This design comes from an exercise in tuning for small area on the open sky130 flow, not from production work. Where RTL was checked, it was by simulation tests only, not by an equivalence proof against the original. The series may have gaps, and a smaller design here may also do less where the tests do not look. No functional check of the RTL was part of runs 2 to 6 and 11. Power is estimated from default activity; no workload was simulated.

==> flow/design.v <==
module uart_rx (
    input  wire       clk,
    input  wire       rst,
    input  wire       rx,
    output reg  [7:0] data,
    output reg        valid
);
    reg [1:0] state;    
    reg [8:0] cnt;
    reg [2:0] bi;
    wire hit = (cnt == 9'd434);
    always @(posedge clk) begin
        if (rst) begin
            valid <= 1'b0;
            state <= 2'd0;
            cnt   <= 9'd217;
            bi    <= 3'd0;
        end else begin
            valid <= 1'b0;
            case (state)
                2'd0: begin
                    cnt <= 9'd217;
                    if (!rx) state <= 2'd1;
                end
                2'd1: begin
                    if (hit) begin
                        cnt <= 9'd0;
                        state <= rx ? 2'd0 : 2'd2;
                    end else cnt <= cnt + 9'd1;
                end
                2'd2: begin
                    if (hit) begin
                        cnt <= 9'd0;
                        data <= {rx, data[7:1]};
                        bi <= bi + 3'd1;
                        if (bi == 3'd7) state <= 2'd3;
                    end else cnt <= cnt + 9'd1;
                end
                2'd3: begin
                    if (hit) begin
                        valid <= 1'b1;
                        state <= 2'd0;
                    end else cnt <= cnt + 9'd1;
                end
            endcase
        end
    end
endmodule
module firepi_top (
    input  clk_50mhz,
    input  rst,  
    input  uart_rx,  
    output uart_tx,
    input  uart1_rx,  
    output uart1_tx,
    output led_out,  
    output led_solved  
);
    wire clk = clk_50mhz;
    reg [22:0] cnt;
    always @(posedge clk) cnt <= rst ? 23'd0 : cnt + 23'd1;
    wire [4:0] ph  = cnt[4:0];
    wire [3:0] ph4 = cnt[3:0];
    wire lowh = ~ph[4];
    wire k0   = (ph == 5'd0);
    wire kend = (ph == 5'd31);
    reg [15:0] lfsr;
    always @(posedge clk)
        if (rst) lfsr <= 16'hACE1;
        else lfsr <= {lfsr[14:0], lfsr[15] ^ lfsr[13] ^ lfsr[12] ^ lfsr[10]};
    wire [7:0] rxd0, rxd1;
    wire rxv0, rxv1;
    uart_rx u_rx0 (.clk(clk), .rst(rst), .rx(uart_rx),  .data(rxd0), .valid(rxv0));
    uart_rx u_rx1 (.clk(clk), .rst(rst), .rx(uart1_rx), .data(rxd1), .valid(rxv1));
    reg [15:0] a0, a1, a2, a3;    
    reg [15:0] b0, b1, b2, b3;    
    reg        gbuf;              
    reg [31:0] acc;               
    wire [3:0] ap = {a3[0], a2[0], a1[0], a0[0]};
    wire [3:0] bp = {b3[0], b2[0], b1[0], b0[0]};
    reg  [3:0] ain, bin;
    reg        accin;
    always @(posedge clk) begin
        a0 <= {ain[0], a0[15:1]};
        a1 <= {ain[1], a1[15:1]};
        a2 <= {ain[2], a2[15:1]};
        a3 <= {ain[3], a3[15:1]};
        b0 <= {bin[0], b0[15:1]};
        b1 <= {bin[1], b1[15:1]};
        b2 <= {bin[2], b2[15:1]};
        b3 <= {bin[3], b3[15:1]};
        acc <= {accin, acc[31:1]};
    end
    localparam S_IDLE = 5'd0,  S_RDR = 5'd1,  S_RDH = 5'd2,  S_RDC = 5'd3,
               S_RDM  = 5'd4,  S_RDE = 5'd5,  S_RDX = 5'd6,  S_A1H = 5'd7,
               S_A1C  = 5'd8,  S_A2Z = 5'd9,  S_A2O = 5'd10, S_A2X = 5'd11,
               S_EXR  = 5'd12, S_EXG = 5'd13, S_MC  = 5'd14, S_MD  = 5'd15,
               S_TX   = 5'd16, S_AP  = 5'd17;
    localparam L_NONE = 3'd0, L_SW13 = 3'd1, L_SW23 = 3'd2, L_H0 = 3'd3,
               L_H1 = 3'd4, L_MEAS = 3'd5;
    reg [4:0] st;
    reg processing, green, meas;
    reg [3:0] tbyte, tslot;
    reg [8:0] tcnt;
    reg txr, nb;
    wire tend = (tcnt == 9'd434);
    reg fr;
    reg [3:0] idx;
    reg ready;
    reg wpend, wact;
    reg blkp, bact, bcopy, fwd;
    reg [1:0] o;
    reg [2:0] lop;
    reg lact, pro;
    reg [1:0] sub, hi;
    reg [3:0] j;
    reg carry, prev, mcur, mnext, ep, eq;
    reg [13:0] rr;
    localparam [15:0] C4 = 16'd46344;    
    wire isH  = (lop == L_H0) | (lop == L_H1);
    wire h1   = (lop == L_H1);
    wire isM  = (lop == L_MEAS);
    wire isSW = (lop == L_SW13) | (lop == L_SW23);
    wire [1:0] hp = hi[0] ? (h1 ? 2'd1 : 2'd2) : 2'd0;
    wire [1:0] hq = hi[0] ? 2'd3 : (h1 ? 2'd2 : 2'd1);
    wire bf1 = isH & (sub == 2'd0);
    wire bf2 = isH & (sub == 2'd1);
    wire hornH = isH & sub[1];
    wire inj  = isM & (sub == 2'd3);
    wire horn = hornH | (isM & ~pro);
    wire [1:0] xsel = isM ? sub : ((sub == 2'd3) ? hq : hp);
    wire xr = ap[xsel];
    wire qr = ap[hq];
    wire ext = (isH & (sub == 2'd3)) ? eq : ep;
    wire xk = lowh ? xr : ext;
    wire mbit = isH ? C4[j] : mcur;
    wire neg = isM & (j == 4'd15) & ~inj;
    wire first = (j == 4'd15) & (isH | (sub == 2'd0));
    wire dbl = isH | (sub == 2'd0);
    wire accp = acc[0];
    wire pm = mbit & xk;
    wire injb = (ph < 5'd14) ? ~rr[ph[3:0]] : 1'b1;
    wire fa_a = bf1 ? xr : bf2 ? accp : first ? 1'b0 : dbl ? (k0 ? 1'b0 : prev) : accp;
    wire fa_b = bf1 ? qr : bf2 ? ~qr : inj ? injb : (neg ? ~pm : pm);
    wire cin = k0 ? (bf2 | neg) : carry;
    wire sum = fa_a ^ fa_b ^ cin;
    wire cout = (fa_a & fa_b) | (cin & (fa_a ^ fa_b));
    reg [1:0] ni;
    reg [3:0] nj;
    always @(*) begin
        if (pro) begin ni = 2'd0; nj = 4'd15; end
        else if (sub != 2'd3 && sub < hi) begin ni = sub + 2'd1; nj = j; end
        else if (sub != 2'd3 && j == 4'd14) begin ni = 2'd3; nj = j; end
        else if (j != 4'd0) begin ni = 2'd0; nj = j - 4'd1; end
        else begin ni = 2'd0; nj = 4'd15; end
    end
    wire runend = isM & ~pro & (sub == hi) & (j == 4'd0);
    wire blkreq = (st == S_AP) | (st == S_RDR);
    wire [3:0] wk = idx - 4'd1;
    integer g;
    always @(*) begin
        ain = ap;
        for (g = 0; g < 4; g = g + 1) begin
            bin[g] = bp[g];
            if (wact && lowh && wk[2:1] == g && ph4[3] == ~wk[0])
                bin[g] = rxd1[ph4[2:0]];
        end
        if (bact && lowh) begin
            for (g = 0; g < 4; g = g + 1)
                ain[g] = bcopy ? (fwd ? bin[g] : bp[g]) : ((o == g) && (ph4 == 4'd14));
        end else if (lact) begin
            if (isSW && lowh) begin
                if (lop == L_SW13) begin ain[1] = ap[3]; ain[3] = ap[1]; end
                else begin ain[2] = ap[3]; ain[3] = ap[2]; end
            end
            if (isH) begin
                if (bf1 && lowh) ain[hp] = sum;
                if (bf2 && lowh) ain[hq] = sum;
                if (hornH && j == 4'd0 && !lowh) ain[sub[0] ? hq : hp] = sum;
            end
        end
        accin = accp;
        if (lact && horn) accin = sum;
        else if (lact && bf1 && lowh) accin = xr;
    end
    reg [7:0] cbyte;
    always @(*) begin
        case (tbyte)
            4'd0:  cbyte = 8'hAA;
            4'd9:  cbyte = {7'b0, green};
            4'd11: cbyte = {7'b0011000, o[1]};
            4'd12: cbyte = meas ? {7'b0011000, o[0]} : 8'h4B;
            4'd13: cbyte = 8'h0D;
            4'd14: cbyte = 8'h0A;
            default: cbyte = 8'h00;
        endcase
    end
    wire [2:0] nd = tslot[2:0] - 3'd1;           
    wire ampbyte = (tbyte >= 4'd1) && (tbyte <= 4'd8);
    wire [1:0] tring = (tbyte[2:0] - 3'd1) >> 1;
    wire tcap = ~ampbyte | (ph4 == {tbyte[0], nd});
    assign uart1_tx = txr | (tbyte > 4'd10);
    assign uart_tx  = txr | (tbyte <= 4'd10);
    assign led_solved = (!processing) && green;
    assign led_out = processing ? cnt[22] : (!green);
    always @(posedge clk) begin
        if (rst) begin
            st <= S_IDLE;
            processing <= 1'b0;
            green <= 1'b1;
            meas <= 1'b0;
            tbyte <= 4'd15;
            tslot <= 4'd0;
            tcnt <= 9'd0;
            txr <= 1'b1;
            fr <= 1'b0;
            idx <= 4'd0;
            ready <= 1'b0;
            wpend <= 1'b0;
            wact <= 1'b0;
            blkp <= 1'b1;
            bcopy <= 1'b0;
            bact <= 1'b0;
            o <= 2'd0;
            lop <= L_NONE;
            lact <= 1'b0;
        end else begin
            if (rxv1) begin
                if (!fr) begin
                    if (rxd1 == 8'hAA) begin idx <= 4'd0; fr <= 1'b1; end
                end else begin
                    if (idx == 4'd8) gbuf <= rxd1[0];
                    if (idx[3] == 1'b0) wpend <= 1'b1;
                    if (idx == 4'd9) begin ready <= 1'b1; fr <= 1'b0; end
                    else idx <= idx + 4'd1;
                end
            end
            if (st == S_AP) ready <= 1'b0;
            if (kend) begin
                wact <= wpend;
                if (wpend) wpend <= 1'b0;
            end else if (ph == 5'd15) wact <= 1'b0;
            case (st)
                S_IDLE: begin
                    processing <= 1'b0;
                    if (ready) begin
                        processing <= 1'b1;
                        st <= S_AP;
                    end else if (rxv0) begin
                        processing <= 1'b1;
                        case (rxd0)
                            "r": st <= S_RDR;
                            "h": st <= S_RDH;
                            "c": st <= S_RDC;
                            "m": st <= S_RDM;
                            "e": st <= S_RDE;
                            default: st <= S_RDX;
                        endcase
                    end
                end
                S_AP: begin
                    green <= gbuf;
                    blkp <= 1'b1;
                    bcopy <= 1'b1;
                    fwd <= wpend;
                    st <= S_IDLE;
                end
                S_RDR: begin
                    blkp <= 1'b1;
                    bcopy <= 1'b0;
                    o <= 2'd0;
                    st <= S_EXR;
                end
                S_RDH: st <= S_A1H;
                S_RDC: st <= S_A1C;
                S_RDM: st <= S_MC;
                S_RDX: st <= S_IDLE;
                S_RDE: begin
                    meas <= 1'b0;
                    tbyte <= 4'd0; tslot <= 4'd0; tcnt <= 9'd432;
                    st <= S_TX;
                end
                S_A1H: if (rxv0) begin
                    if (rxd0 == "0") lop <= L_H0;
                    else if (rxd0 == "1") lop <= L_H1;
                    sub <= 2'd0; hi <= 2'd0; j <= 4'd15; pro <= 1'b0;
                    st <= S_EXG;
                end
                S_A1C: if (rxv0) begin
                    st <= (rxd0 == "0") ? S_A2Z : (rxd0 == "1") ? S_A2O : S_A2X;
                end
                S_A2Z, S_A2O, S_A2X: if (rxv0) begin
                    if (st == S_A2Z && rxd0 == "1") lop <= L_SW13;
                    else if (st == S_A2O && rxd0 == "0") lop <= L_SW23;
                    st <= S_EXG;
                end
                S_EXR: begin
                    green <= 1'b1;
                    meas <= 1'b0;
                    tbyte <= 4'd12; tslot <= 4'd0; tcnt <= 9'd432;
                    st <= S_TX;
                end
                S_EXG: begin
                    green <= 1'b0;
                    meas <= 1'b0;
                    tbyte <= 4'd12; tslot <= 4'd0; tcnt <= 9'd432;
                    st <= S_TX;
                end
                S_MC: begin
                    rr <= lfsr[13:0];
                    lop <= L_MEAS;
                    sub <= 2'd0; hi <= 2'd0; j <= 4'd15; pro <= 1'b1;
                    st <= S_MD;
                end
                S_MD: begin
                    green <= 1'b1;
                    meas <= 1'b1;
                    tbyte <= 4'd0; tslot <= 4'd0; tcnt <= 9'd432;
                    st <= S_TX;
                end
                S_TX: begin
                    if (tslot >= 4'd1 && tslot <= 4'd8 && tcap)
                        nb <= ampbyte ? ap[tring] : cbyte[nd];
                    if (tend) begin
                        tcnt <= 9'd0;
                        tslot <= tslot + 4'd1;
                        if (tslot == 4'd0) txr <= 1'b0;
                        else if (tslot <= 4'd8) txr <= nb;
                        else if (tslot == 4'd9) txr <= 1'b1;
                        else begin
                            tslot <= 4'd0;
                            tcnt <= 9'd432;
                            if (tbyte == 4'd14) begin
                                tbyte <= 4'd15;
                                st <= S_IDLE;
                            end else if (tbyte == 4'd10 && !meas)
                                tbyte <= 4'd12;
                            else
                                tbyte <= tbyte + 4'd1;
                        end
                    end else tcnt <= tcnt + 9'd1;
                end
                default: st <= S_IDLE;
            endcase
            if (kend) begin
                bact <= blkp;
                if (blkp && !blkreq) blkp <= 1'b0;
                if (!blkp && lop != L_NONE && !lact) lact <= 1'b1;
            end
            if (lact) begin
                carry <= cout;
                prev <= accp;
                if (bf1 && ph == 5'd15) ep <= fa_a ^ fa_b ^ cout;
                if (bf2 && ph == 5'd15) eq <= fa_a ^ fa_b ^ cout;
                if (isM && ph == 5'd15) ep <= xr;
                if (isM && lowh && ph4 == nj) mnext <= ap[ni];
                if (kend) begin
                    mcur <= mnext;
                    if (isSW) begin
                        lop <= L_NONE; lact <= 1'b0;
                    end else if (isH) begin
                        case (sub)
                            2'd0: sub <= 2'd1;
                            2'd1: begin sub <= 2'd2; j <= 4'd15; end
                            2'd2: begin
                                j <= j - 4'd1;
                                if (j == 4'd0) sub <= 2'd3;
                            end
                            2'd3: begin
                                j <= j - 4'd1;
                                if (j == 4'd0) begin
                                    sub <= 2'd0;
                                    hi <= 2'd1;
                                    if (hi[0]) begin lop <= L_NONE; lact <= 1'b0; end
                                end
                            end
                        endcase
                    end else if (isM) begin
                        pro <= 1'b0;
                        sub <= ni;
                        j <= nj;
                        if (runend) begin
                            if (!sum) begin
                                o <= hi;
                                lop <= L_NONE; lact <= 1'b0;
                                blkp <= 1'b1; bcopy <= 1'b0;
                            end else if (hi == 2'd2) begin
                                o <= 2'd3;
                                lop <= L_NONE; lact <= 1'b0;
                                blkp <= 1'b1; bcopy <= 1'b0;
                            end else hi <= hi + 2'd1;
                        end
                    end
                end
            end
        end
    end
endmodule
==> flow/run.sh <==
#!/bin/bash
# synth_recipe.tcl (not shown) runs the flow's synth.tcl, then flattens the netlist and writes it again
# the make line also repeats each setting of config.mk as NAME=value (left out here)
make -C /OpenROAD-flow-scripts/flow DESIGN_CONFIG=/design/flow/config.mk WORK_HOME=/design/flow/orfs CLKGATE_MAP_FILE= SYNTH_SCRIPT=/design/flow/synth_recipe.tcl finish
==> flow/config.mk <==
export PLATFORM = sky130hd
export DESIGN_NAME = firepi_top
export DESIGN_NICKNAME = firepi_top
export VERILOG_FILES = /design/flow/design.v
export SDC_FILE = /design/flow/constraint.sdc
export NUM_CORES = 4
export LEC_CHECK = 0
export CAP_MARGIN = 20
export CORE_MARGIN = 2
export CORE_UTILIZATION = 40
export SLEW_MARGIN = 20
==> flow/constraint.sdc <==
create_clock -name core_clock -period 20.0 [get_ports {clk_50mhz}]
set_input_delay 4.0000 -clock core_clock [delete_from_list [all_inputs] [get_ports {clk_50mhz}]]
set_output_delay 4.0000 -clock core_clock [all_outputs]
set_load 0.01 [all_outputs]
Figure 1. Supply network (run 1).
Pins as bars on the die edge. Tap cells in gray.
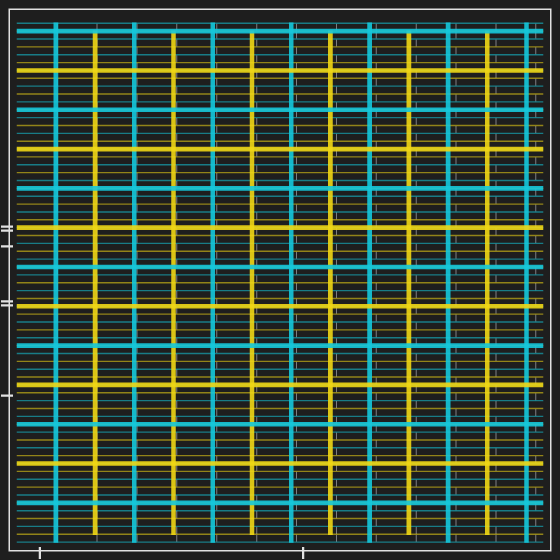
- VDD: yellow
- VSS: cyan
- signal pins: 8
- rows: 66
- met4 straps: 13

Figure 2. Signal routing as the flow saved it (run 1).
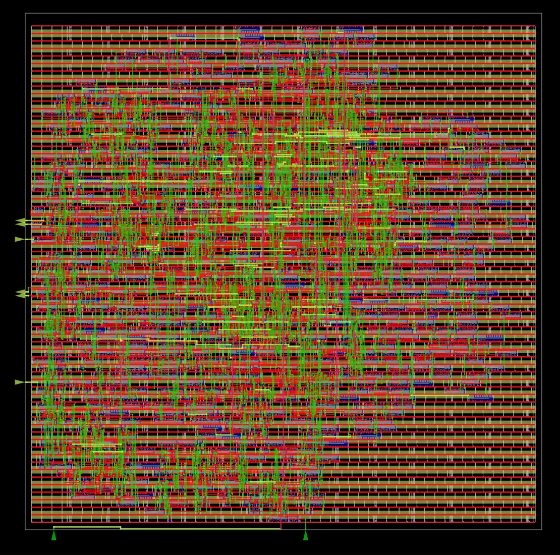
GRT Resource Usage Total: 16.36%
routed via count: 9871
WL/cell: 15.56 um
final WL: 28480 um
M1 wire length: 13930 um

==> summary.txt, run 1 <==
GRT
  • Total grt overflow: 0
  • Largest net degree at the start of global routing: 63
  • Number of global-route vias before repair: 9410
  • Met3 Use GR: 2.964%

Power
  • Sw frac: 27.51%
  • Clock Power Share: 41.8%
  • Cell Int Power: 1.148 mW
  • P_clk: 662 uW
  • IR drop worst, VDD: 63.88 uV
  • Comb pwr share: 13.1%

STA
  • FMAX: 159.4 MHz
  • Fin Setup TNS: 0 ns
  • Hold Slack: 0.3190 ns
  • RSZ-0062 raised after global routing: no
  • Setup-failing EPs final: 0
  • Slew Viols, Final: 0

Placement
  • Dpl cell area: 13730 sq um
  • Placed cells: 1765

Setup path
  • Reg-to-reg endpoint: lact
  • Buf+Inv Stages, Crit Path: 2
  • Data required, critical path: 16.00 ns
  • Critical Path Slowest Stage Cell: clkdlybuf4s50_1

Synthesis
  • Most numerous cell in the Yosys netlist: dfxtp_1
  • Cells after Synth: 1371
  • Synth top area share: 40.72%
  • Yosys cell types: 92
  • Post-Syn Area: 13370 sq um
  • Area leader, netlist: dfxtp_1
  • Simple-gate share of the synthesized area: 19.52%
  • Synth warnings: 2

Routing
  • DR WL met3: 1270 um
  • Vias per cell: 5.394
  • DRT Pass-1 Iters: 5

Hold path
  • Hold Path Class: reg -> reg
  • Cell depth of the worst hold path: 0
  • Hold Crit Start: a1[9]

Final layout
  • Multi-input combinational area share: 39.92%
  • Fraction of layout cells with a size suffix above 1: 7.565%
  • Layout Utilization: 45.64%
  • Multi-input gate area: 5958 sq um
  • Fraction of area in registers: 46.14%
  • Most flops, register: acc
  • # diodes: 0
  • Top Registers: acc (32), cnt (23)
  • Clock buffers: 43
  • Final instance area: 14930 sq um

Clocking
  • # clock sinks: 320
  • H-tree Lvls: 2
  • Clock tree root driver cell: clkbuf_16
  • Post_cts resized: 0
  • CTS Buffer Depth: 3
  • Clock Latency Late Sink: 0.52 ns

Die
  • DIE AREA: 34910 sq um
  • Core area: 32700 sq um
  • Effective utilization at floorplan: 40.89%
  • # IOs: 8

Outcome
  • Outcome: timing/DRC/antenna clean
Figure 3. The clock network (run 1).
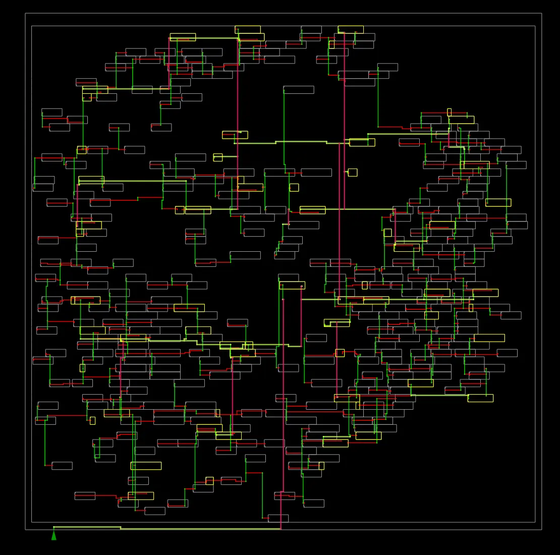
Final Skew: 0.01384 ns
CTS buffer count: 36

-- run 1: how the worst max path moves through the flow --
stage,slack [ns],startpoint,endpoint,depth (start not counted)
6_report,13.73,tbyte[0],uart_tx,5
5_1_grt,13.59,tbyte[0],uart_tx,5
4_1_cts,13.74,tbyte[0],uart_tx,5
3_5_place_dp,13.74,rst,u_rx1.data[1],5
3_3_place_gp,13.75,rst,u_rx0.data[0],5
2_1_floorplan,14.37,rst,rr[0],4
-- run 1: cells in the final DEF (no fill, tap or decap), types with 7 or more instances in the layout --
cell and instances:
a211oi_1 7, a21oi_1 107, a22oi_1 7, a31oi_1 20, and3_1 21, and4_1 8, buf_4 8, clkbuf_16 38
dfxtp_1 272, edfxtp_1 48, ha_1 54, inv_1 53, mux2_2 11, mux2i_1 16, nand2_1 108, nand2b_1 15
nand3_1 49, nand3b_1 7, nand4_1 17, nand4b_1 8, nor2_1 134, nor2b_1 27, nor3_1 35, nor3b_1 8
nor4_1 9, o211ai_1 7, o21ai_0 83, or2_2 11, or3_1 12, or4_1 7, xnor2_1 16, xor2_1 19
==> run 2: a larger rewrite; changed files in full <==
==> flow/design.v <==
module uart_rx (
    input  wire       clk,
    input  wire       rst,
    input  wire       rx,
    output reg  [7:0] data,
    output reg        valid
);
    reg [1:0] state;    
    reg [8:0] tmr;
    reg [2:0] bi;
    wire hit = (tmr == 9'h093);
    wire [8:0] step = {tmr[7:0], tmr[8] ^ tmr[4]};
    always @(posedge clk) begin
        if (state == 2'd0) tmr <= 9'h1B2;
        else if (hit) tmr <= 9'h1FF;
        else tmr <= step;
        if (state == 2'd2 && hit) data <= {rx, data[7:1]};
    end
    always @(posedge clk) begin
        if (rst) begin
            valid <= 1'b0;
            state <= 2'd0;
            bi    <= 3'd0;
        end else begin
            valid <= (state == 2'd3) && hit;
            case (state)
                2'd0: if (!rx) state <= 2'd1;
                2'd1: if (hit) state <= rx ? 2'd0 : 2'd2;
                2'd2: if (hit) begin
                    bi <= bi + 3'd1;
                    if (bi == 3'd7) state <= 2'd3;
                end
                2'd3: if (hit) state <= 2'd0;
            endcase
        end
    end
endmodule
module firepi_top (
    input  clk_50mhz,
    input  rst,  
    input  uart_rx,  
    output uart_tx,
    input  uart1_rx,  
    output uart1_tx,
    output led_out,  
    output led_solved  
);
    wire clk = clk_50mhz;
    reg [4:0] ph;
    always @(posedge clk) ph <= rst ? 5'd0 : ph + 5'd1;
    wire [3:0] ph4 = ph[3:0];
    wire lowh = ~ph[4];
    wire k0   = (ph == 5'd0);
    wire kend = (ph == 5'd31);
    reg [21:0] dbs;      
    reg blink;           
    wire dbz = (dbs[20:0] == 21'd0);
    always @(posedge clk) begin
        if (rst) begin
            dbs <= 22'd1;
            blink <= 1'b0;
        end else begin
            dbs <= {dbs[20:0], dbs[21] ^ dbs[20] ^ dbz};
            if (dbz && !dbs[21]) blink <= ~blink;
        end
    end
    reg [15:0] lfsr;
    always @(posedge clk)
        if (rst) lfsr <= 16'hACE1;
        else lfsr <= {lfsr[14:0], lfsr[15] ^ lfsr[13] ^ lfsr[12] ^ lfsr[10]};
    wire [7:0] rxd0, rxd1;
    wire rxv0, rxv1;
    uart_rx u_rx0 (.clk(clk), .rst(rst), .rx(uart_rx),  .data(rxd0), .valid(rxv0));
    uart_rx u_rx1 (.clk(clk), .rst(rst), .rx(uart1_rx), .data(rxd1), .valid(rxv1));
    reg [15:0] a0, a1, a2, a3;    
    reg [15:0] b0, b1, b2, b3;    
    reg        gbuf;              
    reg [31:0] acc;               
    wire [3:0] ap = {a3[0], a2[0], a1[0], a0[0]};
    wire [3:0] bp = {b3[0], b2[0], b1[0], b0[0]};
    reg  [3:0] ain, bin;
    reg        accin;
    always @(posedge clk) begin
        a0 <= {ain[0], a0[15:1]};
        a1 <= {ain[1], a1[15:1]};
        a2 <= {ain[2], a2[15:1]};
        a3 <= {ain[3], a3[15:1]};
        b0 <= {bin[0], b0[15:1]};
        b1 <= {bin[1], b1[15:1]};
        b2 <= {bin[2], b2[15:1]};
        b3 <= {bin[3], b3[15:1]};
        acc <= {accin, acc[31:1]};
    end
    localparam S_IDLE = 5'd0,  S_RDR = 5'd1,  S_RDH = 5'd2,  S_RDC = 5'd3,
               S_RDM  = 5'd4,  S_RDE = 5'd5,  S_RDX = 5'd6,  S_A1H = 5'd7,
               S_A1C  = 5'd8,  S_A2Z = 5'd9,  S_A2O = 5'd10, S_A2X = 5'd11,
               S_EXR  = 5'd12, S_EXG = 5'd13, S_MC  = 5'd14, S_MD  = 5'd15,
               S_TX   = 5'd16, S_AP  = 5'd17;
    localparam L_NONE = 3'd0, L_SW13 = 3'd1, L_SW23 = 3'd2, L_H0 = 3'd3,
               L_H1 = 3'd4, L_MEAS = 3'd5;
    reg [4:0] st;
    reg processing, green, meas;
    reg [3:0] tbyte, tslot;
    reg [8:0] tmr;
    reg txr, nb;
    wire tend = (tmr == 9'h093);
    reg fr;
    reg [3:0] idx;
    reg ready;
    reg wpend, wact;
    reg blkp, bact, bcopy, fwd;
    reg [1:0] o;
    reg [2:0] lop;
    reg lact, pro;
    reg [1:0] sub, hi;
    reg [3:0] j;
    reg carry, prev, mcur, mnext, ep, eq;
    reg [13:0] rr;
    localparam [15:0] C4 = 16'd46344;    
    wire isH  = (lop == L_H0) | (lop == L_H1);
    wire h1   = (lop == L_H1);
    wire isM  = (lop == L_MEAS);
    wire isSW = (lop == L_SW13) | (lop == L_SW23);
    wire mv   = isH | isSW;              
    wire st0  = mv & (sub == 2'd0);
    wire st1  = mv & (sub == 2'd1);
    wire [1:0] hp = hi[0] ? (h1 ? 2'd1 : 2'd2) : 2'd0;
    wire [1:0] hq = hi[0] ? 2'd3 : (h1 ? 2'd2 : 2'd1);
    wire hornH = isH & sub[1];
    wire inj  = isM & (sub == 2'd3);
    wire horn = hornH | (isM & ~pro);
    reg [1:0] ni;
    reg [3:0] nj;
    always @(*) begin
        if (pro) begin ni = 2'd0; nj = 4'd15; end
        else if (sub != 2'd3 && sub < hi) begin ni = sub + 2'd1; nj = j; end
        else if (sub != 2'd3 && j == 4'd14) begin ni = 2'd3; nj = j; end
        else if (j != 4'd0) begin ni = 2'd0; nj = j - 4'd1; end
        else begin ni = 2'd0; nj = 4'd15; end
    end
    wire runend = isM & ~pro & (sub == hi) & (j == 4'd0);
    wire [1:0] tring;
    wire [1:0] xsel = isSW ? 2'd3 : isM ? sub : ((sub == 2'd3) ? hq : hp);
    wire [1:0] qsel = !lact ? tring : isSW ? (lop == L_SW13 ? 2'd1 : 2'd2) : isH ? hq : ni;
    wire xr = ap[xsel];
    wire qr = ap[qsel];
    wire ext = (isH & (sub == 2'd3)) ? eq : ep;
    wire xk = lowh ? xr : ext;
    wire mbit = isH ? C4[j] : mcur;
    wire neg = isM & (j == 4'd15) & ~inj;
    wire first = (j == 4'd15) & (isH | (sub == 2'd0));
    wire dbl = isH | (sub == 2'd0);
    wire accp = acc[0];
    wire pm = mbit & xk;
    wire injb = (ph < 5'd14) ? ~rr[ph[3:0]] : 1'b1;
    wire fa_a = st0 ? (isH & xr) : st1 ? accp :
                first ? 1'b0 : dbl ? (k0 ? 1'b0 : prev) : accp;
    wire fa_b = st0 ? qr : st1 ? (isH & ~qr) : inj ? injb : (neg ? ~pm : pm);
    wire cin = k0 ? ((st1 & isH) | neg) : carry;
    wire sum = fa_a ^ fa_b ^ cin;
    wire cout = (fa_a & fa_b) | (cin & (fa_a ^ fa_b));
    wire we_x = lact & ((st0 & lowh) | (hornH & (j == 4'd0) & ~lowh));
    wire we_q = lact & st1 & lowh;
    wire blkreq = (st == S_AP) | (st == S_RDR);
    wire [3:0] wk = idx - 4'd1;
    wire wdat = rxd1[ph4[2:0]];
    integer g;
    always @(*) begin
        for (g = 0; g < 4; g = g + 1) begin
            bin[g] = (wact && lowh && wk[2:1] == g && ph4[3] == ~wk[0]) ? wdat : bp[g];
            if (bact && lowh)
                ain[g] = bcopy ? (fwd ? bin[g] : bp[g]) : ((o == g) && (ph4 == 4'd14));
            else if ((we_x && xsel == g) || (we_q && qsel == g))
                ain[g] = sum;
            else
                ain[g] = ap[g];
        end
        accin = accp;
        if (lact && horn) accin = sum;
        else if (lact && st0 && lowh) accin = xr;
    end
    reg [7:0] cbyte;
    always @(*) begin
        case (tbyte)
            4'd0:  cbyte = 8'hAA;
            4'd9:  cbyte = {7'b0, green};
            4'd11: cbyte = {7'b0011000, o[1]};
            4'd12: cbyte = meas ? {7'b0011000, o[0]} : 8'h4B;
            4'd13: cbyte = 8'h0D;
            4'd14: cbyte = 8'h0A;
            default: cbyte = 8'h00;
        endcase
    end
    wire [2:0] nd = tslot[2:0] - 3'd1;           
    wire ampbyte = (tbyte >= 4'd1) && (tbyte <= 4'd8);
    assign tring = (tbyte[2:0] - 3'd1) >> 1;
    wire tcap = ~ampbyte | (ph4 == {tbyte[0], nd});
    assign uart1_tx = txr | (tbyte > 4'd10);
    assign uart_tx  = txr | (tbyte <= 4'd10);
    assign led_solved = (!processing) && green;
    assign led_out = processing ? blink : (!green);
    always @(posedge clk) begin
        if (st != S_TX) tmr <= 9'h1A4;        
        else if (tend) tmr <= (tslot == 4'd10) ? 9'h1A4 : 9'h1FF;
        else tmr <= {tmr[7:0], tmr[8] ^ tmr[4]};
        if (st != S_TX) tslot <= 4'd0;
        else if (tend) tslot <= (tslot == 4'd10) ? 4'd0 : tslot + 4'd1;
        if (tslot >= 4'd1 && tslot <= 4'd8 && tcap)
            nb <= ampbyte ? qr : cbyte[nd];
    end
    always @(posedge clk) begin
        if (rst) begin
            st <= S_IDLE;
            processing <= 1'b0;
            green <= 1'b1;
            txr <= 1'b1;
            fr <= 1'b0;
            ready <= 1'b0;
            wpend <= 1'b0;
            wact <= 1'b0;
            blkp <= 1'b1;
            bcopy <= 1'b0;
            bact <= 1'b0;
            o <= 2'd0;
            lop <= L_NONE;
            lact <= 1'b0;
        end else begin
            if (rxv1) begin
                if (!fr) begin
                    if (rxd1 == 8'hAA) begin idx <= 4'd0; fr <= 1'b1; end
                end else begin
                    if (idx == 4'd8) gbuf <= rxd1[0];
                    if (idx[3] == 1'b0) wpend <= 1'b1;
                    if (idx == 4'd9) begin ready <= 1'b1; fr <= 1'b0; end
                    else idx <= idx + 4'd1;
                end
            end
            if (st == S_AP) ready <= 1'b0;
            if (kend) begin
                wact <= wpend;
                if (wpend) wpend <= 1'b0;
            end else if (ph == 5'd15) wact <= 1'b0;
            case (st)
                S_IDLE: begin
                    processing <= 1'b0;
                    if (ready) begin
                        processing <= 1'b1;
                        st <= S_AP;
                    end else if (rxv0) begin
                        processing <= 1'b1;
                        case (rxd0)
                            "r": st <= S_RDR;
                            "h": st <= S_RDH;
                            "c": st <= S_RDC;
                            "m": st <= S_RDM;
                            "e": st <= S_RDE;
                            default: st <= S_RDX;
                        endcase
                    end
                end
                S_AP: begin
                    green <= gbuf;
                    blkp <= 1'b1;
                    bcopy <= 1'b1;
                    fwd <= wpend;
                    st <= S_IDLE;
                end
                S_RDR: begin
                    blkp <= 1'b1;
                    bcopy <= 1'b0;
                    o <= 2'd0;
                    st <= S_EXR;
                end
                S_RDH: st <= S_A1H;
                S_RDC: st <= S_A1C;
                S_RDM: st <= S_MC;
                S_RDX: st <= S_IDLE;
                S_RDE: begin
                    meas <= 1'b0;
                    tbyte <= 4'd0;
                    st <= S_TX;
                end
                S_A1H: if (rxv0) begin
                    if (rxd0 == "0") lop <= L_H0;
                    else if (rxd0 == "1") lop <= L_H1;
                    st <= S_EXG;
                end
                S_A1C: if (rxv0) begin
                    st <= (rxd0 == "0") ? S_A2Z : (rxd0 == "1") ? S_A2O : S_A2X;
                end
                S_A2Z, S_A2O, S_A2X: if (rxv0) begin
                    if (st == S_A2Z && rxd0 == "1") lop <= L_SW13;
                    else if (st == S_A2O && rxd0 == "0") lop <= L_SW23;
                    st <= S_EXG;
                end
                S_EXR: begin
                    green <= 1'b1;
                    meas <= 1'b0;
                    tbyte <= 4'd12;
                    st <= S_TX;
                end
                S_EXG: begin
                    green <= 1'b0;
                    meas <= 1'b0;
                    tbyte <= 4'd12;
                    st <= S_TX;
                end
                S_MC: begin
                    rr <= lfsr[13:0];
                    lop <= L_MEAS;
                    st <= S_MD;
                end
                S_MD: begin
                    green <= 1'b1;
                    meas <= 1'b1;
                    tbyte <= 4'd0;
                    st <= S_TX;
                end
                S_TX: begin
                    if (tend) begin
                        if (tslot == 4'd0) txr <= 1'b0;
                        else if (tslot <= 4'd8) txr <= nb;
                        else if (tslot == 4'd9) txr <= 1'b1;
                        else begin
                            if (tbyte == 4'd14) st <= S_IDLE;
                            else if (tbyte == 4'd10 && !meas) tbyte <= 4'd12;
                            else tbyte <= tbyte + 4'd1;
                        end
                    end
                end
                default: st <= S_IDLE;
            endcase
            if (kend) begin
                bact <= blkp;
                if (blkp && !blkreq) blkp <= 1'b0;
                if (!blkp && lop != L_NONE && !lact) begin
                    lact <= 1'b1;
                    sub <= 2'd0; hi <= 2'd0; j <= 4'd15; pro <= 1'b1;
                end
            end
            if (lact && kend) begin
                mcur <= mnext;
                if (isSW) begin
                    sub <= 2'd1;
                    if (sub[0]) begin lop <= L_NONE; lact <= 1'b0; end
                end else if (isH) begin
                    case (sub)
                        2'd0: sub <= 2'd1;
                        2'd1: sub <= 2'd2;
                        2'd2: begin
                            j <= j - 4'd1;
                            if (j == 4'd0) sub <= 2'd3;
                        end
                        2'd3: begin
                            j <= j - 4'd1;
                            if (j == 4'd0) begin
                                sub <= 2'd0;
                                hi <= 2'd1;
                                if (hi[0]) begin lop <= L_NONE; lact <= 1'b0; end
                            end
                        end
                    endcase
                end else if (isM) begin
                    pro <= 1'b0;
                    sub <= ni;
                    j <= nj;
                    if (runend) begin
                        if (!sum || hi == 2'd2) begin
                            o <= sum ? 2'd3 : hi;
                            lop <= L_NONE; lact <= 1'b0;
                            blkp <= 1'b1; bcopy <= 1'b0;
                        end else hi <= hi + 2'd1;
                    end
                end
            end
        end
    end
    always @(posedge clk) begin
        carry <= cout;
        prev <= accp;
        if (lact && ph == 5'd15) begin
            if (st0 && isH) ep <= fa_a ^ fa_b ^ cout;
            if (st1 && isH) eq <= fa_a ^ fa_b ^ cout;
            if (isM) ep <= xr;
        end
        if (lact && isM && lowh && ph4 == nj) mnext <= qr;
    end
endmodule
==> flow/config.mk <==
export PLATFORM = sky130hd
export DESIGN_NAME = firepi_top
export DESIGN_NICKNAME = firepi_top
export VERILOG_FILES = /design/flow/design.v
export SDC_FILE = /design/flow/constraint.sdc
export NUM_CORES = 4
export LEC_CHECK = 0
export ABC_AREA = 1
export CAP_MARGIN = 20
export CORE_MARGIN = 2
export CORE_UTILIZATION = 40
export CTS_BUF_LIST = sky130_fd_sc_hd__clkbuf_2
export SLEW_MARGIN = 20
Figure 4. Where the registers sit (run 2).
Bar = 50 um. Other sequential cells in the stronger gray, the rest of the logic in the fainter gray.
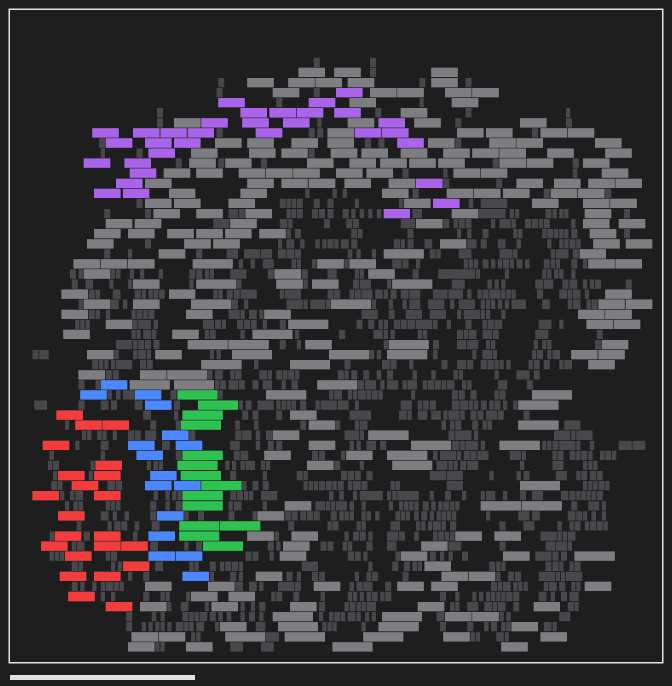
- lfsr: blue (sequential cells 16)
- acc: purple (sequential cells 32)
- rr: green (sequential cells 14)
- dbs: red (sequential cells 22; where bottom left)
- not colored: 241

Figure 5. Supply network (run 2).
Pins as bars on the die edge. Tap cells in gray.
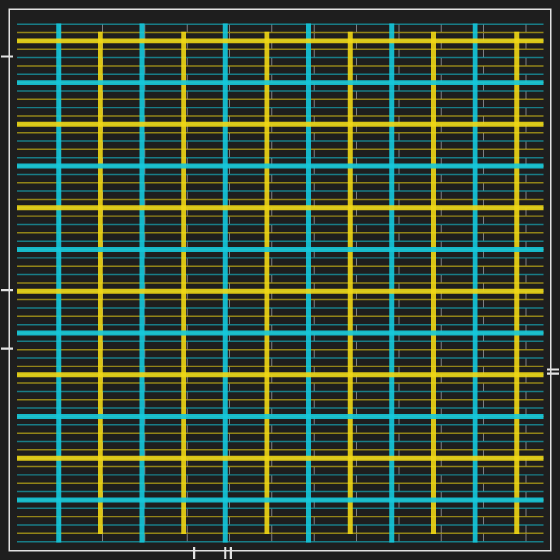
- VDD: yellow
- VSS: cyan
- signal pins: 8
- rows: 62
- met4 straps: 12
- met1 rails: 63
- tap cells: 384

==> summary.txt, run 2 <==
STA
  • Final Skew: 0.09006 ns (+0.07623 ns)
  • Setup-failing EPs final: 0 (unchanged)
  • Slew Viols, Final: 0 (unchanged)
  • RSZ-0062 raised after global routing: no
  • Fin Setup TNS: 0 ns (unchanged)

Hold path
  • Hold Path Class: reg -> reg

Routing
  • WL/cell: 12.96 um (-17%)
  • Final WL: 23120 um (-19%)
  • Routed via count: 8491 (-14%)
  • DRT Pass-1 Iters: 5 (unchanged)
  • Vias per cell: 4.760 (-12%)

Clocking
  • CTS Buffer Depth: 3 (unchanged)
  • CTS buffer count: 79 (+120%)
  • # clock sinks: 325 (+1.6%)
  • Post_cts resized: 0 (unchanged)

Synthesis
  • Most numerous cell in the Yosys netlist: dfxtp_1
  • Synth warnings: 2 (unchanged)
  • Cells after Synth: 1270 (-7.4%)

Outcome
  • Outcome: timing/DRC/antenna clean

Setup path
  • Reg-to-reg endpoint: hi[0]

GRT
  • Largest net degree at the start of global routing: 66 (+4.8%)
  • Total grt overflow: 0 (unchanged)
  • GRT Resource Usage Total: 15.60% (-0.75 points)

Final layout
  • Final instance area: 12990 sq um (-13%)
  • Most flops, register: acc
  • Clock buffers: 116 (+170%)
  • Fraction of layout cells with a size suffix above 1: 12.59% (+5.0 points)
  • Multi-input combinational area share: 30.41% (-9.5 points)
  • # diodes: 2 (+2)

Power
  • IR drop worst, VDD: 36.01 uV (-44%)

Placement
  • Dpl cell area: 12280 sq um (-11%)
  • Placed cells: 1641 (-7.0%)

Die
  • Effective utilization at floorplan: 40.88% (about the same)
  • Core area: 28940 sq um (-12%)
## run 2: cells by family after synthesis
family,after synthesis,synth area share [%]
flip-flops,325,59.65
buffers and inverters,213,7.023
XOR/XNOR,18,1.333
AO/OA/AOI/OAI,204,10.12
multiplexers,1,0.09518
adder cells (fa/ha/maj),35,3.829
AND/OR/NAND/NOR,474,17.95
## run 2: how the worst max path moves through the flow
stage,from,endpoint,depth (start not counted)
after detailed placement,rst,idx[0],5
after global routing,tbyte[2],uart_tx,6
final,tbyte[2],uart_tx,6
after CTS,tbyte[2],uart_tx,6
after global placement,rst,idx[0],5
after floorplan,rst,rr[0],3
## run 2: routing by layer
metal	wire length, um	global-route usage (%)	up-vias
li1	-	-	4344
met1	11100	21.33	3889
met2	10090	23.54	217
met3	1380	3.510	41
met4	546	7.335	0
met5	0	0	-
## run 2: worst max-delay path, cell delays in order (launching register included)
cell and delay, ns:
edfxtp_1 0.51, inv_1 0.13, nand2_1 0.07, nor3_1 0.24
nor2_1 0.07, nand2_1 0.06, clkdlybuf4s50_1 0.52
## run 2: power by group
group,internal [mW],leakage (nW),switching [mW]
Combinational,0.0535,2.33,0.113
Sequential,0.695,2.69,0.0242
Clock,0.157,0.527,0.251
--- run 3 (diff from run 2) ---
--- a/flow/config.mk
+++ b/flow/config.mk
@@ -10,4 +10,4 @@
 export CORE_MARGIN = 2
 export CORE_UTILIZATION = 40
-export CTS_BUF_LIST = sky130_fd_sc_hd__clkbuf_2
+export CTS_BUF_LIST = sky130_fd_sc_hd__clkbuf_4
 export SLEW_MARGIN = 20
Figure 6. Where the registers sit (run 3).
Bar = 50 um. Other sequential cells in the stronger gray, the rest of the logic in the fainter gray.
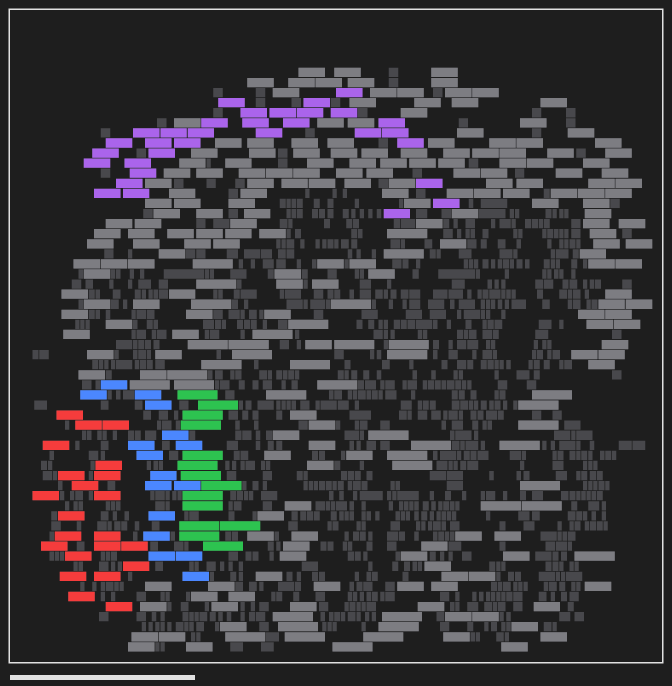
- acc: purple (sequential cells 32)
- rr: green (sequential cells 14)
- lfsr: blue (sequential cells 16)
- dbs: red (sequential cells 22; where bottom left)
- not colored: 241

Figure 7. Signal routing as the flow saved it (run 3).
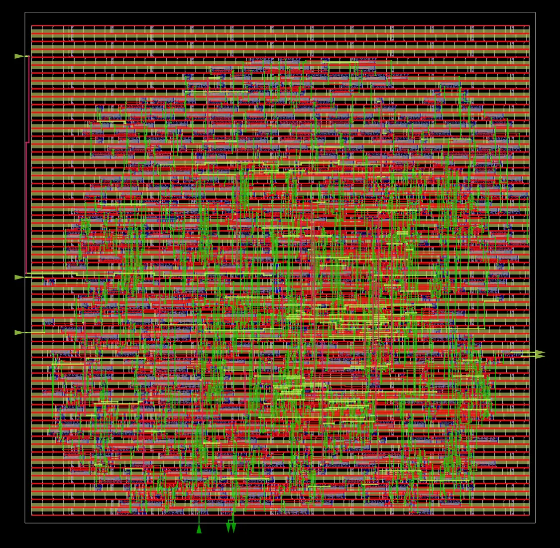
routed via count: 8532
DR WL met3: 1411 um
final WL: 23380 um
WL/cell: 13.14 um
GRT Resource Usage Total: 15.77%

==> summary.txt, run 3 <==
Outcome
  • Outcome: timing/DRC/antenna clean

Clocking
  • Post_cts resized: 0 (unchanged)
  • CTS buffer count: 81 (+2.5%)
  • # clock sinks: 325 (unchanged)
  • CTS Buffer Depth: 3 (unchanged)

Power
  • Flop pwr share: 51.1% (-4.5 points)
  • Comb pwr share: 11.9% (-1.0 points)
  • Net load switching power: 389.8 uW (+0.37%)
  • Clock Power Share: 37.0% (+5.5 points)
  • Cell Int Power: 1.022 mW (+13%)
  • IR drop worst, VDD: 39.10 uV (+8.6%)

Routing
  • DR top layer: met4
  • First DRT Iteration DRCs: 580
  • DRT Pass-1 Iters: 5 (unchanged)
  • Vias per cell: 4.796 (+0.77%)
  • M1 wire length: 11120 um (+0.22%)
  • Met2 routed WL: 10090 um (about the same)

GRT
  • Largest net degree at the start of global routing: 66 (unchanged)
  • GRT Max-Usage Layer: met2
  • Total grt overflow: 0 (unchanged)
  • Met1 GRT Util: 21.07% (-0.26 points)
  • GR Util met2: 23.61% (+0.066 points)
  • Met3 Use GR: 4.414% (+0.90 points)

Die
  • Core area: 28940 sq um (unchanged)
  • Effective utilization at floorplan: 40.88% (unchanged)
  • Die Width: 176.0 um

STA
  • Fin Setup TNS: 0 ns (unchanged)
  • Slew Viols, Final: 0 (unchanged)
  • Setup ws final: 13.70 ns
  • Setup-failing EPs final: 0 (unchanged)
  • RSZ-0062 raised after global routing: no
  • Final Skew: 0.06197 ns (-0.02809 ns)

Setup path
  • Critical Path Start: tbyte[2]
  • Buf+Inv Stages, Crit Path: 2 (unchanged)
  • Data required, critical path: 16.00 ns
  • Reg-to-reg endpoint: hi[0]
  • Most frequent CP cell: nand2_1
  • Critical path cell sequence: inv_1 -> nand2_1 -> nor3_1 -> nor2_1 -> nand2_1 -> clkdlybuf4s50_1
  • Top delay family on crit path: buffers and inverters
  • Critical Path Slowest Stage Cell: clkdlybuf4s50_1
  • Crit path largest cell delay: 0.52 ns (about the same)

Final layout
  • Final instance area: 13280 sq um (+2.2%)
  • Most flops, register: acc
  • Fraction of layout cells with a size suffix above 1: 12.59% (about the same)

Hold path
  • Hold Path Class: reg -> reg

Synthesis
  • Commonest cells post-synth: dfxtp_1 (270), inv_1 (181), nand2_1 (180), nor2_1 (151), o21ai_0 (73)
  • Cells after Synth: 1270 (unchanged)
  • Synth warnings: 2 (unchanged)

Placement
  • Placed cells: 1641 (unchanged)
  • Dpl cell area: 12280 sq um (unchanged)
run 3: cell counts after synthesis:
No cell type changed its count.
run 3: how the worst max path moves through the flow:
stage | to | depth (start not counted)
floorplan | rr[0] | 3
global placement | idx[0] | 5
detailed placement | idx[0] | 5
CTS | uart_tx | 6
global route | uart_tx | 6
finish | uart_tx | 6
run 3: logic make-up after synthesis:
| family | synth area share (%) |
|---|---|
| simple gates | 17.95 |
| flops | 59.65 |
| buf+inv | 7.023 |
| compound gates | 10.12 |
| fa+ha+maj | 3.829 |
| xor+xnor | 1.333 |
| mux | 0.09518 |
run 3: power by group through the flow:
stage / logic [mW] / registers [mW] / clock network [mW]
4_1_cts: 0.168 / 0.720 / 0.546
6_report: 0.168 / 0.721 / 0.523
3_5_place_dp: 0.166 / 0.734 / 0
3_3_place_gp: 0.164 / 0.734 / 0
5_1_grt: 0.194 / 0.725 / 0.583
2_1_floorplan: 0.131 / 0.725 / 0
run 3: area by class of cell:
cell class                      instances  area, sq um
Clock inverter                         21        132.6
Clock buffer                          112        840.8
Multi-Input combinational cell        732         3950
Fill cell                            2811        15660
Timing Repair Buffer                    9        80.08
Tap cell                              384        480.5
Inverter                              191        721.9
Sequential cell                       325         7057
Antenna cell                            5        12.51
--- run 4 (diff from run 3) ---
--- a/flow/config.mk
+++ b/flow/config.mk
@@ -10,4 +10,6 @@
 export CORE_MARGIN = 2
 export CORE_UTILIZATION = 40
-export CTS_BUF_LIST = sky130_fd_sc_hd__clkbuf_4
+export CTS_BUF_LIST = sky130_fd_sc_hd__clkbuf_8
+export CTS_CLUSTER_DIAMETER = 50
+export CTS_CLUSTER_SIZE = 20
 export SLEW_MARGIN = 20
Figure 8. Where the registers sit (run 4).
Bar = 50 um. Other sequential cells in the stronger gray, the rest of the logic in the fainter gray.
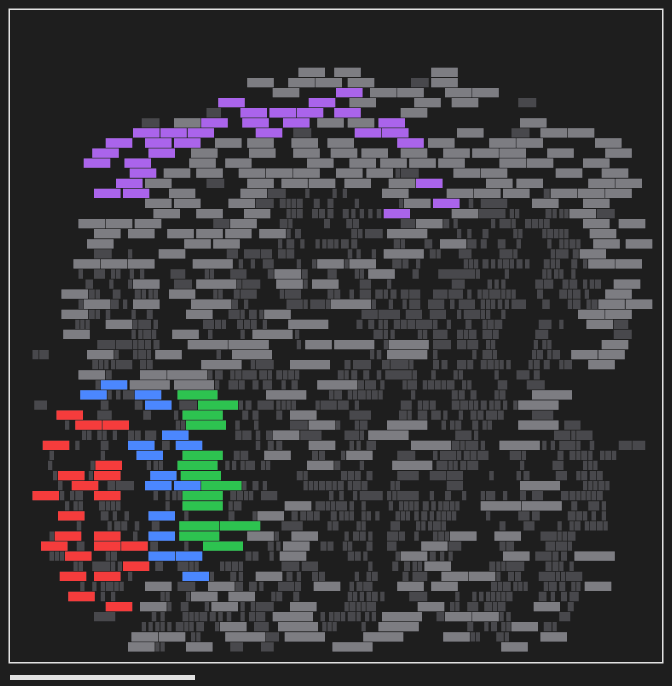
- acc: purple (sequential cells 32)
- dbs: red (sequential cells 22; where bottom left)
- lfsr: blue (sequential cells 16)
- rr: green (sequential cells 14)

Figure 9. Gate families picked out (run 4).
Bar = 50 um.
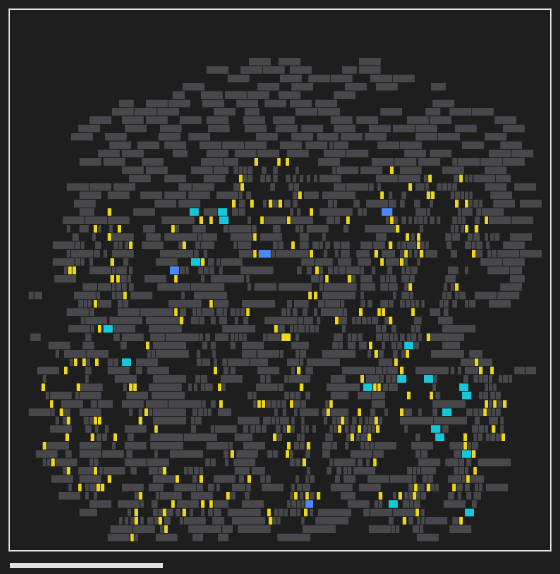
- AND-OR and OR-AND gates: blue (cells 4; where middle)
- XOR/XNOR gates: cyan (cells 18; most used xor2_1)
- inverters: yellow (cells 191; most used inv_1)

==> summary.txt, run 4 <==
Routing
  • Vias per cell: 4.800 (about the same)
  • WL/cell: 13.25 um (+0.84%)
  • Final WL: 22430 um (-4.0%)
  • First DRT Iteration DRCs: 628 (+8.3%)
  • Routed via count: 8126 (-4.8%)

Synthesis
  • Most numerous cell in the Yosys netlist: dfxtp_1
  • Commonest cells post-synth: dfxtp_1 (270), inv_1 (181), nand2_1 (180), nor2_1 (151), o21ai_0 (73)
  • Mux cell area share after synthesis: 0.09519% (unchanged)
  • Cells after Synth: 1270 (unchanged)
  • Synth warnings: 2 (unchanged)
  • Main combinational cell family by area after synthesis: simple AND/OR/NAND/NOR gates
  • Post-synth EDFFs: 55
  • XOR/XNOR Fraction of Synth Area: 1.333% (unchanged)

Setup path
  • Critical path cell sequence: inv_1 -> nand2_1 -> nor3_1 -> nor2_1 -> nand2_1 -> clkdlybuf4s50_1
  • Most frequent CP cell: nand2_1
  • CP Depth: 6 (unchanged)
  • Crit path largest cell delay: 0.52 ns (about the same)
  • Critical Path Slowest Stage Cell: edfxtp_1
  • Top delay family on crit path: buffers and inverters

Clocking
  • CTS Buffer Depth: 3 (unchanged)
  • CTS buffer count: 29 (-64%)
  • Post_cts resized: 0 (unchanged)
  • # clock sinks: 325 (unchanged)
  • Clk slew on worst S/H paths: 0.11 ns

STA
  • RSZ-0062 raised after global routing: no
  • Slew Viols, Final: 0 (unchanged)
  • Fin Setup TNS: 0 ns (unchanged)
  • Worst slew pin tran: 0.7992 ns
  • Setup-failing EPs final: 0 (unchanged)

GRT
  • GRT Resource Usage Total: 14.96% (-0.81 points)
  • Largest net degree at the start of global routing: 66 (unchanged)

Final layout
  • Most flops, register: acc
  • # diodes: 0 (-5)

Die
  • Effective utilization at floorplan: 40.88% (unchanged)
  • Die Width: 176.0 um (unchanged)

Outcome
  • Outcome: timing/DRC/antenna clean

Placement
  • Placed cells: 1641 (unchanged)

Hold path
  • Hold Path Class: reg -> reg
run 4: where the power goes:
part	switching (mW)	internal, mW	leakage, nW	total [mW]
clock	0.255	0.169	0.352	0.423
sequential	0.0241	0.696	2.69	0.720
combinational	0.113	0.0534	2.33	0.166
run 4: layout make-up:
type                    count  area (sq um)  area share [%]
flip-flops and latches    325          7057           54.45
repair buffers              9         80.08          0.6179
inverters                 191         721.9           5.571
well taps                 384         480.5           3.707
clock buffers              31         426.7           3.292
clock inverters            21         244.0           1.883
multi-input cells         732          3950           30.48
run 4: worst paths after layout:
| kind | slack, ns | endpoint | startpoint |
|---|---|---|---|
| worst max-delay path | 13.77 | uart_tx | tbyte[2] |
| worst min-delay path | 0.32 | a1[8] | a1[9] |
| worst max register to register | 15.92 | hi[0] | ph[0] |
| worst min register to register | 0.32 | a1[8] | a1[9] |
run 4: routing by layer:
metal	track usage, %	up-vias	wire, um
li1	-	4193	-
met1	21.39	3713	10950
met2	22.83	175	9494
met3	2.972	45	1315
met4	4.752	0	669
met5	0	-	0
run 4: through the flow:
step,setup slack (ns),cell area (sq um)
CTS,13.73,12950
detailed placement,14.15,12280
finish,13.77,12960
global route,13.56,12960
global placement,14.23,12280
floorplan,14.60,11830
--- run 5 (diff from run 4) ---
--- a/flow/config.mk
+++ b/flow/config.mk
@@ -10,6 +10,6 @@
 export CORE_MARGIN = 2
 export CORE_UTILIZATION = 40
-export CTS_BUF_LIST = sky130_fd_sc_hd__clkbuf_8
-export CTS_CLUSTER_DIAMETER = 50
-export CTS_CLUSTER_SIZE = 20
+export CTS_BUF_LIST = sky130_fd_sc_hd__clkbuf_16
+export CTS_CLUSTER_DIAMETER = 60
+export CTS_CLUSTER_SIZE = 30
 export SLEW_MARGIN = 20
Figure 10. Signal routing as the flow saved it (run 5).
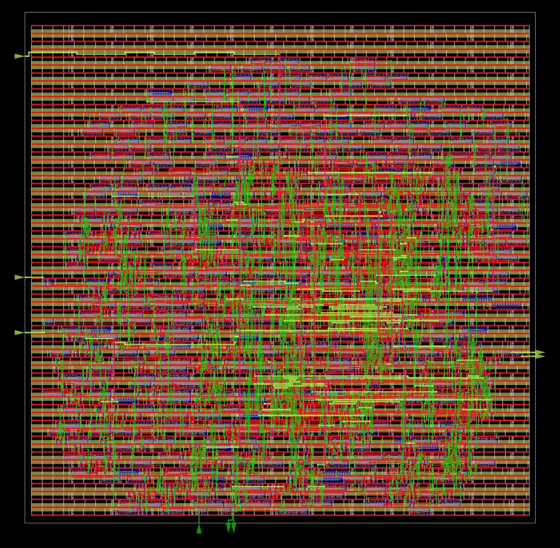
GRT Resource Usage Total: 14.97%
routed via count: 8097
met2 routed WL: 9651 um
DR top layer: met4
M1 wire length: 10980 um

Figure 11. Gate families picked out (run 5).
Bar = 50 um.
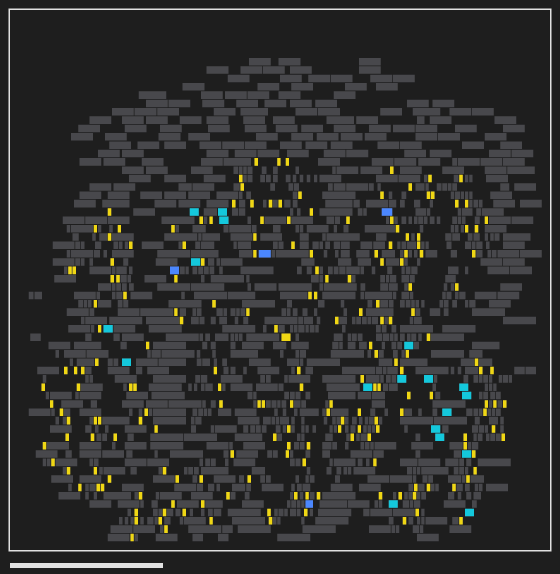
- inverters: yellow (cells 191; most used inv_1)
- AND-OR and OR-AND gates: blue (cells 4; where middle)
- XOR/XNOR gates: cyan (cells 18; most used xor2_1)

==> summary.txt, run 5 <==
Placement
  • Dpl cell area: 12280 sq um (unchanged)
  • Placed cells: 1641 (unchanged)
  • Pre-CTS setup slack: 14.15 ns (unchanged)

Power
  • Flop pwr share: 49.9% (-5.1 points)
  • Clock Power Share: 38.5% (+6.2 points)
  • Sw frac: 29.39% (-0.53 points)
  • Net load switching power: 423.7 uW (+8.2%)
  • Top Consumer: sequential cells
  • P_clk: 555 uW (+31%)

Setup path
  • Critical path cell sequence: inv_1 -> nand2_1 -> nor3_1 -> nor2_1 -> nand2_1 -> clkdlybuf4s50_1
  • Critical Path Slowest Stage Cell: clkdlybuf4s50_1
  • Reg-to-reg endpoint: hi[0]
  • Critical Path Start: tbyte[2]
  • Top delay family on crit path: buffers and inverters
  • Most frequent CP cell: nand2_1

STA
  • Slew Viols, Final: 0 (unchanged)
  • Setup ws final: 13.85 ns (+0.07910 ns)
  • Setup-failing EPs final: 0 (unchanged)
  • Fin Setup TNS: 0 ns (unchanged)

Final layout
  • # diodes: 0 (unchanged)
  • Most flops, register: acc

Outcome
  • Outcome: timing/DRC/antenna clean

Hold path
  • Hold Path Class: reg -> reg
  • Hold Crit Start: b2[13]

Synthesis
  • Synth warnings: 2 (unchanged)
  • Commonest cells post-synth: dfxtp_1 (270), inv_1 (181), nand2_1 (180), nor2_1 (151), o21ai_0 (73)
  • Cells after Synth: 1270 (unchanged)

Routing
  • Final WL: 22620 um (+0.81%)
  • First DRT Iteration DRCs: 610 (-2.9%)
  • Vias per cell: 4.808 (+0.18%)

GRT
  • Met1 GRT Util: 21.39% (about the same)

Clocking
  • CTS buffer count: 24 (-17%)
  • # clock sinks: 325 (unchanged)
run 5: cell counts after synthesis:
No cell type changed its count.
run 5: routing by layer:
layer / share of wire, % / vias to the layer above
met4: 2.8 / 0
met5: 0 / -
met1: 49 / 3726
met2: 43 / 165
li1: - / 4166
met3: 5.9 / 40
run 5: cells by family after synthesis:
| kind of cell | count (synthesis) | share of synthesized area (%) |
|---|---|---|
| AND/OR/NAND/NOR | 474 | 17.95 |
| flip-flops | 325 | 59.65 |
| buffers and inverters | 213 | 7.023 |
| AO/OA/AOI/OAI | 204 | 10.12 |
| adder cells (fa/ha/maj) | 35 | 3.829 |
| XOR/XNOR | 18 | 1.333 |
| multiplexers | 1 | 0.09518 |
run 5: layout make-up:
type / instances / area, sq um / area share (%)
multi-input combinational: 732 / 3950 / 29.73
timing repair buffer: 9 / 80.08 / 0.6026
tap: 384 / 480.5 / 3.616
inverter: 191 / 721.9 / 5.433
clock buffer: 26 / 650.6 / 4.896
clock inverter: 17 / 347.8 / 2.618
sequential: 325 / 7057 / 53.11
## Run 6: files that changed since run 5, shown whole
==> flow/design.v <==
module uart_rx (
    input  wire       clk,
    input  wire       rst,
    input  wire       rx,
    output reg  [7:0] data,
    output reg        valid
);
    reg [3:0] rs;
    reg [8:0] tmr;
    wire idle = (rs == 4'd1);
    wire hit = (tmr == 9'h093);
    always @(posedge clk) begin
        if (idle) tmr <= 9'h1B2;
        else if (hit) tmr <= 9'h1FF;
        else tmr <= {tmr[7:0], tmr[8] ^ tmr[4]};
        if (rs[3] && hit) data <= {rx, data[7:1]};
    end
    always @(posedge clk) begin
        if (rst) begin
            valid <= 1'b0;
            rs <= 4'd1;
        end else begin
            valid <= (rs == 4'd0) && hit;
            if (idle) begin
                if (!rx) rs <= 4'd7;
            end else if (hit) begin
                if (rs == 4'd7 && rx) rs <= 4'd1;
                else rs <= rs + 4'd1;
            end
        end
    end
endmodule
module firepi_top (
    input  clk_50mhz,
    input  rst,  
    input  uart_rx,  
    output uart_tx,
    input  uart1_rx,  
    output uart1_tx,
    output led_out,  
    output led_solved  
);
    wire clk = clk_50mhz;
    reg [4:0] ph;
    always @(posedge clk) ph <= rst ? 5'd0 : ph + 5'd1;
    wire [3:0] ph4 = ph[3:0];
    wire lowh = ~ph[4];
    wire k0   = (ph == 5'd0);
    wire kend = (ph == 5'd31);
    reg [21:0] dbs;      
    reg blink;           
    wire dbz = (dbs[20:0] == 21'd0);
    always @(posedge clk) begin
        if (rst) begin
            dbs <= 22'd1;
            blink <= 1'b0;
        end else begin
            dbs <= {dbs[20:0], dbs[21] ^ dbs[20] ^ dbz};
            if (dbz && !dbs[21]) blink <= ~blink;
        end
    end
    reg [15:0] lfsr;
    always @(posedge clk)
        if (rst) lfsr <= 16'hACE1;
        else lfsr <= {lfsr[14:0], lfsr[15] ^ lfsr[13] ^ lfsr[12] ^ lfsr[10]};
    wire [7:0] rxd0, rxd1;
    wire rxv0, rxv1;
    uart_rx u_rx0 (.clk(clk), .rst(rst), .rx(uart_rx),  .data(rxd0), .valid(rxv0));
    uart_rx u_rx1 (.clk(clk), .rst(rst), .rx(uart1_rx), .data(rxd1), .valid(rxv1));
    reg [15:0] a0, a1, a2, a3;    
    reg [15:0] b0, b1, b2, b3;    
    reg        gbuf;              
    reg [31:0] acc;               
    wire [3:0] ap = {a3[0], a2[0], a1[0], a0[0]};
    wire [3:0] bp = {b3[0], b2[0], b1[0], b0[0]};
    reg  [3:0] ain, bin;
    reg        accin;
    always @(posedge clk) begin
        a0 <= {ain[0], a0[15:1]};
        a1 <= {ain[1], a1[15:1]};
        a2 <= {ain[2], a2[15:1]};
        a3 <= {ain[3], a3[15:1]};
        b0 <= {bin[0], b0[15:1]};
        b1 <= {bin[1], b1[15:1]};
        b2 <= {bin[2], b2[15:1]};
        b3 <= {bin[3], b3[15:1]};
        acc <= {accin, acc[31:1]};
    end
    localparam S_IDLE = 4'd0,  S_RDR = 4'd1,  S_RDM = 4'd2,  S_RDE = 4'd3,
               S_RDX  = 4'd4,  S_A1H = 4'd5,  S_A1C = 4'd6,  S_A2Z = 4'd7,
               S_A2O  = 4'd8,  S_A2X = 4'd9,  S_EXR = 4'd10, S_EXG = 4'd11,
               S_MC   = 4'd12, S_MD  = 4'd13, S_TX  = 4'd14, S_AP  = 4'd15;
    localparam L_NONE = 3'd0, L_SW13 = 3'd2, L_SW23 = 3'd3, L_H0 = 3'd4,
               L_H1 = 3'd5, L_MEAS = 3'd6;
    reg [3:0] st;
    reg processing, green, meas;
    reg [3:0] tbyte, tslot;
    reg [8:0] tmr;
    reg txr, nb;
    wire tend = (tmr == 9'h093);
    reg fr;
    reg [3:0] idx;
    reg ready;
    reg wpend, wact;
    reg blkp, bact, bcopy, fwd;
    reg [1:0] o;
    reg [2:0] lop;
    reg lact;
    reg [1:0] sub, hi;
    reg [3:0] j;
    reg carry, prev, mcur, mnext, ep, eq;
    reg [13:0] rr;
    localparam [15:0] C4 = 16'd46344;    
    wire isH  = lop[2] & ~lop[1];
    wire h1   = lop[0];
    wire isM  = lop[2] & lop[1];
    wire isSW = ~lop[2] & lop[1];
    wire pro  = (hi == 2'd3);           
    wire mv   = isH | isSW;              
    wire st0  = mv & (sub == 2'd0);
    wire st1  = mv & (sub == 2'd1);
    wire [1:0] hp = hi[0] ? (h1 ? 2'd1 : 2'd2) : 2'd0;
    wire [1:0] hq = hi[0] ? 2'd3 : (h1 ? 2'd2 : 2'd1);
    wire hornH = isH & sub[1];
    wire inj  = isM & (sub == 2'd3);
    wire horn = hornH | (isM & ~pro);
    reg [1:0] ni;
    reg [3:0] nj;
    always @(*) begin
        if (pro) begin ni = 2'd0; nj = 4'd15; end
        else if (sub != 2'd3 && sub < hi) begin ni = sub + 2'd1; nj = j; end
        else if (sub != 2'd3 && j == 4'd14) begin ni = 2'd3; nj = j; end
        else if (j != 4'd0) begin ni = 2'd0; nj = j - 4'd1; end
        else begin ni = 2'd0; nj = 4'd15; end
    end
    wire runend = isM & ~pro & (sub == hi) & (j == 4'd0);
    wire [1:0] tring;
    wire [1:0] xsel = isSW ? 2'd3 : isM ? sub : ((sub == 2'd3) ? hq : hp);
    wire [1:0] qsel = !lact ? tring : isSW ? {lop[0], ~lop[0]} : isH ? hq : ni;
    wire xr = ap[xsel];
    wire qr = ap[qsel];
    wire ext = (isH & (sub == 2'd3)) ? eq : ep;
    wire xk = lowh ? xr : ext;
    wire mbit = isH ? C4[j] : mcur;
    wire neg = isM & (j == 4'd15) & ~inj;
    wire first = (j == 4'd15) & (isH | (sub == 2'd0));
    wire dbl = isH | (sub == 2'd0);
    wire accp = acc[0];
    wire pm = mbit & xk;
    wire injb = (ph < 5'd14) ? ~rr[ph[3:0]] : 1'b1;
    wire fa_a = st0 ? (isH & xr) : st1 ? accp :
                first ? 1'b0 : dbl ? (k0 ? 1'b0 : prev) : accp;
    wire fa_b = st0 ? qr : st1 ? (isH & ~qr) : inj ? injb : (neg ? ~pm : pm);
    wire cin = k0 ? ((st1 & isH) | neg) : carry;
    wire sum = fa_a ^ fa_b ^ cin;
    wire cout = (fa_a & fa_b) | (cin & (fa_a ^ fa_b));
    wire we_x = lact & ((st0 & lowh) | (hornH & (j == 4'd0) & ~lowh));
    wire we_q = lact & st1 & lowh;
    wire blkreq = (st == S_AP) | (st == S_RDR);
    wire [3:0] wk = idx - 4'd1;
    wire wdat = rxd1[ph4[2:0]];
    integer g;
    always @(*) begin
        for (g = 0; g < 4; g = g + 1) begin
            bin[g] = (wact && lowh && wk[2:1] == g && ph4[3] == ~wk[0]) ? wdat : bp[g];
            if (bact && lowh)
                ain[g] = bcopy ? (fwd ? bin[g] : bp[g]) : ((o == g) && (ph4 == 4'd14));
            else if ((we_x && xsel == g) || (we_q && qsel == g))
                ain[g] = sum;
            else
                ain[g] = ap[g];
        end
        accin = accp;
        if (lact && horn) accin = sum;
        else if (lact && st0 && lowh) accin = xr;
    end
    reg [7:0] cbyte;
    always @(*) begin
        case (tbyte[2:0])
            3'd7: cbyte = 8'hAA;
            3'd0: cbyte = {7'b0, green};
            3'd2: cbyte = {7'b0011000, o[1]};
            3'd3: cbyte = meas ? {7'b0011000, o[0]} : 8'h4B;
            3'd4: cbyte = 8'h0D;
            3'd5: cbyte = 8'h0A;
            default: cbyte = 8'h00;
        endcase
    end
    wire [2:0] nd = tslot[2:0];                   
    wire ampbyte = tbyte[3];
    assign tring = tbyte[2:1];
    wire tcap = ~ampbyte | (ph4 == {~tbyte[0], nd});
    wire ans = ~tbyte[3] & (tbyte[2:1] == 2'b01 || tbyte[2:1] == 2'b10);
    assign uart1_tx = txr | ans;
    assign uart_tx  = txr | ~ans;
    assign led_solved = (!processing) && green;
    assign led_out = processing ? blink : (!green);
    always @(posedge clk) begin
        if (st != S_TX) tmr <= 9'h1A4;        
        else if (tend) tmr <= (tslot == 4'd9) ? 9'h1A4 : 9'h1FF;
        else tmr <= {tmr[7:0], tmr[8] ^ tmr[4]};
        if (st != S_TX) tslot <= 4'd15;
        else if (tend) tslot <= (tslot == 4'd9) ? 4'd15 : tslot + 4'd1;
        if (!tslot[3] && tcap)
            nb <= ampbyte ? qr : cbyte[nd];
    end
    always @(posedge clk) begin
        if (rst) begin
            st <= S_IDLE;
            processing <= 1'b0;
            green <= 1'b1;
            txr <= 1'b1;
            fr <= 1'b0;
            ready <= 1'b0;
            wpend <= 1'b0;
            wact <= 1'b0;
            blkp <= 1'b1;
            bcopy <= 1'b0;
            bact <= 1'b0;
            o <= 2'd0;
            lop <= L_NONE;
            lact <= 1'b0;
        end else begin
            if (rxv1) begin
                if (!fr) begin
                    if (rxd1 == 8'hAA) begin idx <= 4'd0; fr <= 1'b1; end
                end else begin
                    if (idx == 4'd8) gbuf <= rxd1[0];
                    if (idx[3] == 1'b0) wpend <= 1'b1;
                    if (idx == 4'd9) begin ready <= 1'b1; fr <= 1'b0; end
                    else idx <= idx + 4'd1;
                end
            end
            if (st == S_AP) ready <= 1'b0;
            if (kend) begin
                wact <= wpend;
                if (wpend) wpend <= 1'b0;
            end else if (ph == 5'd15) wact <= 1'b0;
            case (st)
                S_IDLE: begin
                    processing <= 1'b0;
                    if (ready) begin
                        processing <= 1'b1;
                        st <= S_AP;
                    end else if (rxv0) begin
                        processing <= 1'b1;
                        case (rxd0)
                            "r": st <= S_RDR;
                            "h": st <= S_A1H;
                            "c": st <= S_A1C;
                            "m": st <= S_RDM;
                            "e": st <= S_RDE;
                            default: st <= S_RDX;
                        endcase
                    end
                end
                S_AP: begin
                    green <= gbuf;
                    blkp <= 1'b1;
                    bcopy <= 1'b1;
                    fwd <= wpend;
                    st <= S_IDLE;
                end
                S_RDR: begin
                    blkp <= 1'b1;
                    bcopy <= 1'b0;
                    o <= 2'd0;
                    st <= S_EXR;
                end
                S_RDM: st <= S_MC;
                S_RDX: st <= S_IDLE;
                S_RDE: begin
                    meas <= 1'b0;
                    tbyte <= 4'd7;
                    st <= S_TX;
                end
                S_A1H: if (rxv0) begin
                    if (rxd0 == "0") lop <= L_H0;
                    else if (rxd0 == "1") lop <= L_H1;
                    st <= S_EXG;
                end
                S_A1C: if (rxv0) begin
                    st <= (rxd0 == "0") ? S_A2Z : (rxd0 == "1") ? S_A2O : S_A2X;
                end
                S_A2Z, S_A2O, S_A2X: if (rxv0) begin
                    if (st == S_A2Z && rxd0 == "1") lop <= L_SW13;
                    else if (st == S_A2O && rxd0 == "0") lop <= L_SW23;
                    st <= S_EXG;
                end
                S_EXR: begin
                    green <= 1'b1;
                    meas <= 1'b0;
                    tbyte <= 4'd3;
                    st <= S_TX;
                end
                S_EXG: begin
                    green <= 1'b0;
                    meas <= 1'b0;
                    tbyte <= 4'd3;
                    st <= S_TX;
                end
                S_MC: begin
                    rr <= lfsr[13:0];
                    lop <= L_MEAS;
                    st <= S_MD;
                end
                S_MD: begin
                    green <= 1'b1;
                    meas <= 1'b1;
                    tbyte <= 4'd7;
                    st <= S_TX;
                end
                S_TX: begin
                    if (tend) begin
                        if (tslot == 4'd15) txr <= 1'b0;
                        else if (!tslot[3]) txr <= nb;
                        else if (tslot == 4'd8) txr <= 1'b1;
                        else begin
                            if (tbyte == 4'd5) st <= S_IDLE;
                            else if (tbyte == 4'd1 && !meas) tbyte <= 4'd3;
                            else tbyte <= tbyte + 4'd1;
                        end
                    end
                end
                default: st <= S_IDLE;
            endcase
            if (kend) begin
                bact <= blkp;
                if (blkp && !blkreq) blkp <= 1'b0;
                if (!blkp && lop != L_NONE && !lact) begin
                    lact <= 1'b1;
                    sub <= 2'd0; hi <= {2{lop[2] & lop[1]}}; j <= 4'd15;
                end
            end
            if (lact && kend) begin
                mcur <= mnext;
                if (isSW) begin
                    sub <= 2'd1;
                    if (sub[0]) begin lop <= L_NONE; lact <= 1'b0; end
                end else if (isH) begin
                    case (sub)
                        2'd0: sub <= 2'd1;
                        2'd1: sub <= 2'd2;
                        2'd2: begin
                            j <= j - 4'd1;
                            if (j == 4'd0) sub <= 2'd3;
                        end
                        2'd3: begin
                            j <= j - 4'd1;
                            if (j == 4'd0) begin
                                sub <= 2'd0;
                                hi <= 2'd1;
                                if (hi[0]) begin lop <= L_NONE; lact <= 1'b0; end
                            end
                        end
                    endcase
                end else if (isM) begin
                    if (pro) hi <= 2'd0;
                    sub <= ni;
                    j <= nj;
                    if (runend) begin
                        if (!sum || hi == 2'd2) begin
                            o <= sum ? 2'd3 : hi;
                            lop <= L_NONE; lact <= 1'b0;
                            blkp <= 1'b1; bcopy <= 1'b0;
                        end else hi <= hi + 2'd1;
                    end
                end
            end
        end
    end
    always @(posedge clk) begin
        carry <= cout;
        prev <= accp;
        if (lact && ph == 5'd15) begin
            if (st0 && isH) ep <= fa_a ^ fa_b ^ cout;
            if (st1 && isH) eq <= fa_a ^ fa_b ^ cout;
            if (isM) ep <= xr;
        end
        if (lact && isM && lowh && ph4 == nj) mnext <= qr;
    end
endmodule
==> flow/config.mk <==
export PLATFORM = sky130hd
export DESIGN_NAME = firepi_top
export DESIGN_NICKNAME = firepi_top
export VERILOG_FILES = /design/flow/design.v
export SDC_FILE = /design/flow/constraint.sdc
export NUM_CORES = 4
export LEC_CHECK = 0
export ABC_AREA = 1
export CAP_MARGIN = 20
export CORE_MARGIN = 2
export CORE_UTILIZATION = 40
export CTS_BUF_LIST = sky130_fd_sc_hd__clkbuf_4
export CTS_CLUSTER_DIAMETER = 40
export CTS_CLUSTER_SIZE = 10
export SLEW_MARGIN = 20
Figure 12. I/O nets highlighted (run 6).
Bar = 50 um.
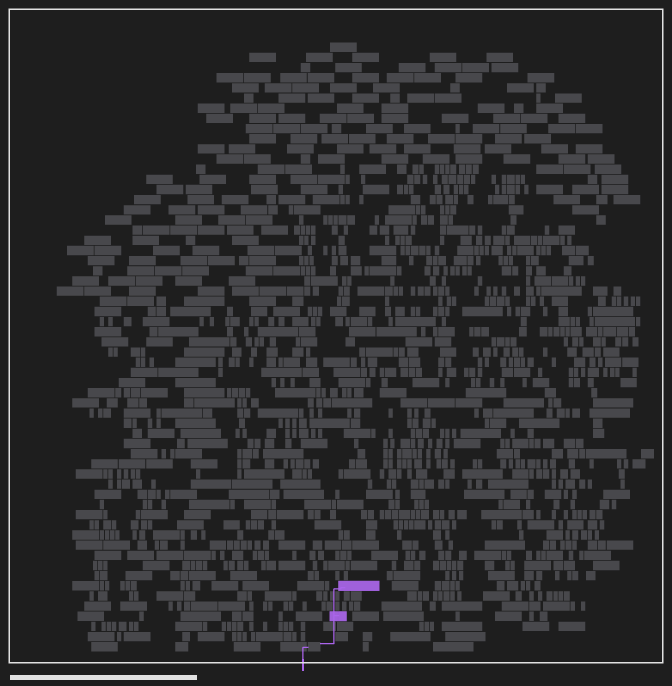
- uart_rx: purple (bits 1; direction input; end cells 3; buffers 1; wire 27.9 um)

Figure 13. Supply network (run 6).
Pins as bars on the die edge. Tap cells in gray.
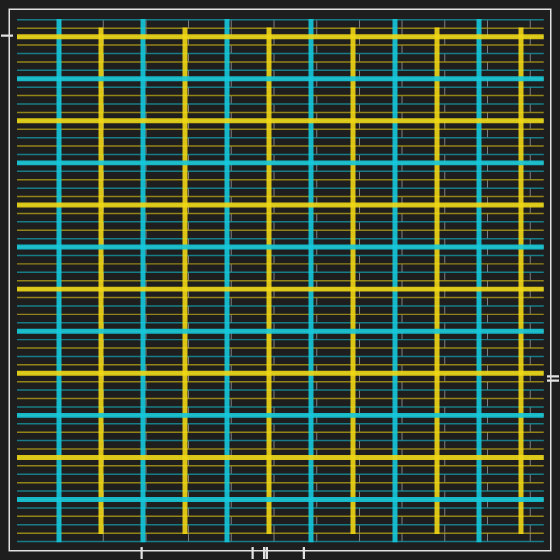
IR drop worst, VDD: 34.64 uV
Die Width: 174.5 um

==> summary.txt, run 6 <==
Synthesis
  • Post-synthesis adder-cell area fraction: 4.646% (+0.82 points)
  • Mux cell area share after synthesis: 0% (-0.095 points)
  • Synth Area in Compound Gates: 8.421% (-1.7 points)
  • XOR/XNOR Fraction of Synth Area: 1.506% (+0.17 points)
  • Cells after Synth: 1240 (-2.4%)
  • Commonest cells post-synth: dfxtp_1 (267), nand2_1 (183), inv_1 (176), nor2_1 (139), nand3_1 (69)
  • Synth warnings: 2 (unchanged)

Setup path
  • Critical Path Slowest Stage Cell: clkdlybuf4s50_1
  • Startpoint Class: flip-flop
  • Critical Path Start: tbyte[2]
  • Most frequent CP cell: nand2_1
  • Top delay family on crit path: buffers and inverters

Clocking
  • CTS buffer count: 45 (+88%)
  • Post_cts resized: 0
  • # clock sinks: 321 (-1.2%)

Outcome
  • Outcome: timing/DRC/antenna clean

GRT
  • Largest net degree at the start of global routing: 61
  • GRT Resource Usage Total: 14.48% (-0.49 points)

STA
  • Hold Slack: 0.3229 ns
  • Setup-failing EPs final: 0 (unchanged)
  • Fin Setup TNS: 0 ns (unchanged)

Routing
  • First DRT Iteration DRCs: 453 (-26%)
  • Routed via count: 7989 (-1.3%)
  • Vias per cell: 4.733 (-1.6%)

Hold path
  • Hold Path Class: reg -> reg
  • Hold Crit Start: b3[6]

Final layout
  • Most flops, register: acc
  • Top Registers: acc (32), dbs (22)

Placement
  • Placed cells: 1616 (-1.5%)
run 6: metal layers:
metal	up-vias	wire length [um]	part of all wire (%)	GRT usage [%]
met5	-	0	0	0
met4	0	526	2.5	5.035
met3	44	1076	5.0	3.281
met2	168	9435	44	22.69
met1	3653	10420	49	19.77
li1	4124	-	-	-
run 6: path summary, 6_finish.rpt:
path | end
max | uart1_tx
max reg2reg | lact
min | b3[5]
min reg2reg | b3[5]
run 6: area by class of cell:
type	instances	area, sq um
sequential	321	6967
clock inverter	17	162.7
timing repair buffer	8	72.57
multi-input combinational	713	3885
inverter	190	713.2
antenna	1	2.502
tap	384	480.5
fill	2810	16010
clock buffer	54	405.4
run 6: power breakdown:
part	switching (mW)	internal [mW]	leakage [nW]
clock	0.218	0.159	0.327
sequential	0.0250	0.691	2.65
combinational	0.111	0.0602	2.43
run 6: metrics by stage:
stage | util [%] | setup WS, ns
after detailed placement | 42.21 | 13.71
after CTS | 44.19 | 13.76
after global routing | 44.21 | 13.69
after floorplan | - | 14.47
after global placement | 42.21 | 13.73
final | 44.21 | 13.82
--- run 7 (diff from run 6) ---
--- a/flow/design.v
+++ b/flow/design.v
@@ -116,5 +116,5 @@
     wire isM  = lop[2] & lop[1];
     wire isSW = ~lop[2] & lop[1];
-    wire pro  = (hi == 2'd3);           
+    wire pro  = (hi == 2'd3);            
     wire mv   = isH | isSW;              
     wire st0  = mv & (sub == 2'd0);
@@ -123,18 +123,12 @@
     wire [1:0] hq = hi[0] ? 2'd3 : (h1 ? 2'd2 : 2'd1);
     wire hornH = isH & sub[1];
-    wire inj  = isM & (sub == 2'd3);
-    wire horn = hornH | (isM & ~pro);
-    reg [1:0] ni;
-    reg [3:0] nj;
-    always @(*) begin
-        if (pro) begin ni = 2'd0; nj = 4'd15; end
-        else if (sub != 2'd3 && sub < hi) begin ni = sub + 2'd1; nj = j; end
-        else if (sub != 2'd3 && j == 4'd14) begin ni = 2'd3; nj = j; end
-        else if (j != 4'd0) begin ni = 2'd0; nj = j - 4'd1; end
-        else begin ni = 2'd0; nj = 4'd15; end
-    end
-    wire runend = isM & ~pro & (sub == hi) & (j == 4'd0);
+    wire mhorn = isM & ~pro & ~sub[0];
+    wire madd  = isM & ~pro & sub[0];
+    wire horn = hornH | mhorn;
+    wire [1:0] ni = pro ? 2'd0 : sub[0] ? hi + 2'd1 : hi;
+    wire [3:0] nj = (pro | sub[0]) ? 4'd15 : j - 4'd1;
     wire [1:0] tring;
-    wire [1:0] xsel = isSW ? 2'd3 : isM ? sub : ((sub == 2'd3) ? hq : hp);
+    wire [1:0] xsel = isSW ? 2'd3 : isM ? (madd ? {2{ph[4]}} : hi) :
+                      ((sub == 2'd3) ? hq : hp);
     wire [1:0] qsel = !lact ? tring : isSW ? {lop[0], ~lop[0]} : isH ? hq : ni;
     wire xr = ap[xsel];
@@ -143,17 +137,18 @@
     wire xk = lowh ? xr : ext;
     wire mbit = isH ? C4[j] : mcur;
-    wire neg = isM & (j == 4'd15) & ~inj;
-    wire first = (j == 4'd15) & (isH | (sub == 2'd0));
-    wire dbl = isH | (sub == 2'd0);
+    wire neg = mhorn & (j == 4'd15);
+    wire first = (j == 4'd15) & horn;
     wire accp = acc[0];
     wire pm = mbit & xk;
-    wire injb = (ph < 5'd14) ? ~rr[ph[3:0]] : 1'b1;
-    wire fa_a = st0 ? (isH & xr) : st1 ? accp :
-                first ? 1'b0 : dbl ? (k0 ? 1'b0 : prev) : accp;
-    wire fa_b = st0 ? qr : st1 ? (isH & ~qr) : inj ? injb : (neg ? ~pm : pm);
+    wire [15:0] rpos = {rr[1:0], 2'b00, rr[13:2]};
+    wire injb = (ph < 5'd14) ? 1'b0 : (ph >= 5'd28) ? 1'b1 : rpos[ph[3:0]];
+    wire fa_a = st0 ? (isH & xr) : (st1 | madd) ? accp :
+                (horn & ~first & ~k0) ? prev : 1'b0;
+    wire fa_b = st0 ? qr : st1 ? (isH & ~qr) :
+                madd ? ((hi == 2'd0) ? injb : xr) : (neg ? ~pm : pm);
     wire cin = k0 ? ((st1 & isH) | neg) : carry;
     wire sum = fa_a ^ fa_b ^ cin;
     wire cout = (fa_a & fa_b) | (cin & (fa_a ^ fa_b));
-    wire we_x = lact & ((st0 & lowh) | (hornH & (j == 4'd0) & ~lowh));
+    wire we_x = lact & ((st0 & lowh) | (hornH & (j == 4'd0) & ~lowh) | madd);
     wire we_q = lact & st1 & lowh;
     wire blkreq = (st == S_AP) | (st == S_RDR);
@@ -301,5 +296,5 @@
                 end
                 S_MC: begin
-                    rr <= lfsr[13:0];
+                    rr <= ~lfsr[13:0];
                     lop <= L_MEAS;
                     st <= S_MD;
@@ -357,7 +352,9 @@
                 end else if (isM) begin
                     if (pro) hi <= 2'd0;
-                    sub <= ni;
-                    j <= nj;
-                    if (runend) begin
+                    else if (!sub[0]) begin
+                        j <= j - 4'd1;
+                        if (j == 4'd0) sub <= 2'd1;
+                    end else begin
+                        sub <= 2'd0;
                         if (!sum || hi == 2'd2) begin
                             o <= sum ? 2'd3 : hi;
--- a/flow/config.mk
+++ b/flow/config.mk
@@ -10,6 +10,6 @@
 export CORE_MARGIN = 2
 export CORE_UTILIZATION = 40
-export CTS_BUF_LIST = sky130_fd_sc_hd__clkbuf_4
-export CTS_CLUSTER_DIAMETER = 40
-export CTS_CLUSTER_SIZE = 10
+export CTS_BUF_LIST = sky130_fd_sc_hd__clkbuf_8
+export CTS_CLUSTER_DIAMETER = 60
+export CTS_CLUSTER_SIZE = 16
 export SLEW_MARGIN = 20
Figure 14. Where the registers sit (run 7).
Bar = 50 um. Other sequential cells in the stronger gray, the rest of the logic in the fainter gray.
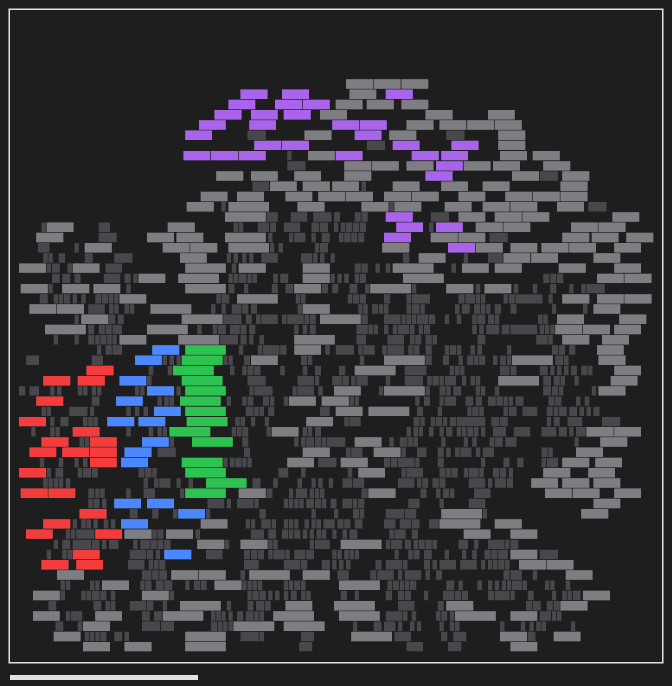
- rr: green (sequential cells 14)
- dbs: red (sequential cells 22)
- acc: purple (sequential cells 32; where top middle)
- lfsr: blue (sequential cells 16)
- not colored: 237

Figure 15. I/O nets highlighted (run 7).
Bar = 50 um.
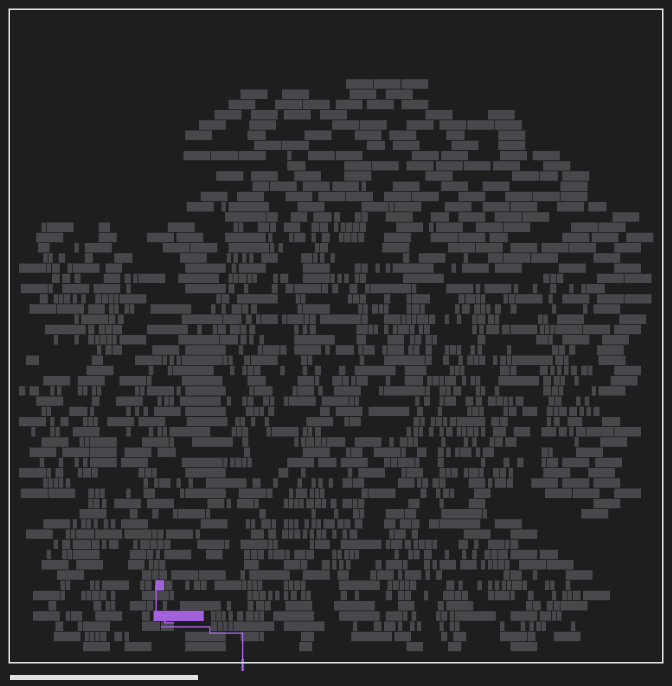
- uart_rx: purple (bits 1; direction input; end cells 3; buffers 1; wire 46.2 um)

==> summary.txt, run 7 <==
Placement
  • Pre-CTS setup slack: 14.32 ns (+0.6135 ns)
  • Placed cells: 1582 (-2.1%)

Final layout
  • Top Registers: acc (32), dbs (22)
  • Multi-input gate area: 3722 sq um (-4.2%)
  • Comb_multi_in: 684 (-4.1%)
  • Layout Utilization: 43.66% (-0.55 points)
  • Most flops, register: acc
  • Multi-input combinational area share: 29.95% (-0.67 points)
  • Sequential cell count: 321 (unchanged)
  • # diodes: 0 (-1)
  • Register area: 6967 sq um (unchanged)
  • Max FFs per register: 32
  • Count of non-CTS buffers in the layout: 9 (+1)
  • Inverter count: 184 (-3.2%)
  • Layout clock area frac: 3.916% (-0.56 points)
  • Fillers: 2780 (-1.1%)
  • Clock buffers: 30 (-44%)
  • Fraction of area in registers: 56.05% (+1.1 points)
  • Non-clock buffer share of cell area: 0.6443% (+0.072 points)
  • Largest cell class: registers

Clocking
  • Hold buffers post-CTS: 0
  • CTS buffer count: 26 (-42%)
  • # clock sinks: 321 (unchanged)
  • Post_cts resized: 0 (unchanged)

Power
  • Leakage: 5.179 nW
  • Net load switching power: 344.0 uW (-2.9%)
  • Comb pwr share: 14.2% (+0.6 points)
  • Cell Int Power: 894.5 uW (-1.8%)
  • Flop pwr share: 57.8% (+1.2 points)
  • Top Consumer: sequential cells
  • IR drop worst, VDD: 59.88 uV (+73%)
  • Clock Power Share: 28.0% (-1.8 points)
  • P_comb: 175 uW (about the same)
  • Sw frac: 27.78% (-0.23 points)
  • Seq power: 716 uW (about the same)
  • P_clk: 347 uW (-8.0%)

Routing
  • Final WL: 20690 um
  • Vias per cell: 4.667 (-1.4%)
  • Routed via count: 7574 (-5.2%)
  • First DRT Iteration DRCs: 407 (-10%)

Die
  • Effective utilization at floorplan: 40.30%
  • Well Taps: 384 (unchanged)

STA
  • FMAX: 165.3 MHz
  • Fin Setup TNS: 0 ns (unchanged)
  • Setup ws final: 13.95 ns (+0.1301 ns)
  • Hold Vio Cnt, Final: 0
  • Slew Viols, Final: 0
  • Hold Slack: 0.3070 ns (-0.01586 ns)
  • Setup-failing EPs final: 0 (unchanged)

Synthesis
  • Main synth FF type: dfxtp_1
  • Commonest cells post-synth: dfxtp_1 (267), nand2_1 (183), inv_1 (160), nor2_1 (123), nand3_1 (68)
  • Synth warnings: 2 (unchanged)

Setup path
  • Top delay family on crit path: buffers and inverters
  • Critical Path Slowest Stage Cell: clkdlybuf4s50_1
  • Most frequent CP cell: nand2_1
  • Startpoint Class: flip-flop

Outcome
  • Outcome: timing/DRC/antenna clean

GRT
  • Largest net degree at the start of global routing: 55 (-9.8%)
  • GRT Resource Usage Total: 14.02% (-0.47 points)

Hold path
  • Hold Path Class: reg -> reg
## run 7: changes by cell type in the layout (fill, tap and decap cells not counted), sizes merged, moves of 5 or more
| cell | previous run | this run |
|---|---|---|
| ha | 40 | 34 |
| nor2 | 149 | 132 |
| clkbuf | 54 | 30 |
| nor3 | 20 | 13 |
| o22ai | 10 | 3 |
| o21ai | 61 | 68 |
| clkinv | 14 | 4 |
| o211ai | 8 | 13 |
| nor4 | 7 | 12 |
## run 7: kinds of logic (layout without fill, tap and decap cells)
kind of cell    count (synthesis)  in the layout  synth area share (%)
buf+inv                       203            234                 6.859
simple gates                  462            462                 18.15
fa+ha+maj                      36             36                 4.057
xor+xnor                       21             21                 1.603
compound gates                165            165                 8.615
flops                         321            321                 60.72
## run 7: worst paths after layout
path         startpoint        to  slack, ns  depth (start not counted)
max reg2reg      lop[1]     hi[0]      15.70                         24
min reg2reg      a1[11]    a1[10]       0.31                          0
min              a1[11]    a1[10]       0.31                          0
max            tbyte[2]  uart1_tx      13.95                          4
## run 7: routing by layer
metal,wire (um),track usage (%),up-vias
met1,10420,20.26,3473
met2,8819,21.45,114
li1,-,-,3950
met4,531,4.273,0
met5,0,0,-
met3,921,2.456,37
--- run 8 (diff from run 7) ---
--- a/flow/config.mk
+++ b/flow/config.mk
@@ -10,6 +10,6 @@
 export CORE_MARGIN = 2
 export CORE_UTILIZATION = 40
-export CTS_BUF_LIST = sky130_fd_sc_hd__clkbuf_8
-export CTS_CLUSTER_DIAMETER = 60
-export CTS_CLUSTER_SIZE = 16
+export CTS_BUF_LIST = sky130_fd_sc_hd__clkbuf_4
+export CTS_CLUSTER_DIAMETER = 40
+export CTS_CLUSTER_SIZE = 10
 export SLEW_MARGIN = 20
Figure 16. Where the registers sit (run 8).
Bar = 50 um. Other sequential cells in the stronger gray, the rest of the logic in the fainter gray.
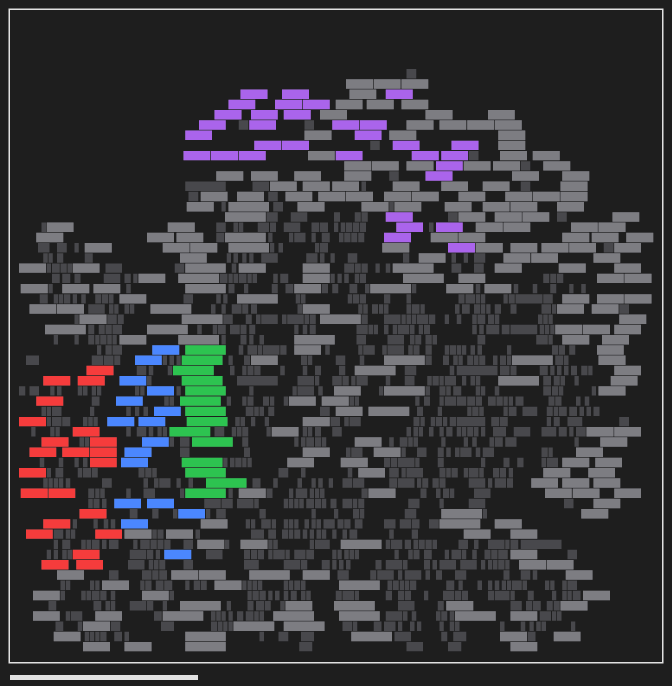
- rr: green (sequential cells 14)
- acc: purple (sequential cells 32; where top middle)
- lfsr: blue (sequential cells 16)
- dbs: red (sequential cells 22)

Figure 17. Supply network (run 8).
Pins as bars on the die edge. Tap cells in gray.
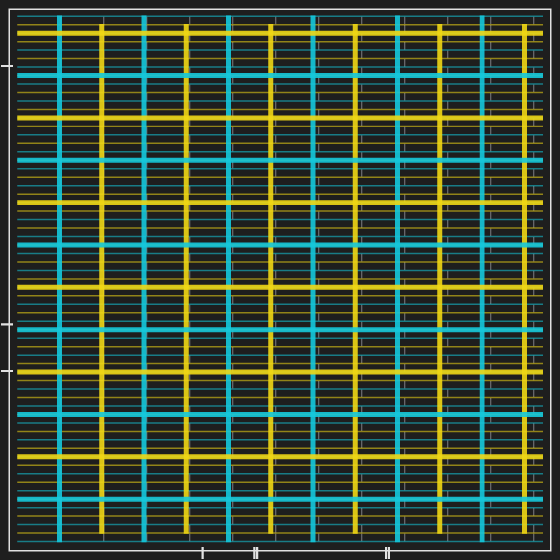
- VDD: yellow
- VSS: cyan
- tap cells: 384
- rows: 62
- met5 straps: 12
- signal pins: 8
- met1 rails: 63

==> summary.txt, run 8 <==
Routing
  • Final WL: 20970 um (+1.4%)
  • Vias per cell: 4.647 (-0.43%)
  • First DRT Iteration DRCs: 402 (-1.2%)
  • Routed Antenna Nets: 0
  • Routed via count: 7690 (+1.5%)

Synthesis
  • Mux cell area share after synthesis: 0% (unchanged)
  • Post-synthesis adder-cell area fraction: 4.057% (unchanged)
  • Main synth FF type: dfxtp_1
  • Synth warnings: 2 (unchanged)
  • XOR/XNOR Fraction of Synth Area: 1.603% (unchanged)
  • Simple-gate share of the synthesized area: 18.15% (unchanged)
  • Yosys reg bits: 321
  • Commonest cells post-synth: dfxtp_1 (267), nand2_1 (183), inv_1 (160), nor2_1 (123), nand3_1 (68)
  • Seq/Total Area, Yosys: 60.72%
  • Syn avg cell area: 9.498 sq um
  • Synth Area in Compound Gates: 8.615% (unchanged)
  • Main combinational cell family by area after synthesis: simple AND/OR/NAND/NOR gates
  • Async SR Flop Fraction: 0%

Placement
  • Detailed placement HPWL: 14620 um
  • Placed cells: 1582 (unchanged)
  • Pre-CTS setup slack: 14.32 ns (unchanged)

GRT
  • GRT Resource Usage Total: 14.31% (+0.29 points)
  • Largest net degree at the start of global routing: 55 (unchanged)

Final layout
  • Most flops, register: acc
  • Top Registers: acc (32), dbs (22)
  • Synth-to-Final Area Change: 9.520%
  • Layout Utilization: 44.14% (+0.48 points)
  • Fillers: 2763 (-0.61%)
  • Max FFs per register: 32 (unchanged)

Clocking
  • Hold buffers post-CTS: 0 (unchanged)
  • Post_cts resized: 0 (unchanged)
  • CTS buffer count: 44 (+69%)
  • # clock sinks: 321 (unchanged)
  • H-tree Lvls: 2

Setup path
  • Reg-to-reg startpoint: lop[1]
  • Startpoint Class: flip-flop
  • Worst R2R Setup Slack: 15.65 ns (-0.05 ns)
  • FF-to-FF path depth: 24 (unchanged)
  • Crit path capture: uart1_tx
  • Reg-to-reg endpoint: hi[0]
  • Critical Path Start: tbyte[2]

STA
  • Fin Setup TNS: 0 ns (unchanged)
  • Setup-failing EPs final: 0 (unchanged)
  • Hold Vio Cnt, Final: 0 (unchanged)
  • FMAX: 163.0 MHz (-1.4%)
  • Slew Viols, Final: 0 (unchanged)
  • Setup ws final: 13.86 ns (-0.08650 ns)
  • Hold Slack: 0.3071 ns (+0.00008600 ns)

Hold path
  • Cell depth of the worst hold path: 0 (unchanged)
  • WHS Endpoint: a1[13]
  • Hold Crit Start: a1[14]
  • Hold Path Class: reg -> reg

Outcome
  • Outcome: timing/DRC/antenna clean

Power
  • IR drop worst, VDD: 56.66 uV (-5.4%)
  • Leakage: 5.263 nW (+1.6%)

Die
  • Vert. Die Dim: 173.4 um
  • Effective utilization at floorplan: 40.30% (unchanged)
run 8: critical path: stages, from the launching register on:
cell	delay, ns
edfxtp_1	0.50
ha_1	0.35
nand2_1	0.05
nand2_1	0.05
clkdlybuf4s50_1	0.52
run 8: report_power, final:
part / internal [mW] / total, mW / switching, mW
logic: 0.0640 / 0.176 / 0.112
clock network: 0.188 / 0.407 / 0.220
registers: 0.690 / 0.716 / 0.0260
total: 0.942 / 1.30 / 0.358
run 8: layout make-up:
class | count | area (sq um) | share of cell area, %
Sequential cell | 321 | 6967 | 55.44
Multi-Input combinational cell | 684 | 3722 | 29.62
Inverter | 184 | 693.2 | 5.516
Tap cell | 384 | 480.5 | 3.824
Clock buffer | 56 | 420.4 | 3.346
Clock inverter | 16 | 200.2 | 1.593
Timing Repair Buffer | 9 | 80.08 | 0.6373
Antenna cell | 1 | 2.502 | 0.01991
run 8: cells by family after synthesis:
group           count (synthesis)
flops                         321
fa+ha+maj                      36
simple gates                  462
compound gates                165
buf+inv                       203
xor+xnor                       21
run 8: routing by layer:
metal	wire (um)	track usage, %
met2	8999	21.78
met4	512	5.120
met1	10480	20.11
met5	0	0
met3	986	3.092
--- run 9 (diff from run 8) ---
--- a/flow/design.v
+++ b/flow/design.v
@@ -31,4 +31,67 @@
     end
 endmodule
+module uart_rx_cmd (
+    input  wire       clk,
+    input  wire       rst,
+    input  wire       rx,
+    output reg  [2:0] cls,
+    output reg        valid
+);
+    reg [3:0] rs;
+    reg [8:0] tmr;
+    reg [3:0] lo;
+    reg ok;
+    wire idle = (rs == 4'd1);
+    wire hit = (tmr == 9'h093);
+    wire g6 = (lo == 4'h8) | (lo == 4'h3) | (lo == 4'hD) | (lo == 4'h5);
+    wire g3 = (lo[3:1] == 3'd0);
+    reg want;
+    always @(*) begin
+        case (rs[1:0])
+            2'd0: want = ~g6;
+            2'd1: want = 1'b1;
+            2'd2: want = ~g3;
+            default: want = 1'b0;
+        endcase
+    end
+    always @(*) begin
+        if (!ok) cls = 3'd0;
+        else case (lo)
+            4'h0: cls = 3'd1;
+            4'h1: cls = 3'd2;
+            4'h2: cls = 3'd3;
+            4'h8: cls = 3'd4;
+            4'h3: cls = 3'd5;
+            4'hD: cls = 3'd6;
+            4'h5: cls = 3'd7;
+            default: cls = 3'd0;
+        endcase
+    end
+    always @(posedge clk) begin
+        if (idle) tmr <= 9'h1B2;
+        else if (hit) tmr <= 9'h1FF;
+        else tmr <= {tmr[7:0], tmr[8] ^ tmr[4]};
+        if (rs[3] && hit) begin
+            if (!rs[2]) begin
+                lo <= {rx, lo[3:1]};
+                ok <= 1'b1;
+            end else if (rx != want) ok <= 1'b0;
+        end
+    end
+    always @(posedge clk) begin
+        if (rst) begin
+            valid <= 1'b0;
+            rs <= 4'd1;
+        end else begin
+            valid <= (rs == 4'd0) && hit;
+            if (idle) begin
+                if (!rx) rs <= 4'd7;
+            end else if (hit) begin
+                if (rs == 4'd7 && rx) rs <= 4'd1;
+                else rs <= rs + 4'd1;
+            end
+        end
+    end
+endmodule
 module firepi_top (
     input  clk_50mhz,
@@ -64,7 +127,8 @@
         if (rst) lfsr <= 16'hACE1;
         else lfsr <= {lfsr[14:0], lfsr[15] ^ lfsr[13] ^ lfsr[12] ^ lfsr[10]};
-    wire [7:0] rxd0, rxd1;
+    wire [7:0] rxd1;
+    wire [2:0] cls;      
     wire rxv0, rxv1;
-    uart_rx u_rx0 (.clk(clk), .rst(rst), .rx(uart_rx),  .data(rxd0), .valid(rxv0));
+    uart_rx_cmd u_rx0 (.clk(clk), .rst(rst), .rx(uart_rx), .cls(cls), .valid(rxv0));
     uart_rx u_rx1 (.clk(clk), .rst(rst), .rx(uart1_rx), .data(rxd1), .valid(rxv1));
     reg [15:0] a0, a1, a2, a3;    
@@ -88,9 +152,9 @@
     end
     localparam S_IDLE = 4'd0,  S_RDR = 4'd1,  S_RDM = 4'd2,  S_RDE = 4'd3,
-               S_RDX  = 4'd4,  S_A1H = 4'd5,  S_A1C = 4'd6,  S_A2Z = 4'd7,
-               S_A2O  = 4'd8,  S_A2X = 4'd9,  S_EXR = 4'd10, S_EXG = 4'd11,
+               S_RDX  = 4'd4,  S_A1  = 4'd5,  S_A2  = 4'd6,
+               S_EXR  = 4'd10, S_EXG = 4'd11,
                S_MC   = 4'd12, S_MD  = 4'd13, S_TX  = 4'd14, S_AP  = 4'd15;
-    localparam L_NONE = 3'd0, L_SW13 = 3'd2, L_SW23 = 3'd3, L_H0 = 3'd4,
-               L_H1 = 3'd5, L_MEAS = 3'd6;
+    localparam L_NONE = 3'd0, L_SWX = 3'd1, L_SW13 = 3'd2, L_SW23 = 3'd3,
+               L_H0 = 3'd4, L_H1 = 3'd5, L_MEAS = 3'd6;
     reg [3:0] st;
     reg processing, green, meas;
@@ -129,6 +193,6 @@
     wire [3:0] nj = (pro | sub[0]) ? 4'd15 : j - 4'd1;
     wire [1:0] tring;
-    wire [1:0] xsel = isSW ? 2'd3 : isM ? (madd ? {2{ph[4]}} : hi) :
-                      ((sub == 2'd3) ? hq : hp);
+    wire [1:0] xsel = isSW ? (sub[0] ? {lop[0], ~lop[0]} : 2'd3) :
+                      isM ? (madd ? {2{ph[4]}} : hi) : (sub[0] ? hq : hp);
     wire [1:0] qsel = !lact ? tring : isSW ? {lop[0], ~lop[0]} : isH ? hq : ni;
     wire xr = ap[xsel];
@@ -145,11 +209,10 @@
     wire fa_a = st0 ? (isH & xr) : (st1 | madd) ? accp :
                 (horn & ~first & ~k0) ? prev : 1'b0;
-    wire fa_b = st0 ? qr : st1 ? (isH & ~qr) :
+    wire fa_b = st0 ? qr : st1 ? (isH & ~xr) :
                 madd ? ((hi == 2'd0) ? injb : xr) : (neg ? ~pm : pm);
     wire cin = k0 ? ((st1 & isH) | neg) : carry;
     wire sum = fa_a ^ fa_b ^ cin;
     wire cout = (fa_a & fa_b) | (cin & (fa_a ^ fa_b));
-    wire we_x = lact & ((st0 & lowh) | (hornH & (j == 4'd0) & ~lowh) | madd);
-    wire we_q = lact & st1 & lowh;
+    wire we_x = lact & (((st0 | st1) & lowh) | (hornH & (j == 4'd0) & ~lowh) | madd);
     wire blkreq = (st == S_AP) | (st == S_RDR);
     wire [3:0] wk = idx - 4'd1;
@@ -161,5 +224,5 @@
             if (bact && lowh)
                 ain[g] = bcopy ? (fwd ? bin[g] : bp[g]) : ((o == g) && (ph4 == 4'd14));
-            else if ((we_x && xsel == g) || (we_q && qsel == g))
+            else if (we_x && xsel == g)
                 ain[g] = sum;
             else
@@ -240,10 +303,10 @@
                     end else if (rxv0) begin
                         processing <= 1'b1;
-                        case (rxd0)
-                            "r": st <= S_RDR;
-                            "h": st <= S_A1H;
-                            "c": st <= S_A1C;
-                            "m": st <= S_RDM;
-                            "e": st <= S_RDE;
+                        case (cls)
+                            3'd3: st <= S_RDR;
+                            3'd4: begin st <= S_A1; lop <= L_H0; end
+                            3'd5: begin st <= S_A1; lop <= L_SWX; end
+                            3'd6: st <= S_RDM;
+                            3'd7: st <= S_RDE;
                             default: st <= S_RDX;
                         endcase
@@ -270,15 +333,16 @@
                     st <= S_TX;
                 end
-                S_A1H: if (rxv0) begin
-                    if (rxd0 == "0") lop <= L_H0;
-                    else if (rxd0 == "1") lop <= L_H1;
-                    st <= S_EXG;
-                end
-                S_A1C: if (rxv0) begin
-                    st <= (rxd0 == "0") ? S_A2Z : (rxd0 == "1") ? S_A2O : S_A2X;
+                S_A1: if (rxv0) begin
+                    if (lop[2]) begin
+                        lop <= (cls == 3'd1) ? L_H0 : (cls == 3'd2) ? L_H1 : L_NONE;
+                        st <= S_EXG;
+                    end else begin
+                        lop <= (cls == 3'd1) ? L_SW13 : (cls == 3'd2) ? L_SW23 : L_SWX;
+                        st <= S_A2;
+                    end
                 end
-                S_A2Z, S_A2O, S_A2X: if (rxv0) begin
-                    if (st == S_A2Z && rxd0 == "1") lop <= L_SW13;
-                    else if (st == S_A2O && rxd0 == "0") lop <= L_SW23;
+                S_A2: if (rxv0) begin
+                    if (!((lop == L_SW13 && cls == 3'd2) || (lop == L_SW23 && cls == 3'd1)))
+                        lop <= L_NONE;
                     st <= S_EXG;
                 end
@@ -323,5 +387,5 @@
                 bact <= blkp;
                 if (blkp && !blkreq) blkp <= 1'b0;
-                if (!blkp && lop != L_NONE && !lact) begin
+                if (!blkp && lop != L_NONE && !lact && st != S_A1 && st != S_A2) begin
                     lact <= 1'b1;
                     sub <= 2'd0; hi <= {2{lop[2] & lop[1]}}; j <= 4'd15;
--- a/flow/config.mk
+++ b/flow/config.mk
@@ -10,6 +10,6 @@
 export CORE_MARGIN = 2
 export CORE_UTILIZATION = 40
-export CTS_BUF_LIST = sky130_fd_sc_hd__clkbuf_4
-export CTS_CLUSTER_DIAMETER = 40
-export CTS_CLUSTER_SIZE = 10
+export CTS_BUF_LIST = sky130_fd_sc_hd__clkbuf_8 sky130_fd_sc_hd__clkbuf_16
+export CTS_CLUSTER_DIAMETER = 80
+export CTS_CLUSTER_SIZE = 24
 export SLEW_MARGIN = 20
Figure 18. Supply network (run 9).
Pins as bars on the die edge. Tap cells in gray.
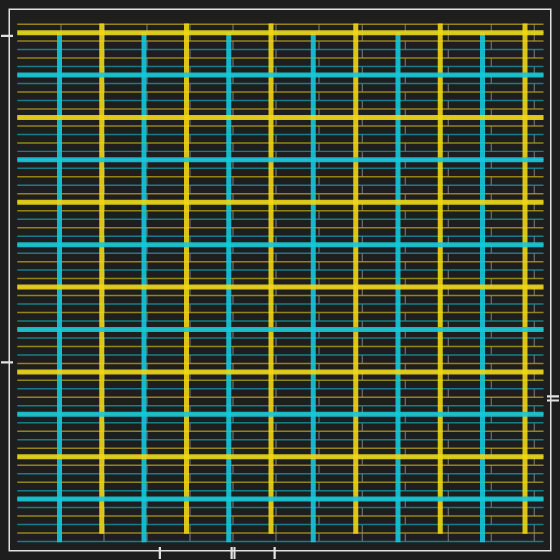
IR drop worst, VDD: 50.87 uV
Die Width: 173.2 um
Vert. Die Dim: 173.2 um
core area: 28010 sq um

Figure 19. I/O nets highlighted (run 9).
Bar = 50 um.
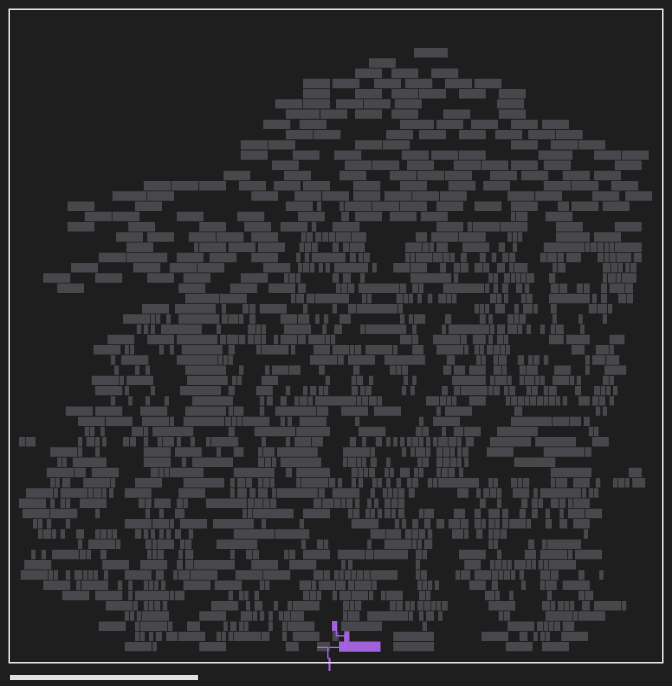
IO Port Bufs: 7
# IOs: 8

==> summary.txt, run 9 <==
Synthesis
  • Main combinational cell family by area after synthesis: simple AND/OR/NAND/NOR gates
  • Simple-gate share of the synthesized area: 16.44% (-1.7 points)
  • Syn avg cell area: 9.462 sq um (-0.38%)
  • Async SR Flop Fraction: 0% (unchanged)
  • Synth warnings: 3 (+1)

Final layout
  • Top Registers: acc (32), dbs (22)
  • Max FFs per register: 32 (unchanged)
  • Layout Utilization: 44.52% (+0.38 points)
  • # diodes: 0 (-1)
  • Most flops, register: acc
  • Fillers: 2699 (-2.3%)

Setup path
  • Critical Path Start: tbyte[2]
  • Critical Path Slowest Stage Cell: edfxtp_1
  • Crit path capture: uart1_tx

Power
  • Sw frac: 24.43% (-3.1 points)
  • P_comb: 109 uW (-38%)
  • Flop pwr share: 58.2% (+3.1 points)
  • Seq power: 696 uW (-3%)
  • P_clk: 391 uW (-4%)
  • Net load switching power: 292.4 uW (-18%)
  • Comb pwr share: 9.1% (-4.4 points)
  • Leakage: 5.214 nW (-0.94%)

Routing
  • First DRT Iteration DRCs: 597 (+49%)
  • Final WL: 20680 um (-1.4%)
  • DR WL met3: 1078 um (+9.3%)
  • Routed via count: 7626 (-0.83%)

Clocking
  • H-tree Lvls: 1 (-1)
  • CTS buffer count: 18 (-59%)

STA
  • Fin Setup TNS: 0 ns (unchanged)
  • Setup ws final: 13.96 ns (+0.09630 ns)
  • Hold Vio Cnt, Final: 0 (unchanged)
  • Slew Viols, Final: 0 (unchanged)

GRT
  • GR Util met2: 22.22% (+0.43 points)
  • GRT Resource Usage Total: 13.83% (-0.48 points)
  • GRT Max-Usage Layer: met2

Outcome
  • Outcome: timing/DRC/antenna clean
run 9: changes by cell type in the layout (fill, tap and decap cells not counted), sizes merged, moves of 8 or more:
cell    delta
clkbuf    -37
nand2     -28
o21ai     +22
inv       +20
nand3     -13
nor3       +9
clkinv     -8
run 9: how the worst min path moves through the flow:
| stage | slack, ns | end | cells past startpoint | start |
|---|---|---|---|---|
| 4_1_cts | 0.33 | a3[13] | 0 | a3[14] |
| 3_3_place_gp | 0.31 | a1[6] | 0 | a1[7] |
| 6_report | 0.33 | a3[13] | 0 | a3[14] |
| 2_1_floorplan | 0.31 | a0[0] | 0 | a0[1] |
| 3_5_place_dp | 0.31 | a0[3] | 0 | a0[4] |
| 5_1_grt | 0.33 | b3[1] | 0 | b3[2] |
run 9: cell type report:
| type | count | area, sq um | area share (%) |
|---|---|---|---|
| flip-flops and latches | 318 | 6877 | 55.14 |
| inverters | 198 | 750.7 | 6.020 |
| clock inverters | 10 | 91.34 | 0.7324 |
| well taps | 378 | 473.0 | 3.793 |
| clock buffers | 19 | 475.5 | 3.813 |
| multi-input cells | 676 | 3724 | 29.86 |
| repair buffers | 9 | 80.08 | 0.6421 |
--- run 10 (diff from run 9) ---
--- a/flow/config.mk
+++ b/flow/config.mk
@@ -10,6 +10,6 @@
 export CORE_MARGIN = 2
 export CORE_UTILIZATION = 40
-export CTS_BUF_LIST = sky130_fd_sc_hd__clkbuf_8 sky130_fd_sc_hd__clkbuf_16
+export CTS_BUF_LIST = sky130_fd_sc_hd__clkbuf_8
 export CTS_CLUSTER_DIAMETER = 80
-export CTS_CLUSTER_SIZE = 24
+export CTS_CLUSTER_SIZE = 18
 export SLEW_MARGIN = 20
Figure 20. I/O nets highlighted (run 10).
Bar = 50 um.
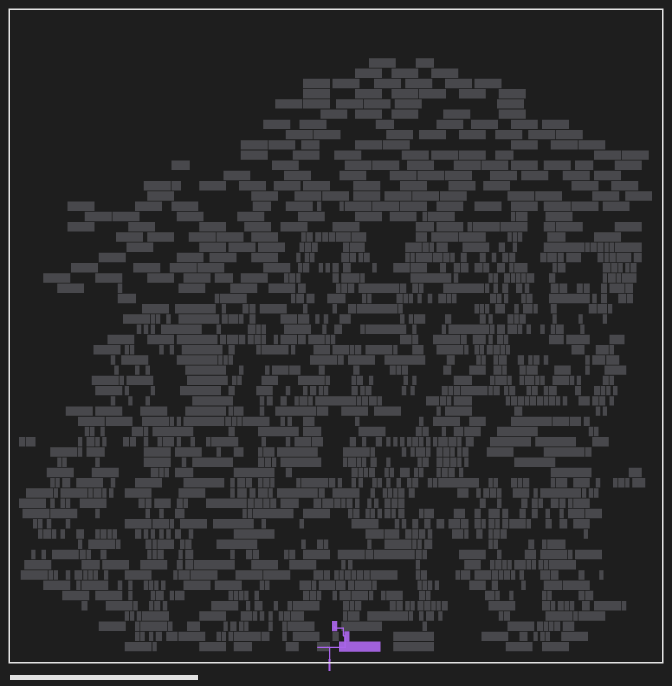

Figure 21. Gate families picked out (run 10).
Bar = 50 um.
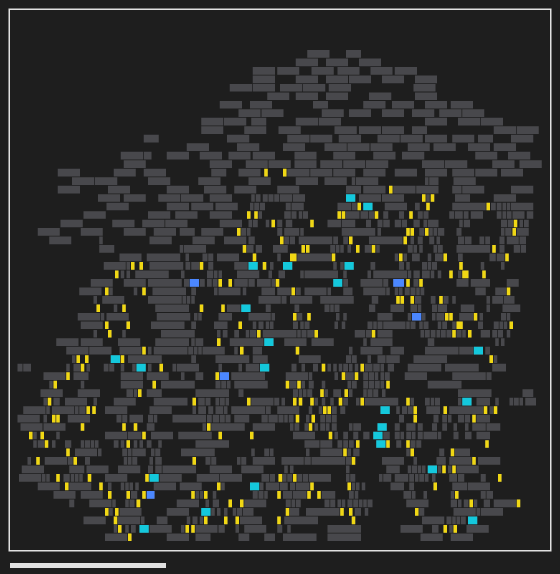
- AND-OR and OR-AND gates: blue (cells 5; most used o22a_1)
- inverters: yellow (cells 198; most used inv_1)
- XOR/XNOR gates: cyan (cells 23; most used xor2_1)

==> summary.txt, run 10 <==
Synthesis
  • Async SR Flop Fraction: 0% (unchanged)
  • Commonest cells post-synth: dfxtp_1 (267), inv_1 (184), nand2_1 (155), nor2_1 (127), o21ai_0 (80)
  • Top area cells in the synthesized netlist: dfxtp_1 (47%), edfxtp_1 (13%), inv_1 (6.0%)
  • Simple-gate share of the synthesized area: 16.44% (unchanged)
  • Area leader, netlist: dfxtp_1
  • Main combinational cell family by area after synthesis: simple AND/OR/NAND/NOR gates
  • Seq/Total Area, Yosys: 60.07%
  • Yosys reg bits: 318
  • Syn avg cell area: 9.462 sq um (unchanged)
  • Synth warnings: 3 (unchanged)

Final layout
  • Commonest non-fill, non-tap cell in the layout: dfxtp_1
  • Multi-input gate area: 3724 sq um (unchanged)
  • Fillers: 2719 (+0.74%)
  • Register area: 6877 sq um (unchanged)
  • Most flops, register: acc
  • # diodes: 0 (unchanged)
  • Max FFs per register: 32 (unchanged)
  • Layout Utilization: 43.97% (-0.55 points)

GRT
  • GRT Resource Usage Total: 13.86% (+0.024 points)
  • GR Util met2: 22.12% (-0.10 points)
  • GRT Max-Usage Layer: met2

Routing
  • DR WL met3: 1031 um (-4.4%)
  • Final WL: 20810 um (+0.61%)
  • DR top layer: met4
  • M1 wire length: 10570 um
  • Routed via count: 7648 (+0.29%)
  • First DRT Iteration DRCs: 592 (-0.84%)

Setup path
  • Critical Path Start: tbyte[2]
  • Critical Path Slowest Stage Cell: edfxtp_1
  • Reg-to-reg endpoint: hi[1]
  • Crit path capture: uart1_tx

Placement
  • RePlAce Congestion: 0.9017
  • IO Port Bufs: 7 (unchanged)

Die
  • Vert. Die Dim: 173.2 um (unchanged)
  • Row Count: 61
  • Core area: 28010 sq um (unchanged)
  • # IOs: 8 (unchanged)

Power
  • Leakage: 5.152 nW (-1.2%)
  • IR drop worst, VDD: 46.84 uV (-7.9%)

STA
  • Post-layout min period: 6.100 ns
  • Hold Vio Cnt, Final: 0 (unchanged)
  • Fin crit share: 30.50%
  • Slew Viols, Final: 0 (unchanged)
  • Setup ws final: 13.90 ns (-0.05990 ns)
  • Fin Setup TNS: 0 ns (unchanged)

Clocking
  • CTS buffer count: 22 (+4)
  • Setup bufs post-CTS: 0
  • H-tree Lvls: 1 (unchanged)

Outcome
  • Outcome: timing/DRC/antenna clean
[run 10: cell counts after synthesis]
Identical to the previous run, type by type.
[run 10: power by group]
group          internal (mW)  switching (mW)
sequential             0.676          0.0200
clock                  0.125           0.194
combinational         0.0383          0.0708
total                  0.840           0.285
[run 10: final cells by class]
class | count | share of cell area [%]
flip-flops and latches | 318 | 55.83
multi-input cells | 676 | 30.23
inverters | 198 | 6.095
well taps | 378 | 3.840
clock buffers | 24 | 2.682
clock inverters | 11 | 0.6705
repair buffers | 9 | 0.6501
[run 10: kinds of logic (layout without fill, tap and decap cells)]
logic type	count (synthesis)	count (layout)
AOI/OAI and AO/OA	195	195
adders and majority gates	38	38
xor gates and xnor gates	23	23
DFF	318	318
and+or+nand+nor	417	417
buffers and inverters	216	242
muxes	3	3
[run 10: worst min path at each step]
stage	startpoint	to	slack, ns	cells past startpoint
3_5_place_dp	a0[4]	a0[3]	0.31	0
3_3_place_gp	a1[7]	a1[6]	0.31	0
5_1_grt	a1[15]	a1[14]	0.34	0
2_1_floorplan	a0[1]	a0[0]	0.31	0
6_report	acc[5]	acc[4]	0.33	0
4_1_cts	a0[4]	a0[3]	0.33	0
## Run 11: large edit since run 10, in outline
flow/design.v: 443 -> 429 lines; modules unchanged: 2
  firepi_top: edited, 348 -> 334 lines
--- a/flow/config.mk
+++ b/flow/config.mk
@@ -9,7 +9,8 @@
 export CAP_MARGIN = 20
 export CORE_MARGIN = 2
-export CORE_UTILIZATION = 40
+export CORE_UTILIZATION = 65
 export CTS_BUF_LIST = sky130_fd_sc_hd__clkbuf_8
 export CTS_CLUSTER_DIAMETER = 80
-export CTS_CLUSTER_SIZE = 18
+export CTS_CLUSTER_SIZE = 20
+export PLACE_DENSITY = 0.75
 export SLEW_MARGIN = 20
Figure 22. I/O nets highlighted (run 11).
Bar = 50 um.
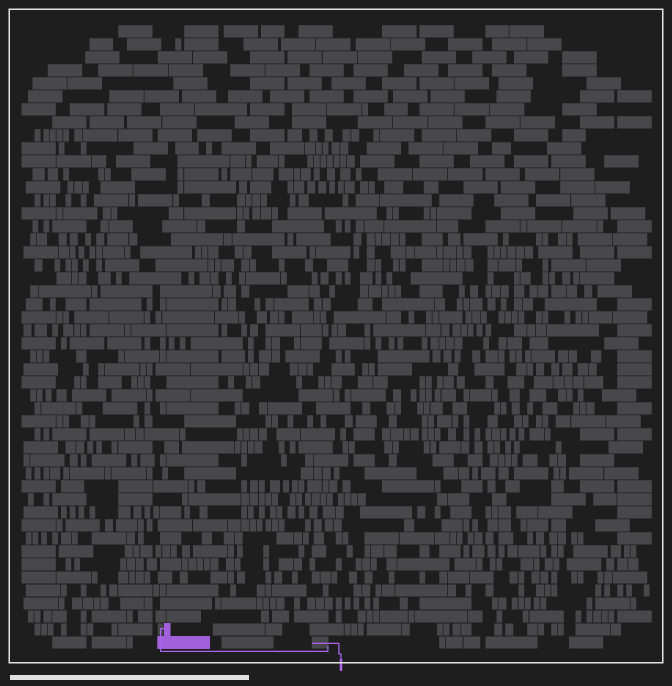
- uart_rx: purple (bits 1; direction input; end cells 2; buffers 1; wire 52.5 um)

Figure 23. The clock network (run 11).
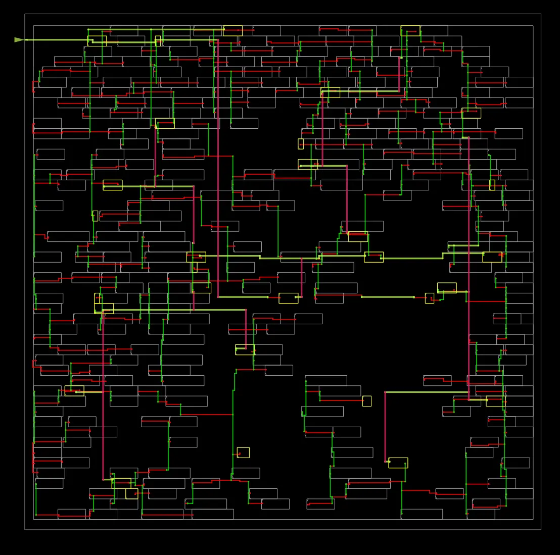
P_clk: 286 uW
CTS buffer count: 20
Final Skew: 0.02496 ns
sequential cell count: 318
Clock Latency Late Sink: 0.55 ns

==> summary.txt, run 11 <==
Outcome
  • Outcome: timing/DRC/antenna clean

Final layout
  • Fillers: 1351 (-50%)
  • Register area: 6877 sq um (unchanged)
  • Layout Utilization: 69.61% (+26 points)
  • # diodes: 0 (unchanged)
  • Commonest non-fill, non-tap cell in the layout: dfxtp_1

Power
  • Seq power: 709 uW (+2%)
  • Top Consumer: sequential cells
  • Clock Power Share: 25.0% (-3.4 points)
  • Flop pwr share: 61.9% (about the same)
  • Net load switching power: 308.2 uW (+8.2%)
  • Comb pwr share: 13.1% (+3.4 points)
  • Leakage: 5.140 nW (-0.24%)
  • IR drop worst, VDD: 80.53 uV (+72%)
  • Cell Int Power: 837.0 uW (-0.38%)

Setup path
  • Critical Path Slowest Stage Cell: clkdlybuf4s50_1

Synthesis
  • Main combinational cell family by area after synthesis: simple AND/OR/NAND/NOR gates
  • Synth warnings: 3 (unchanged)
  • Async SR Flop Fraction: 0% (unchanged)
  • Commonest cells post-synth: dfxtp_1 (267), nand2_1 (181), inv_1 (180), nor2_1 (125), o21ai_0 (63)
  • Top area cells in the synthesized netlist: dfxtp_1 (47%), edfxtp_1 (13%), nand2_1 (6.0%)
  • Syn avg cell area: 9.423 sq um (-0.41%)
  • Area leader, netlist: dfxtp_1
  • Simple-gate share of the synthesized area: 17.55% (+1.1 points)

STA
  • Hold Vio Cnt, Final: 0 (unchanged)
  • Fin Setup TNS: 0 ns (unchanged)
  • Fin crit share: 30.17% (-0.33 points)
  • Setup ws final: 13.97 ns (+0.06620 ns)
  • Post-layout min period: 6.033 ns (-0.06620 ns)

Die
  • Vert. Die Dim: 136.4 um (-21%)
  • # IOs: 8 (unchanged)
  • Row Count: 48 (-21%)
  • Core area: 17240 sq um (-38%)

Placement
  • RePlAce Congestion: 0.9273 (+2.8%)
  • IO Port Bufs: 7 (unchanged)

GRT
  • GRT Max-Usage Layer: met2
  • GR Util met2: 36.57% (+14 points)
  • GRT Resource Usage Total: 22.30% (+8.4 points)

Routing
  • Routed via count: 7593 (-0.72%)
  • DR WL met3: 920 um (-11%)
  • First DRT Iteration DRCs: 547 (-7.6%)

Clocking
  • H-tree Lvls: 1 (unchanged)
-- run 11: cell types whose count changed after synthesis, sizes merged, moves of 3 or more --
cell   delta
nor4      +3
nor3      +6
xor2      -6
o21ai    -19
nor2      -4
inv      -13
a31oi     -3
nand2    +25
or2       +3
-- run 11: cell type report --
cell class | instances | share of cell area [%]
inverter | 186 | 5.819
sequential | 318 | 57.31
clock inverter | 10 | 0.4380
tap | 225 | 2.346
clock buffer | 21 | 2.409
timing repair buffer | 9 | 0.6674
multi-input combinational | 686 | 31.01
-- run 11: worst paths after layout --
path | cells past startpoint | endpoint | slack (ns) | start
worst max register to register | 21 | hi[1] | 15.63 | ph[0]
worst max-delay path | 4 | uart1_tx | 13.97 | tbyte[2]
worst min-delay path | 0 | b1[4] | 0.32 | b1[5]
worst min register to register | 0 | b1[4] | 0.32 | b1[5]
-- run 11: logic make-up (layout without fill, tap and decap cells) --
group,Yosys count,in the layout
and+or+nand+nor,450,450
muxes,3,3
xor gates and xnor gates,18,18
AOI/OAI and AO/OA,177,177
DFF,318,318
adders and majority gates,38,38
buffers and inverters,205,226

==> gallery <==
Signal routing as the flow saved it.
picture 1
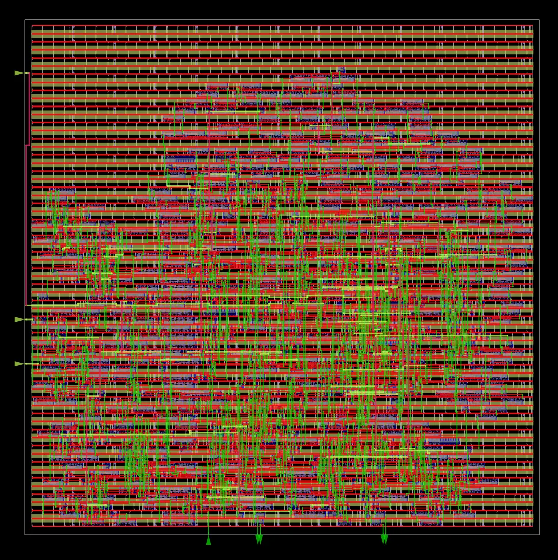
picture 2
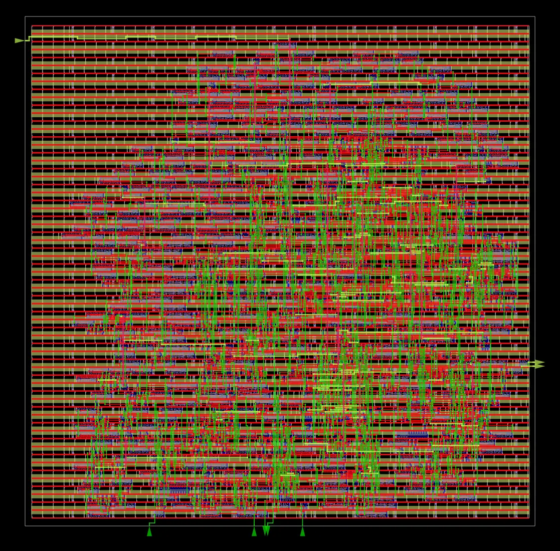
picture 3
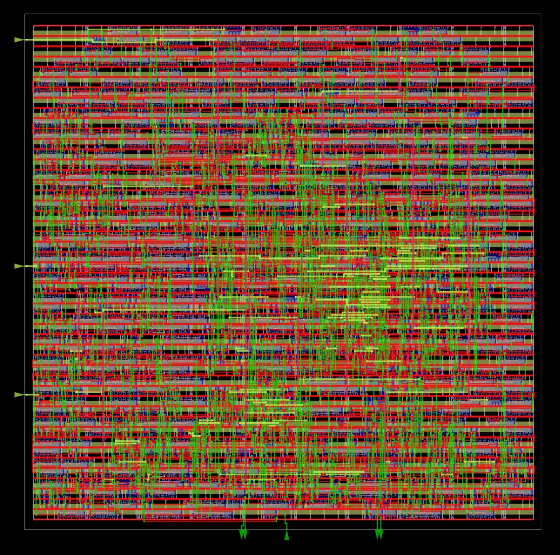
| picture | from |
|---|---|
| picture 3 | run 11 |
| picture 1 | run 8 |
| picture 2 | run 6 |
Of these, highest track usage: picture 3


## Gallery

The clock network.
Plate I
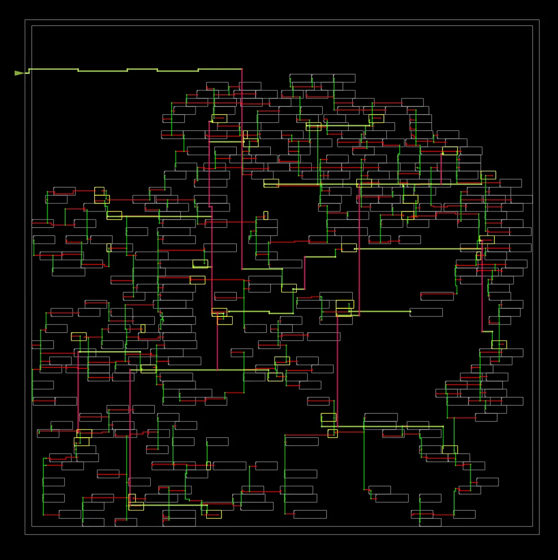
Plate II
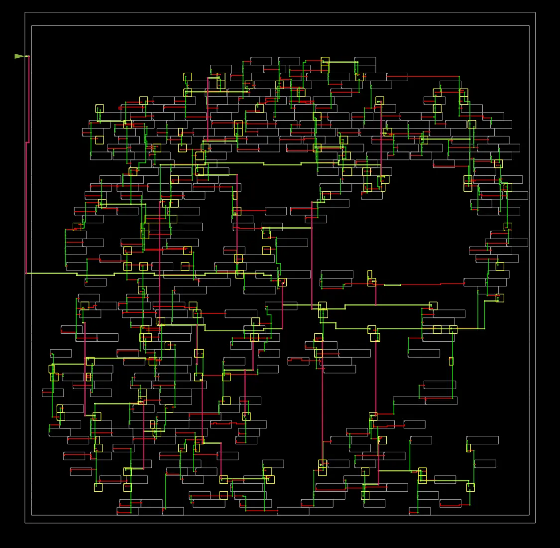
Plate III
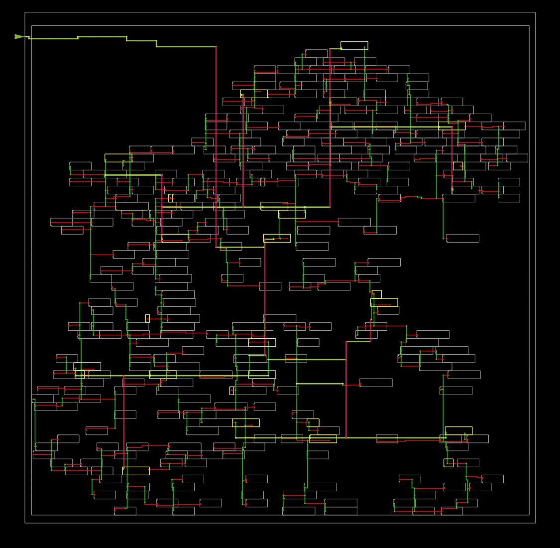
run 3: Plate II
run 9: Plate III
run 7: Plate I

afterwards: timing with drivers on the ports:
The results above use ideal ports. As a check the final layouts listed here were re-extracted and re-timed, cells and wires unchanged. Step 1: set_driving_cell puts a clkbuf_16 on clk_50mhz and a buf_2 on each other input, an assumption about the parent block. Step 2 moves the port delays by t, midway between the first and last clock arrival at a register: inputs arrive t later, outputs are due t later. That takes back most of the time a late clock gives input paths. a / b / c = no drivers / after step 1 / after step 2; a / b = the first two.
| run | t, ns | setup WS [ns] | clock arrival spread, ns | worst slew at a driven data input, ns |
|---|---|---|---|---|
| run 1 | 0.560 | 13.727 / 13.680 / 13.778 | 0.015 / 0.015 | 0.03 |
| run 2 | 0.852 | 13.527 / 13.485 / 14.175 | 0.092 / 0.093 | 0.03 |
| run 3 | 0.724 | 13.697 / 13.651 / 14.163 | 0.063 / 0.063 | 0.03 |
| run 4 | 0.638 | 13.766 / 13.721 / 14.208 | 0.037 / 0.036 | 0.03 |
| run 5 | 0.583 | 13.846 / 13.799 / 14.168 | 0.027 / 0.027 | 0.03 |
| run 6 | 0.685 | 13.820 / 13.775 / 13.730 | 0.034 / 0.034 | 0.03 |
| run 7 | 0.608 | 13.951 / 13.908 / 14.343 | 0.029 / 0.028 | 0.04 |
| run 8 | 0.688 | 13.864 / 13.825 / 14.312 | 0.063 / 0.064 | 0.04 |
| run 9 | 0.542 | 13.960 / 13.916 / 14.052 | 0.017 / 0.017 | 0.03 |
| run 10 | 0.587 | 13.900 / 13.860 / 14.044 | 0.026 / 0.027 | 0.03 |
| run 11 | 0.580 | 13.967 / 13.926 / 14.205 | 0.028 / 0.028 | 0.05 |
After both steps setup and hold are still met in every run listed. For run 6, which loses most, drivers alone change the setup slack by -0.045 ns; drivers and shift together by -0.090 ns.
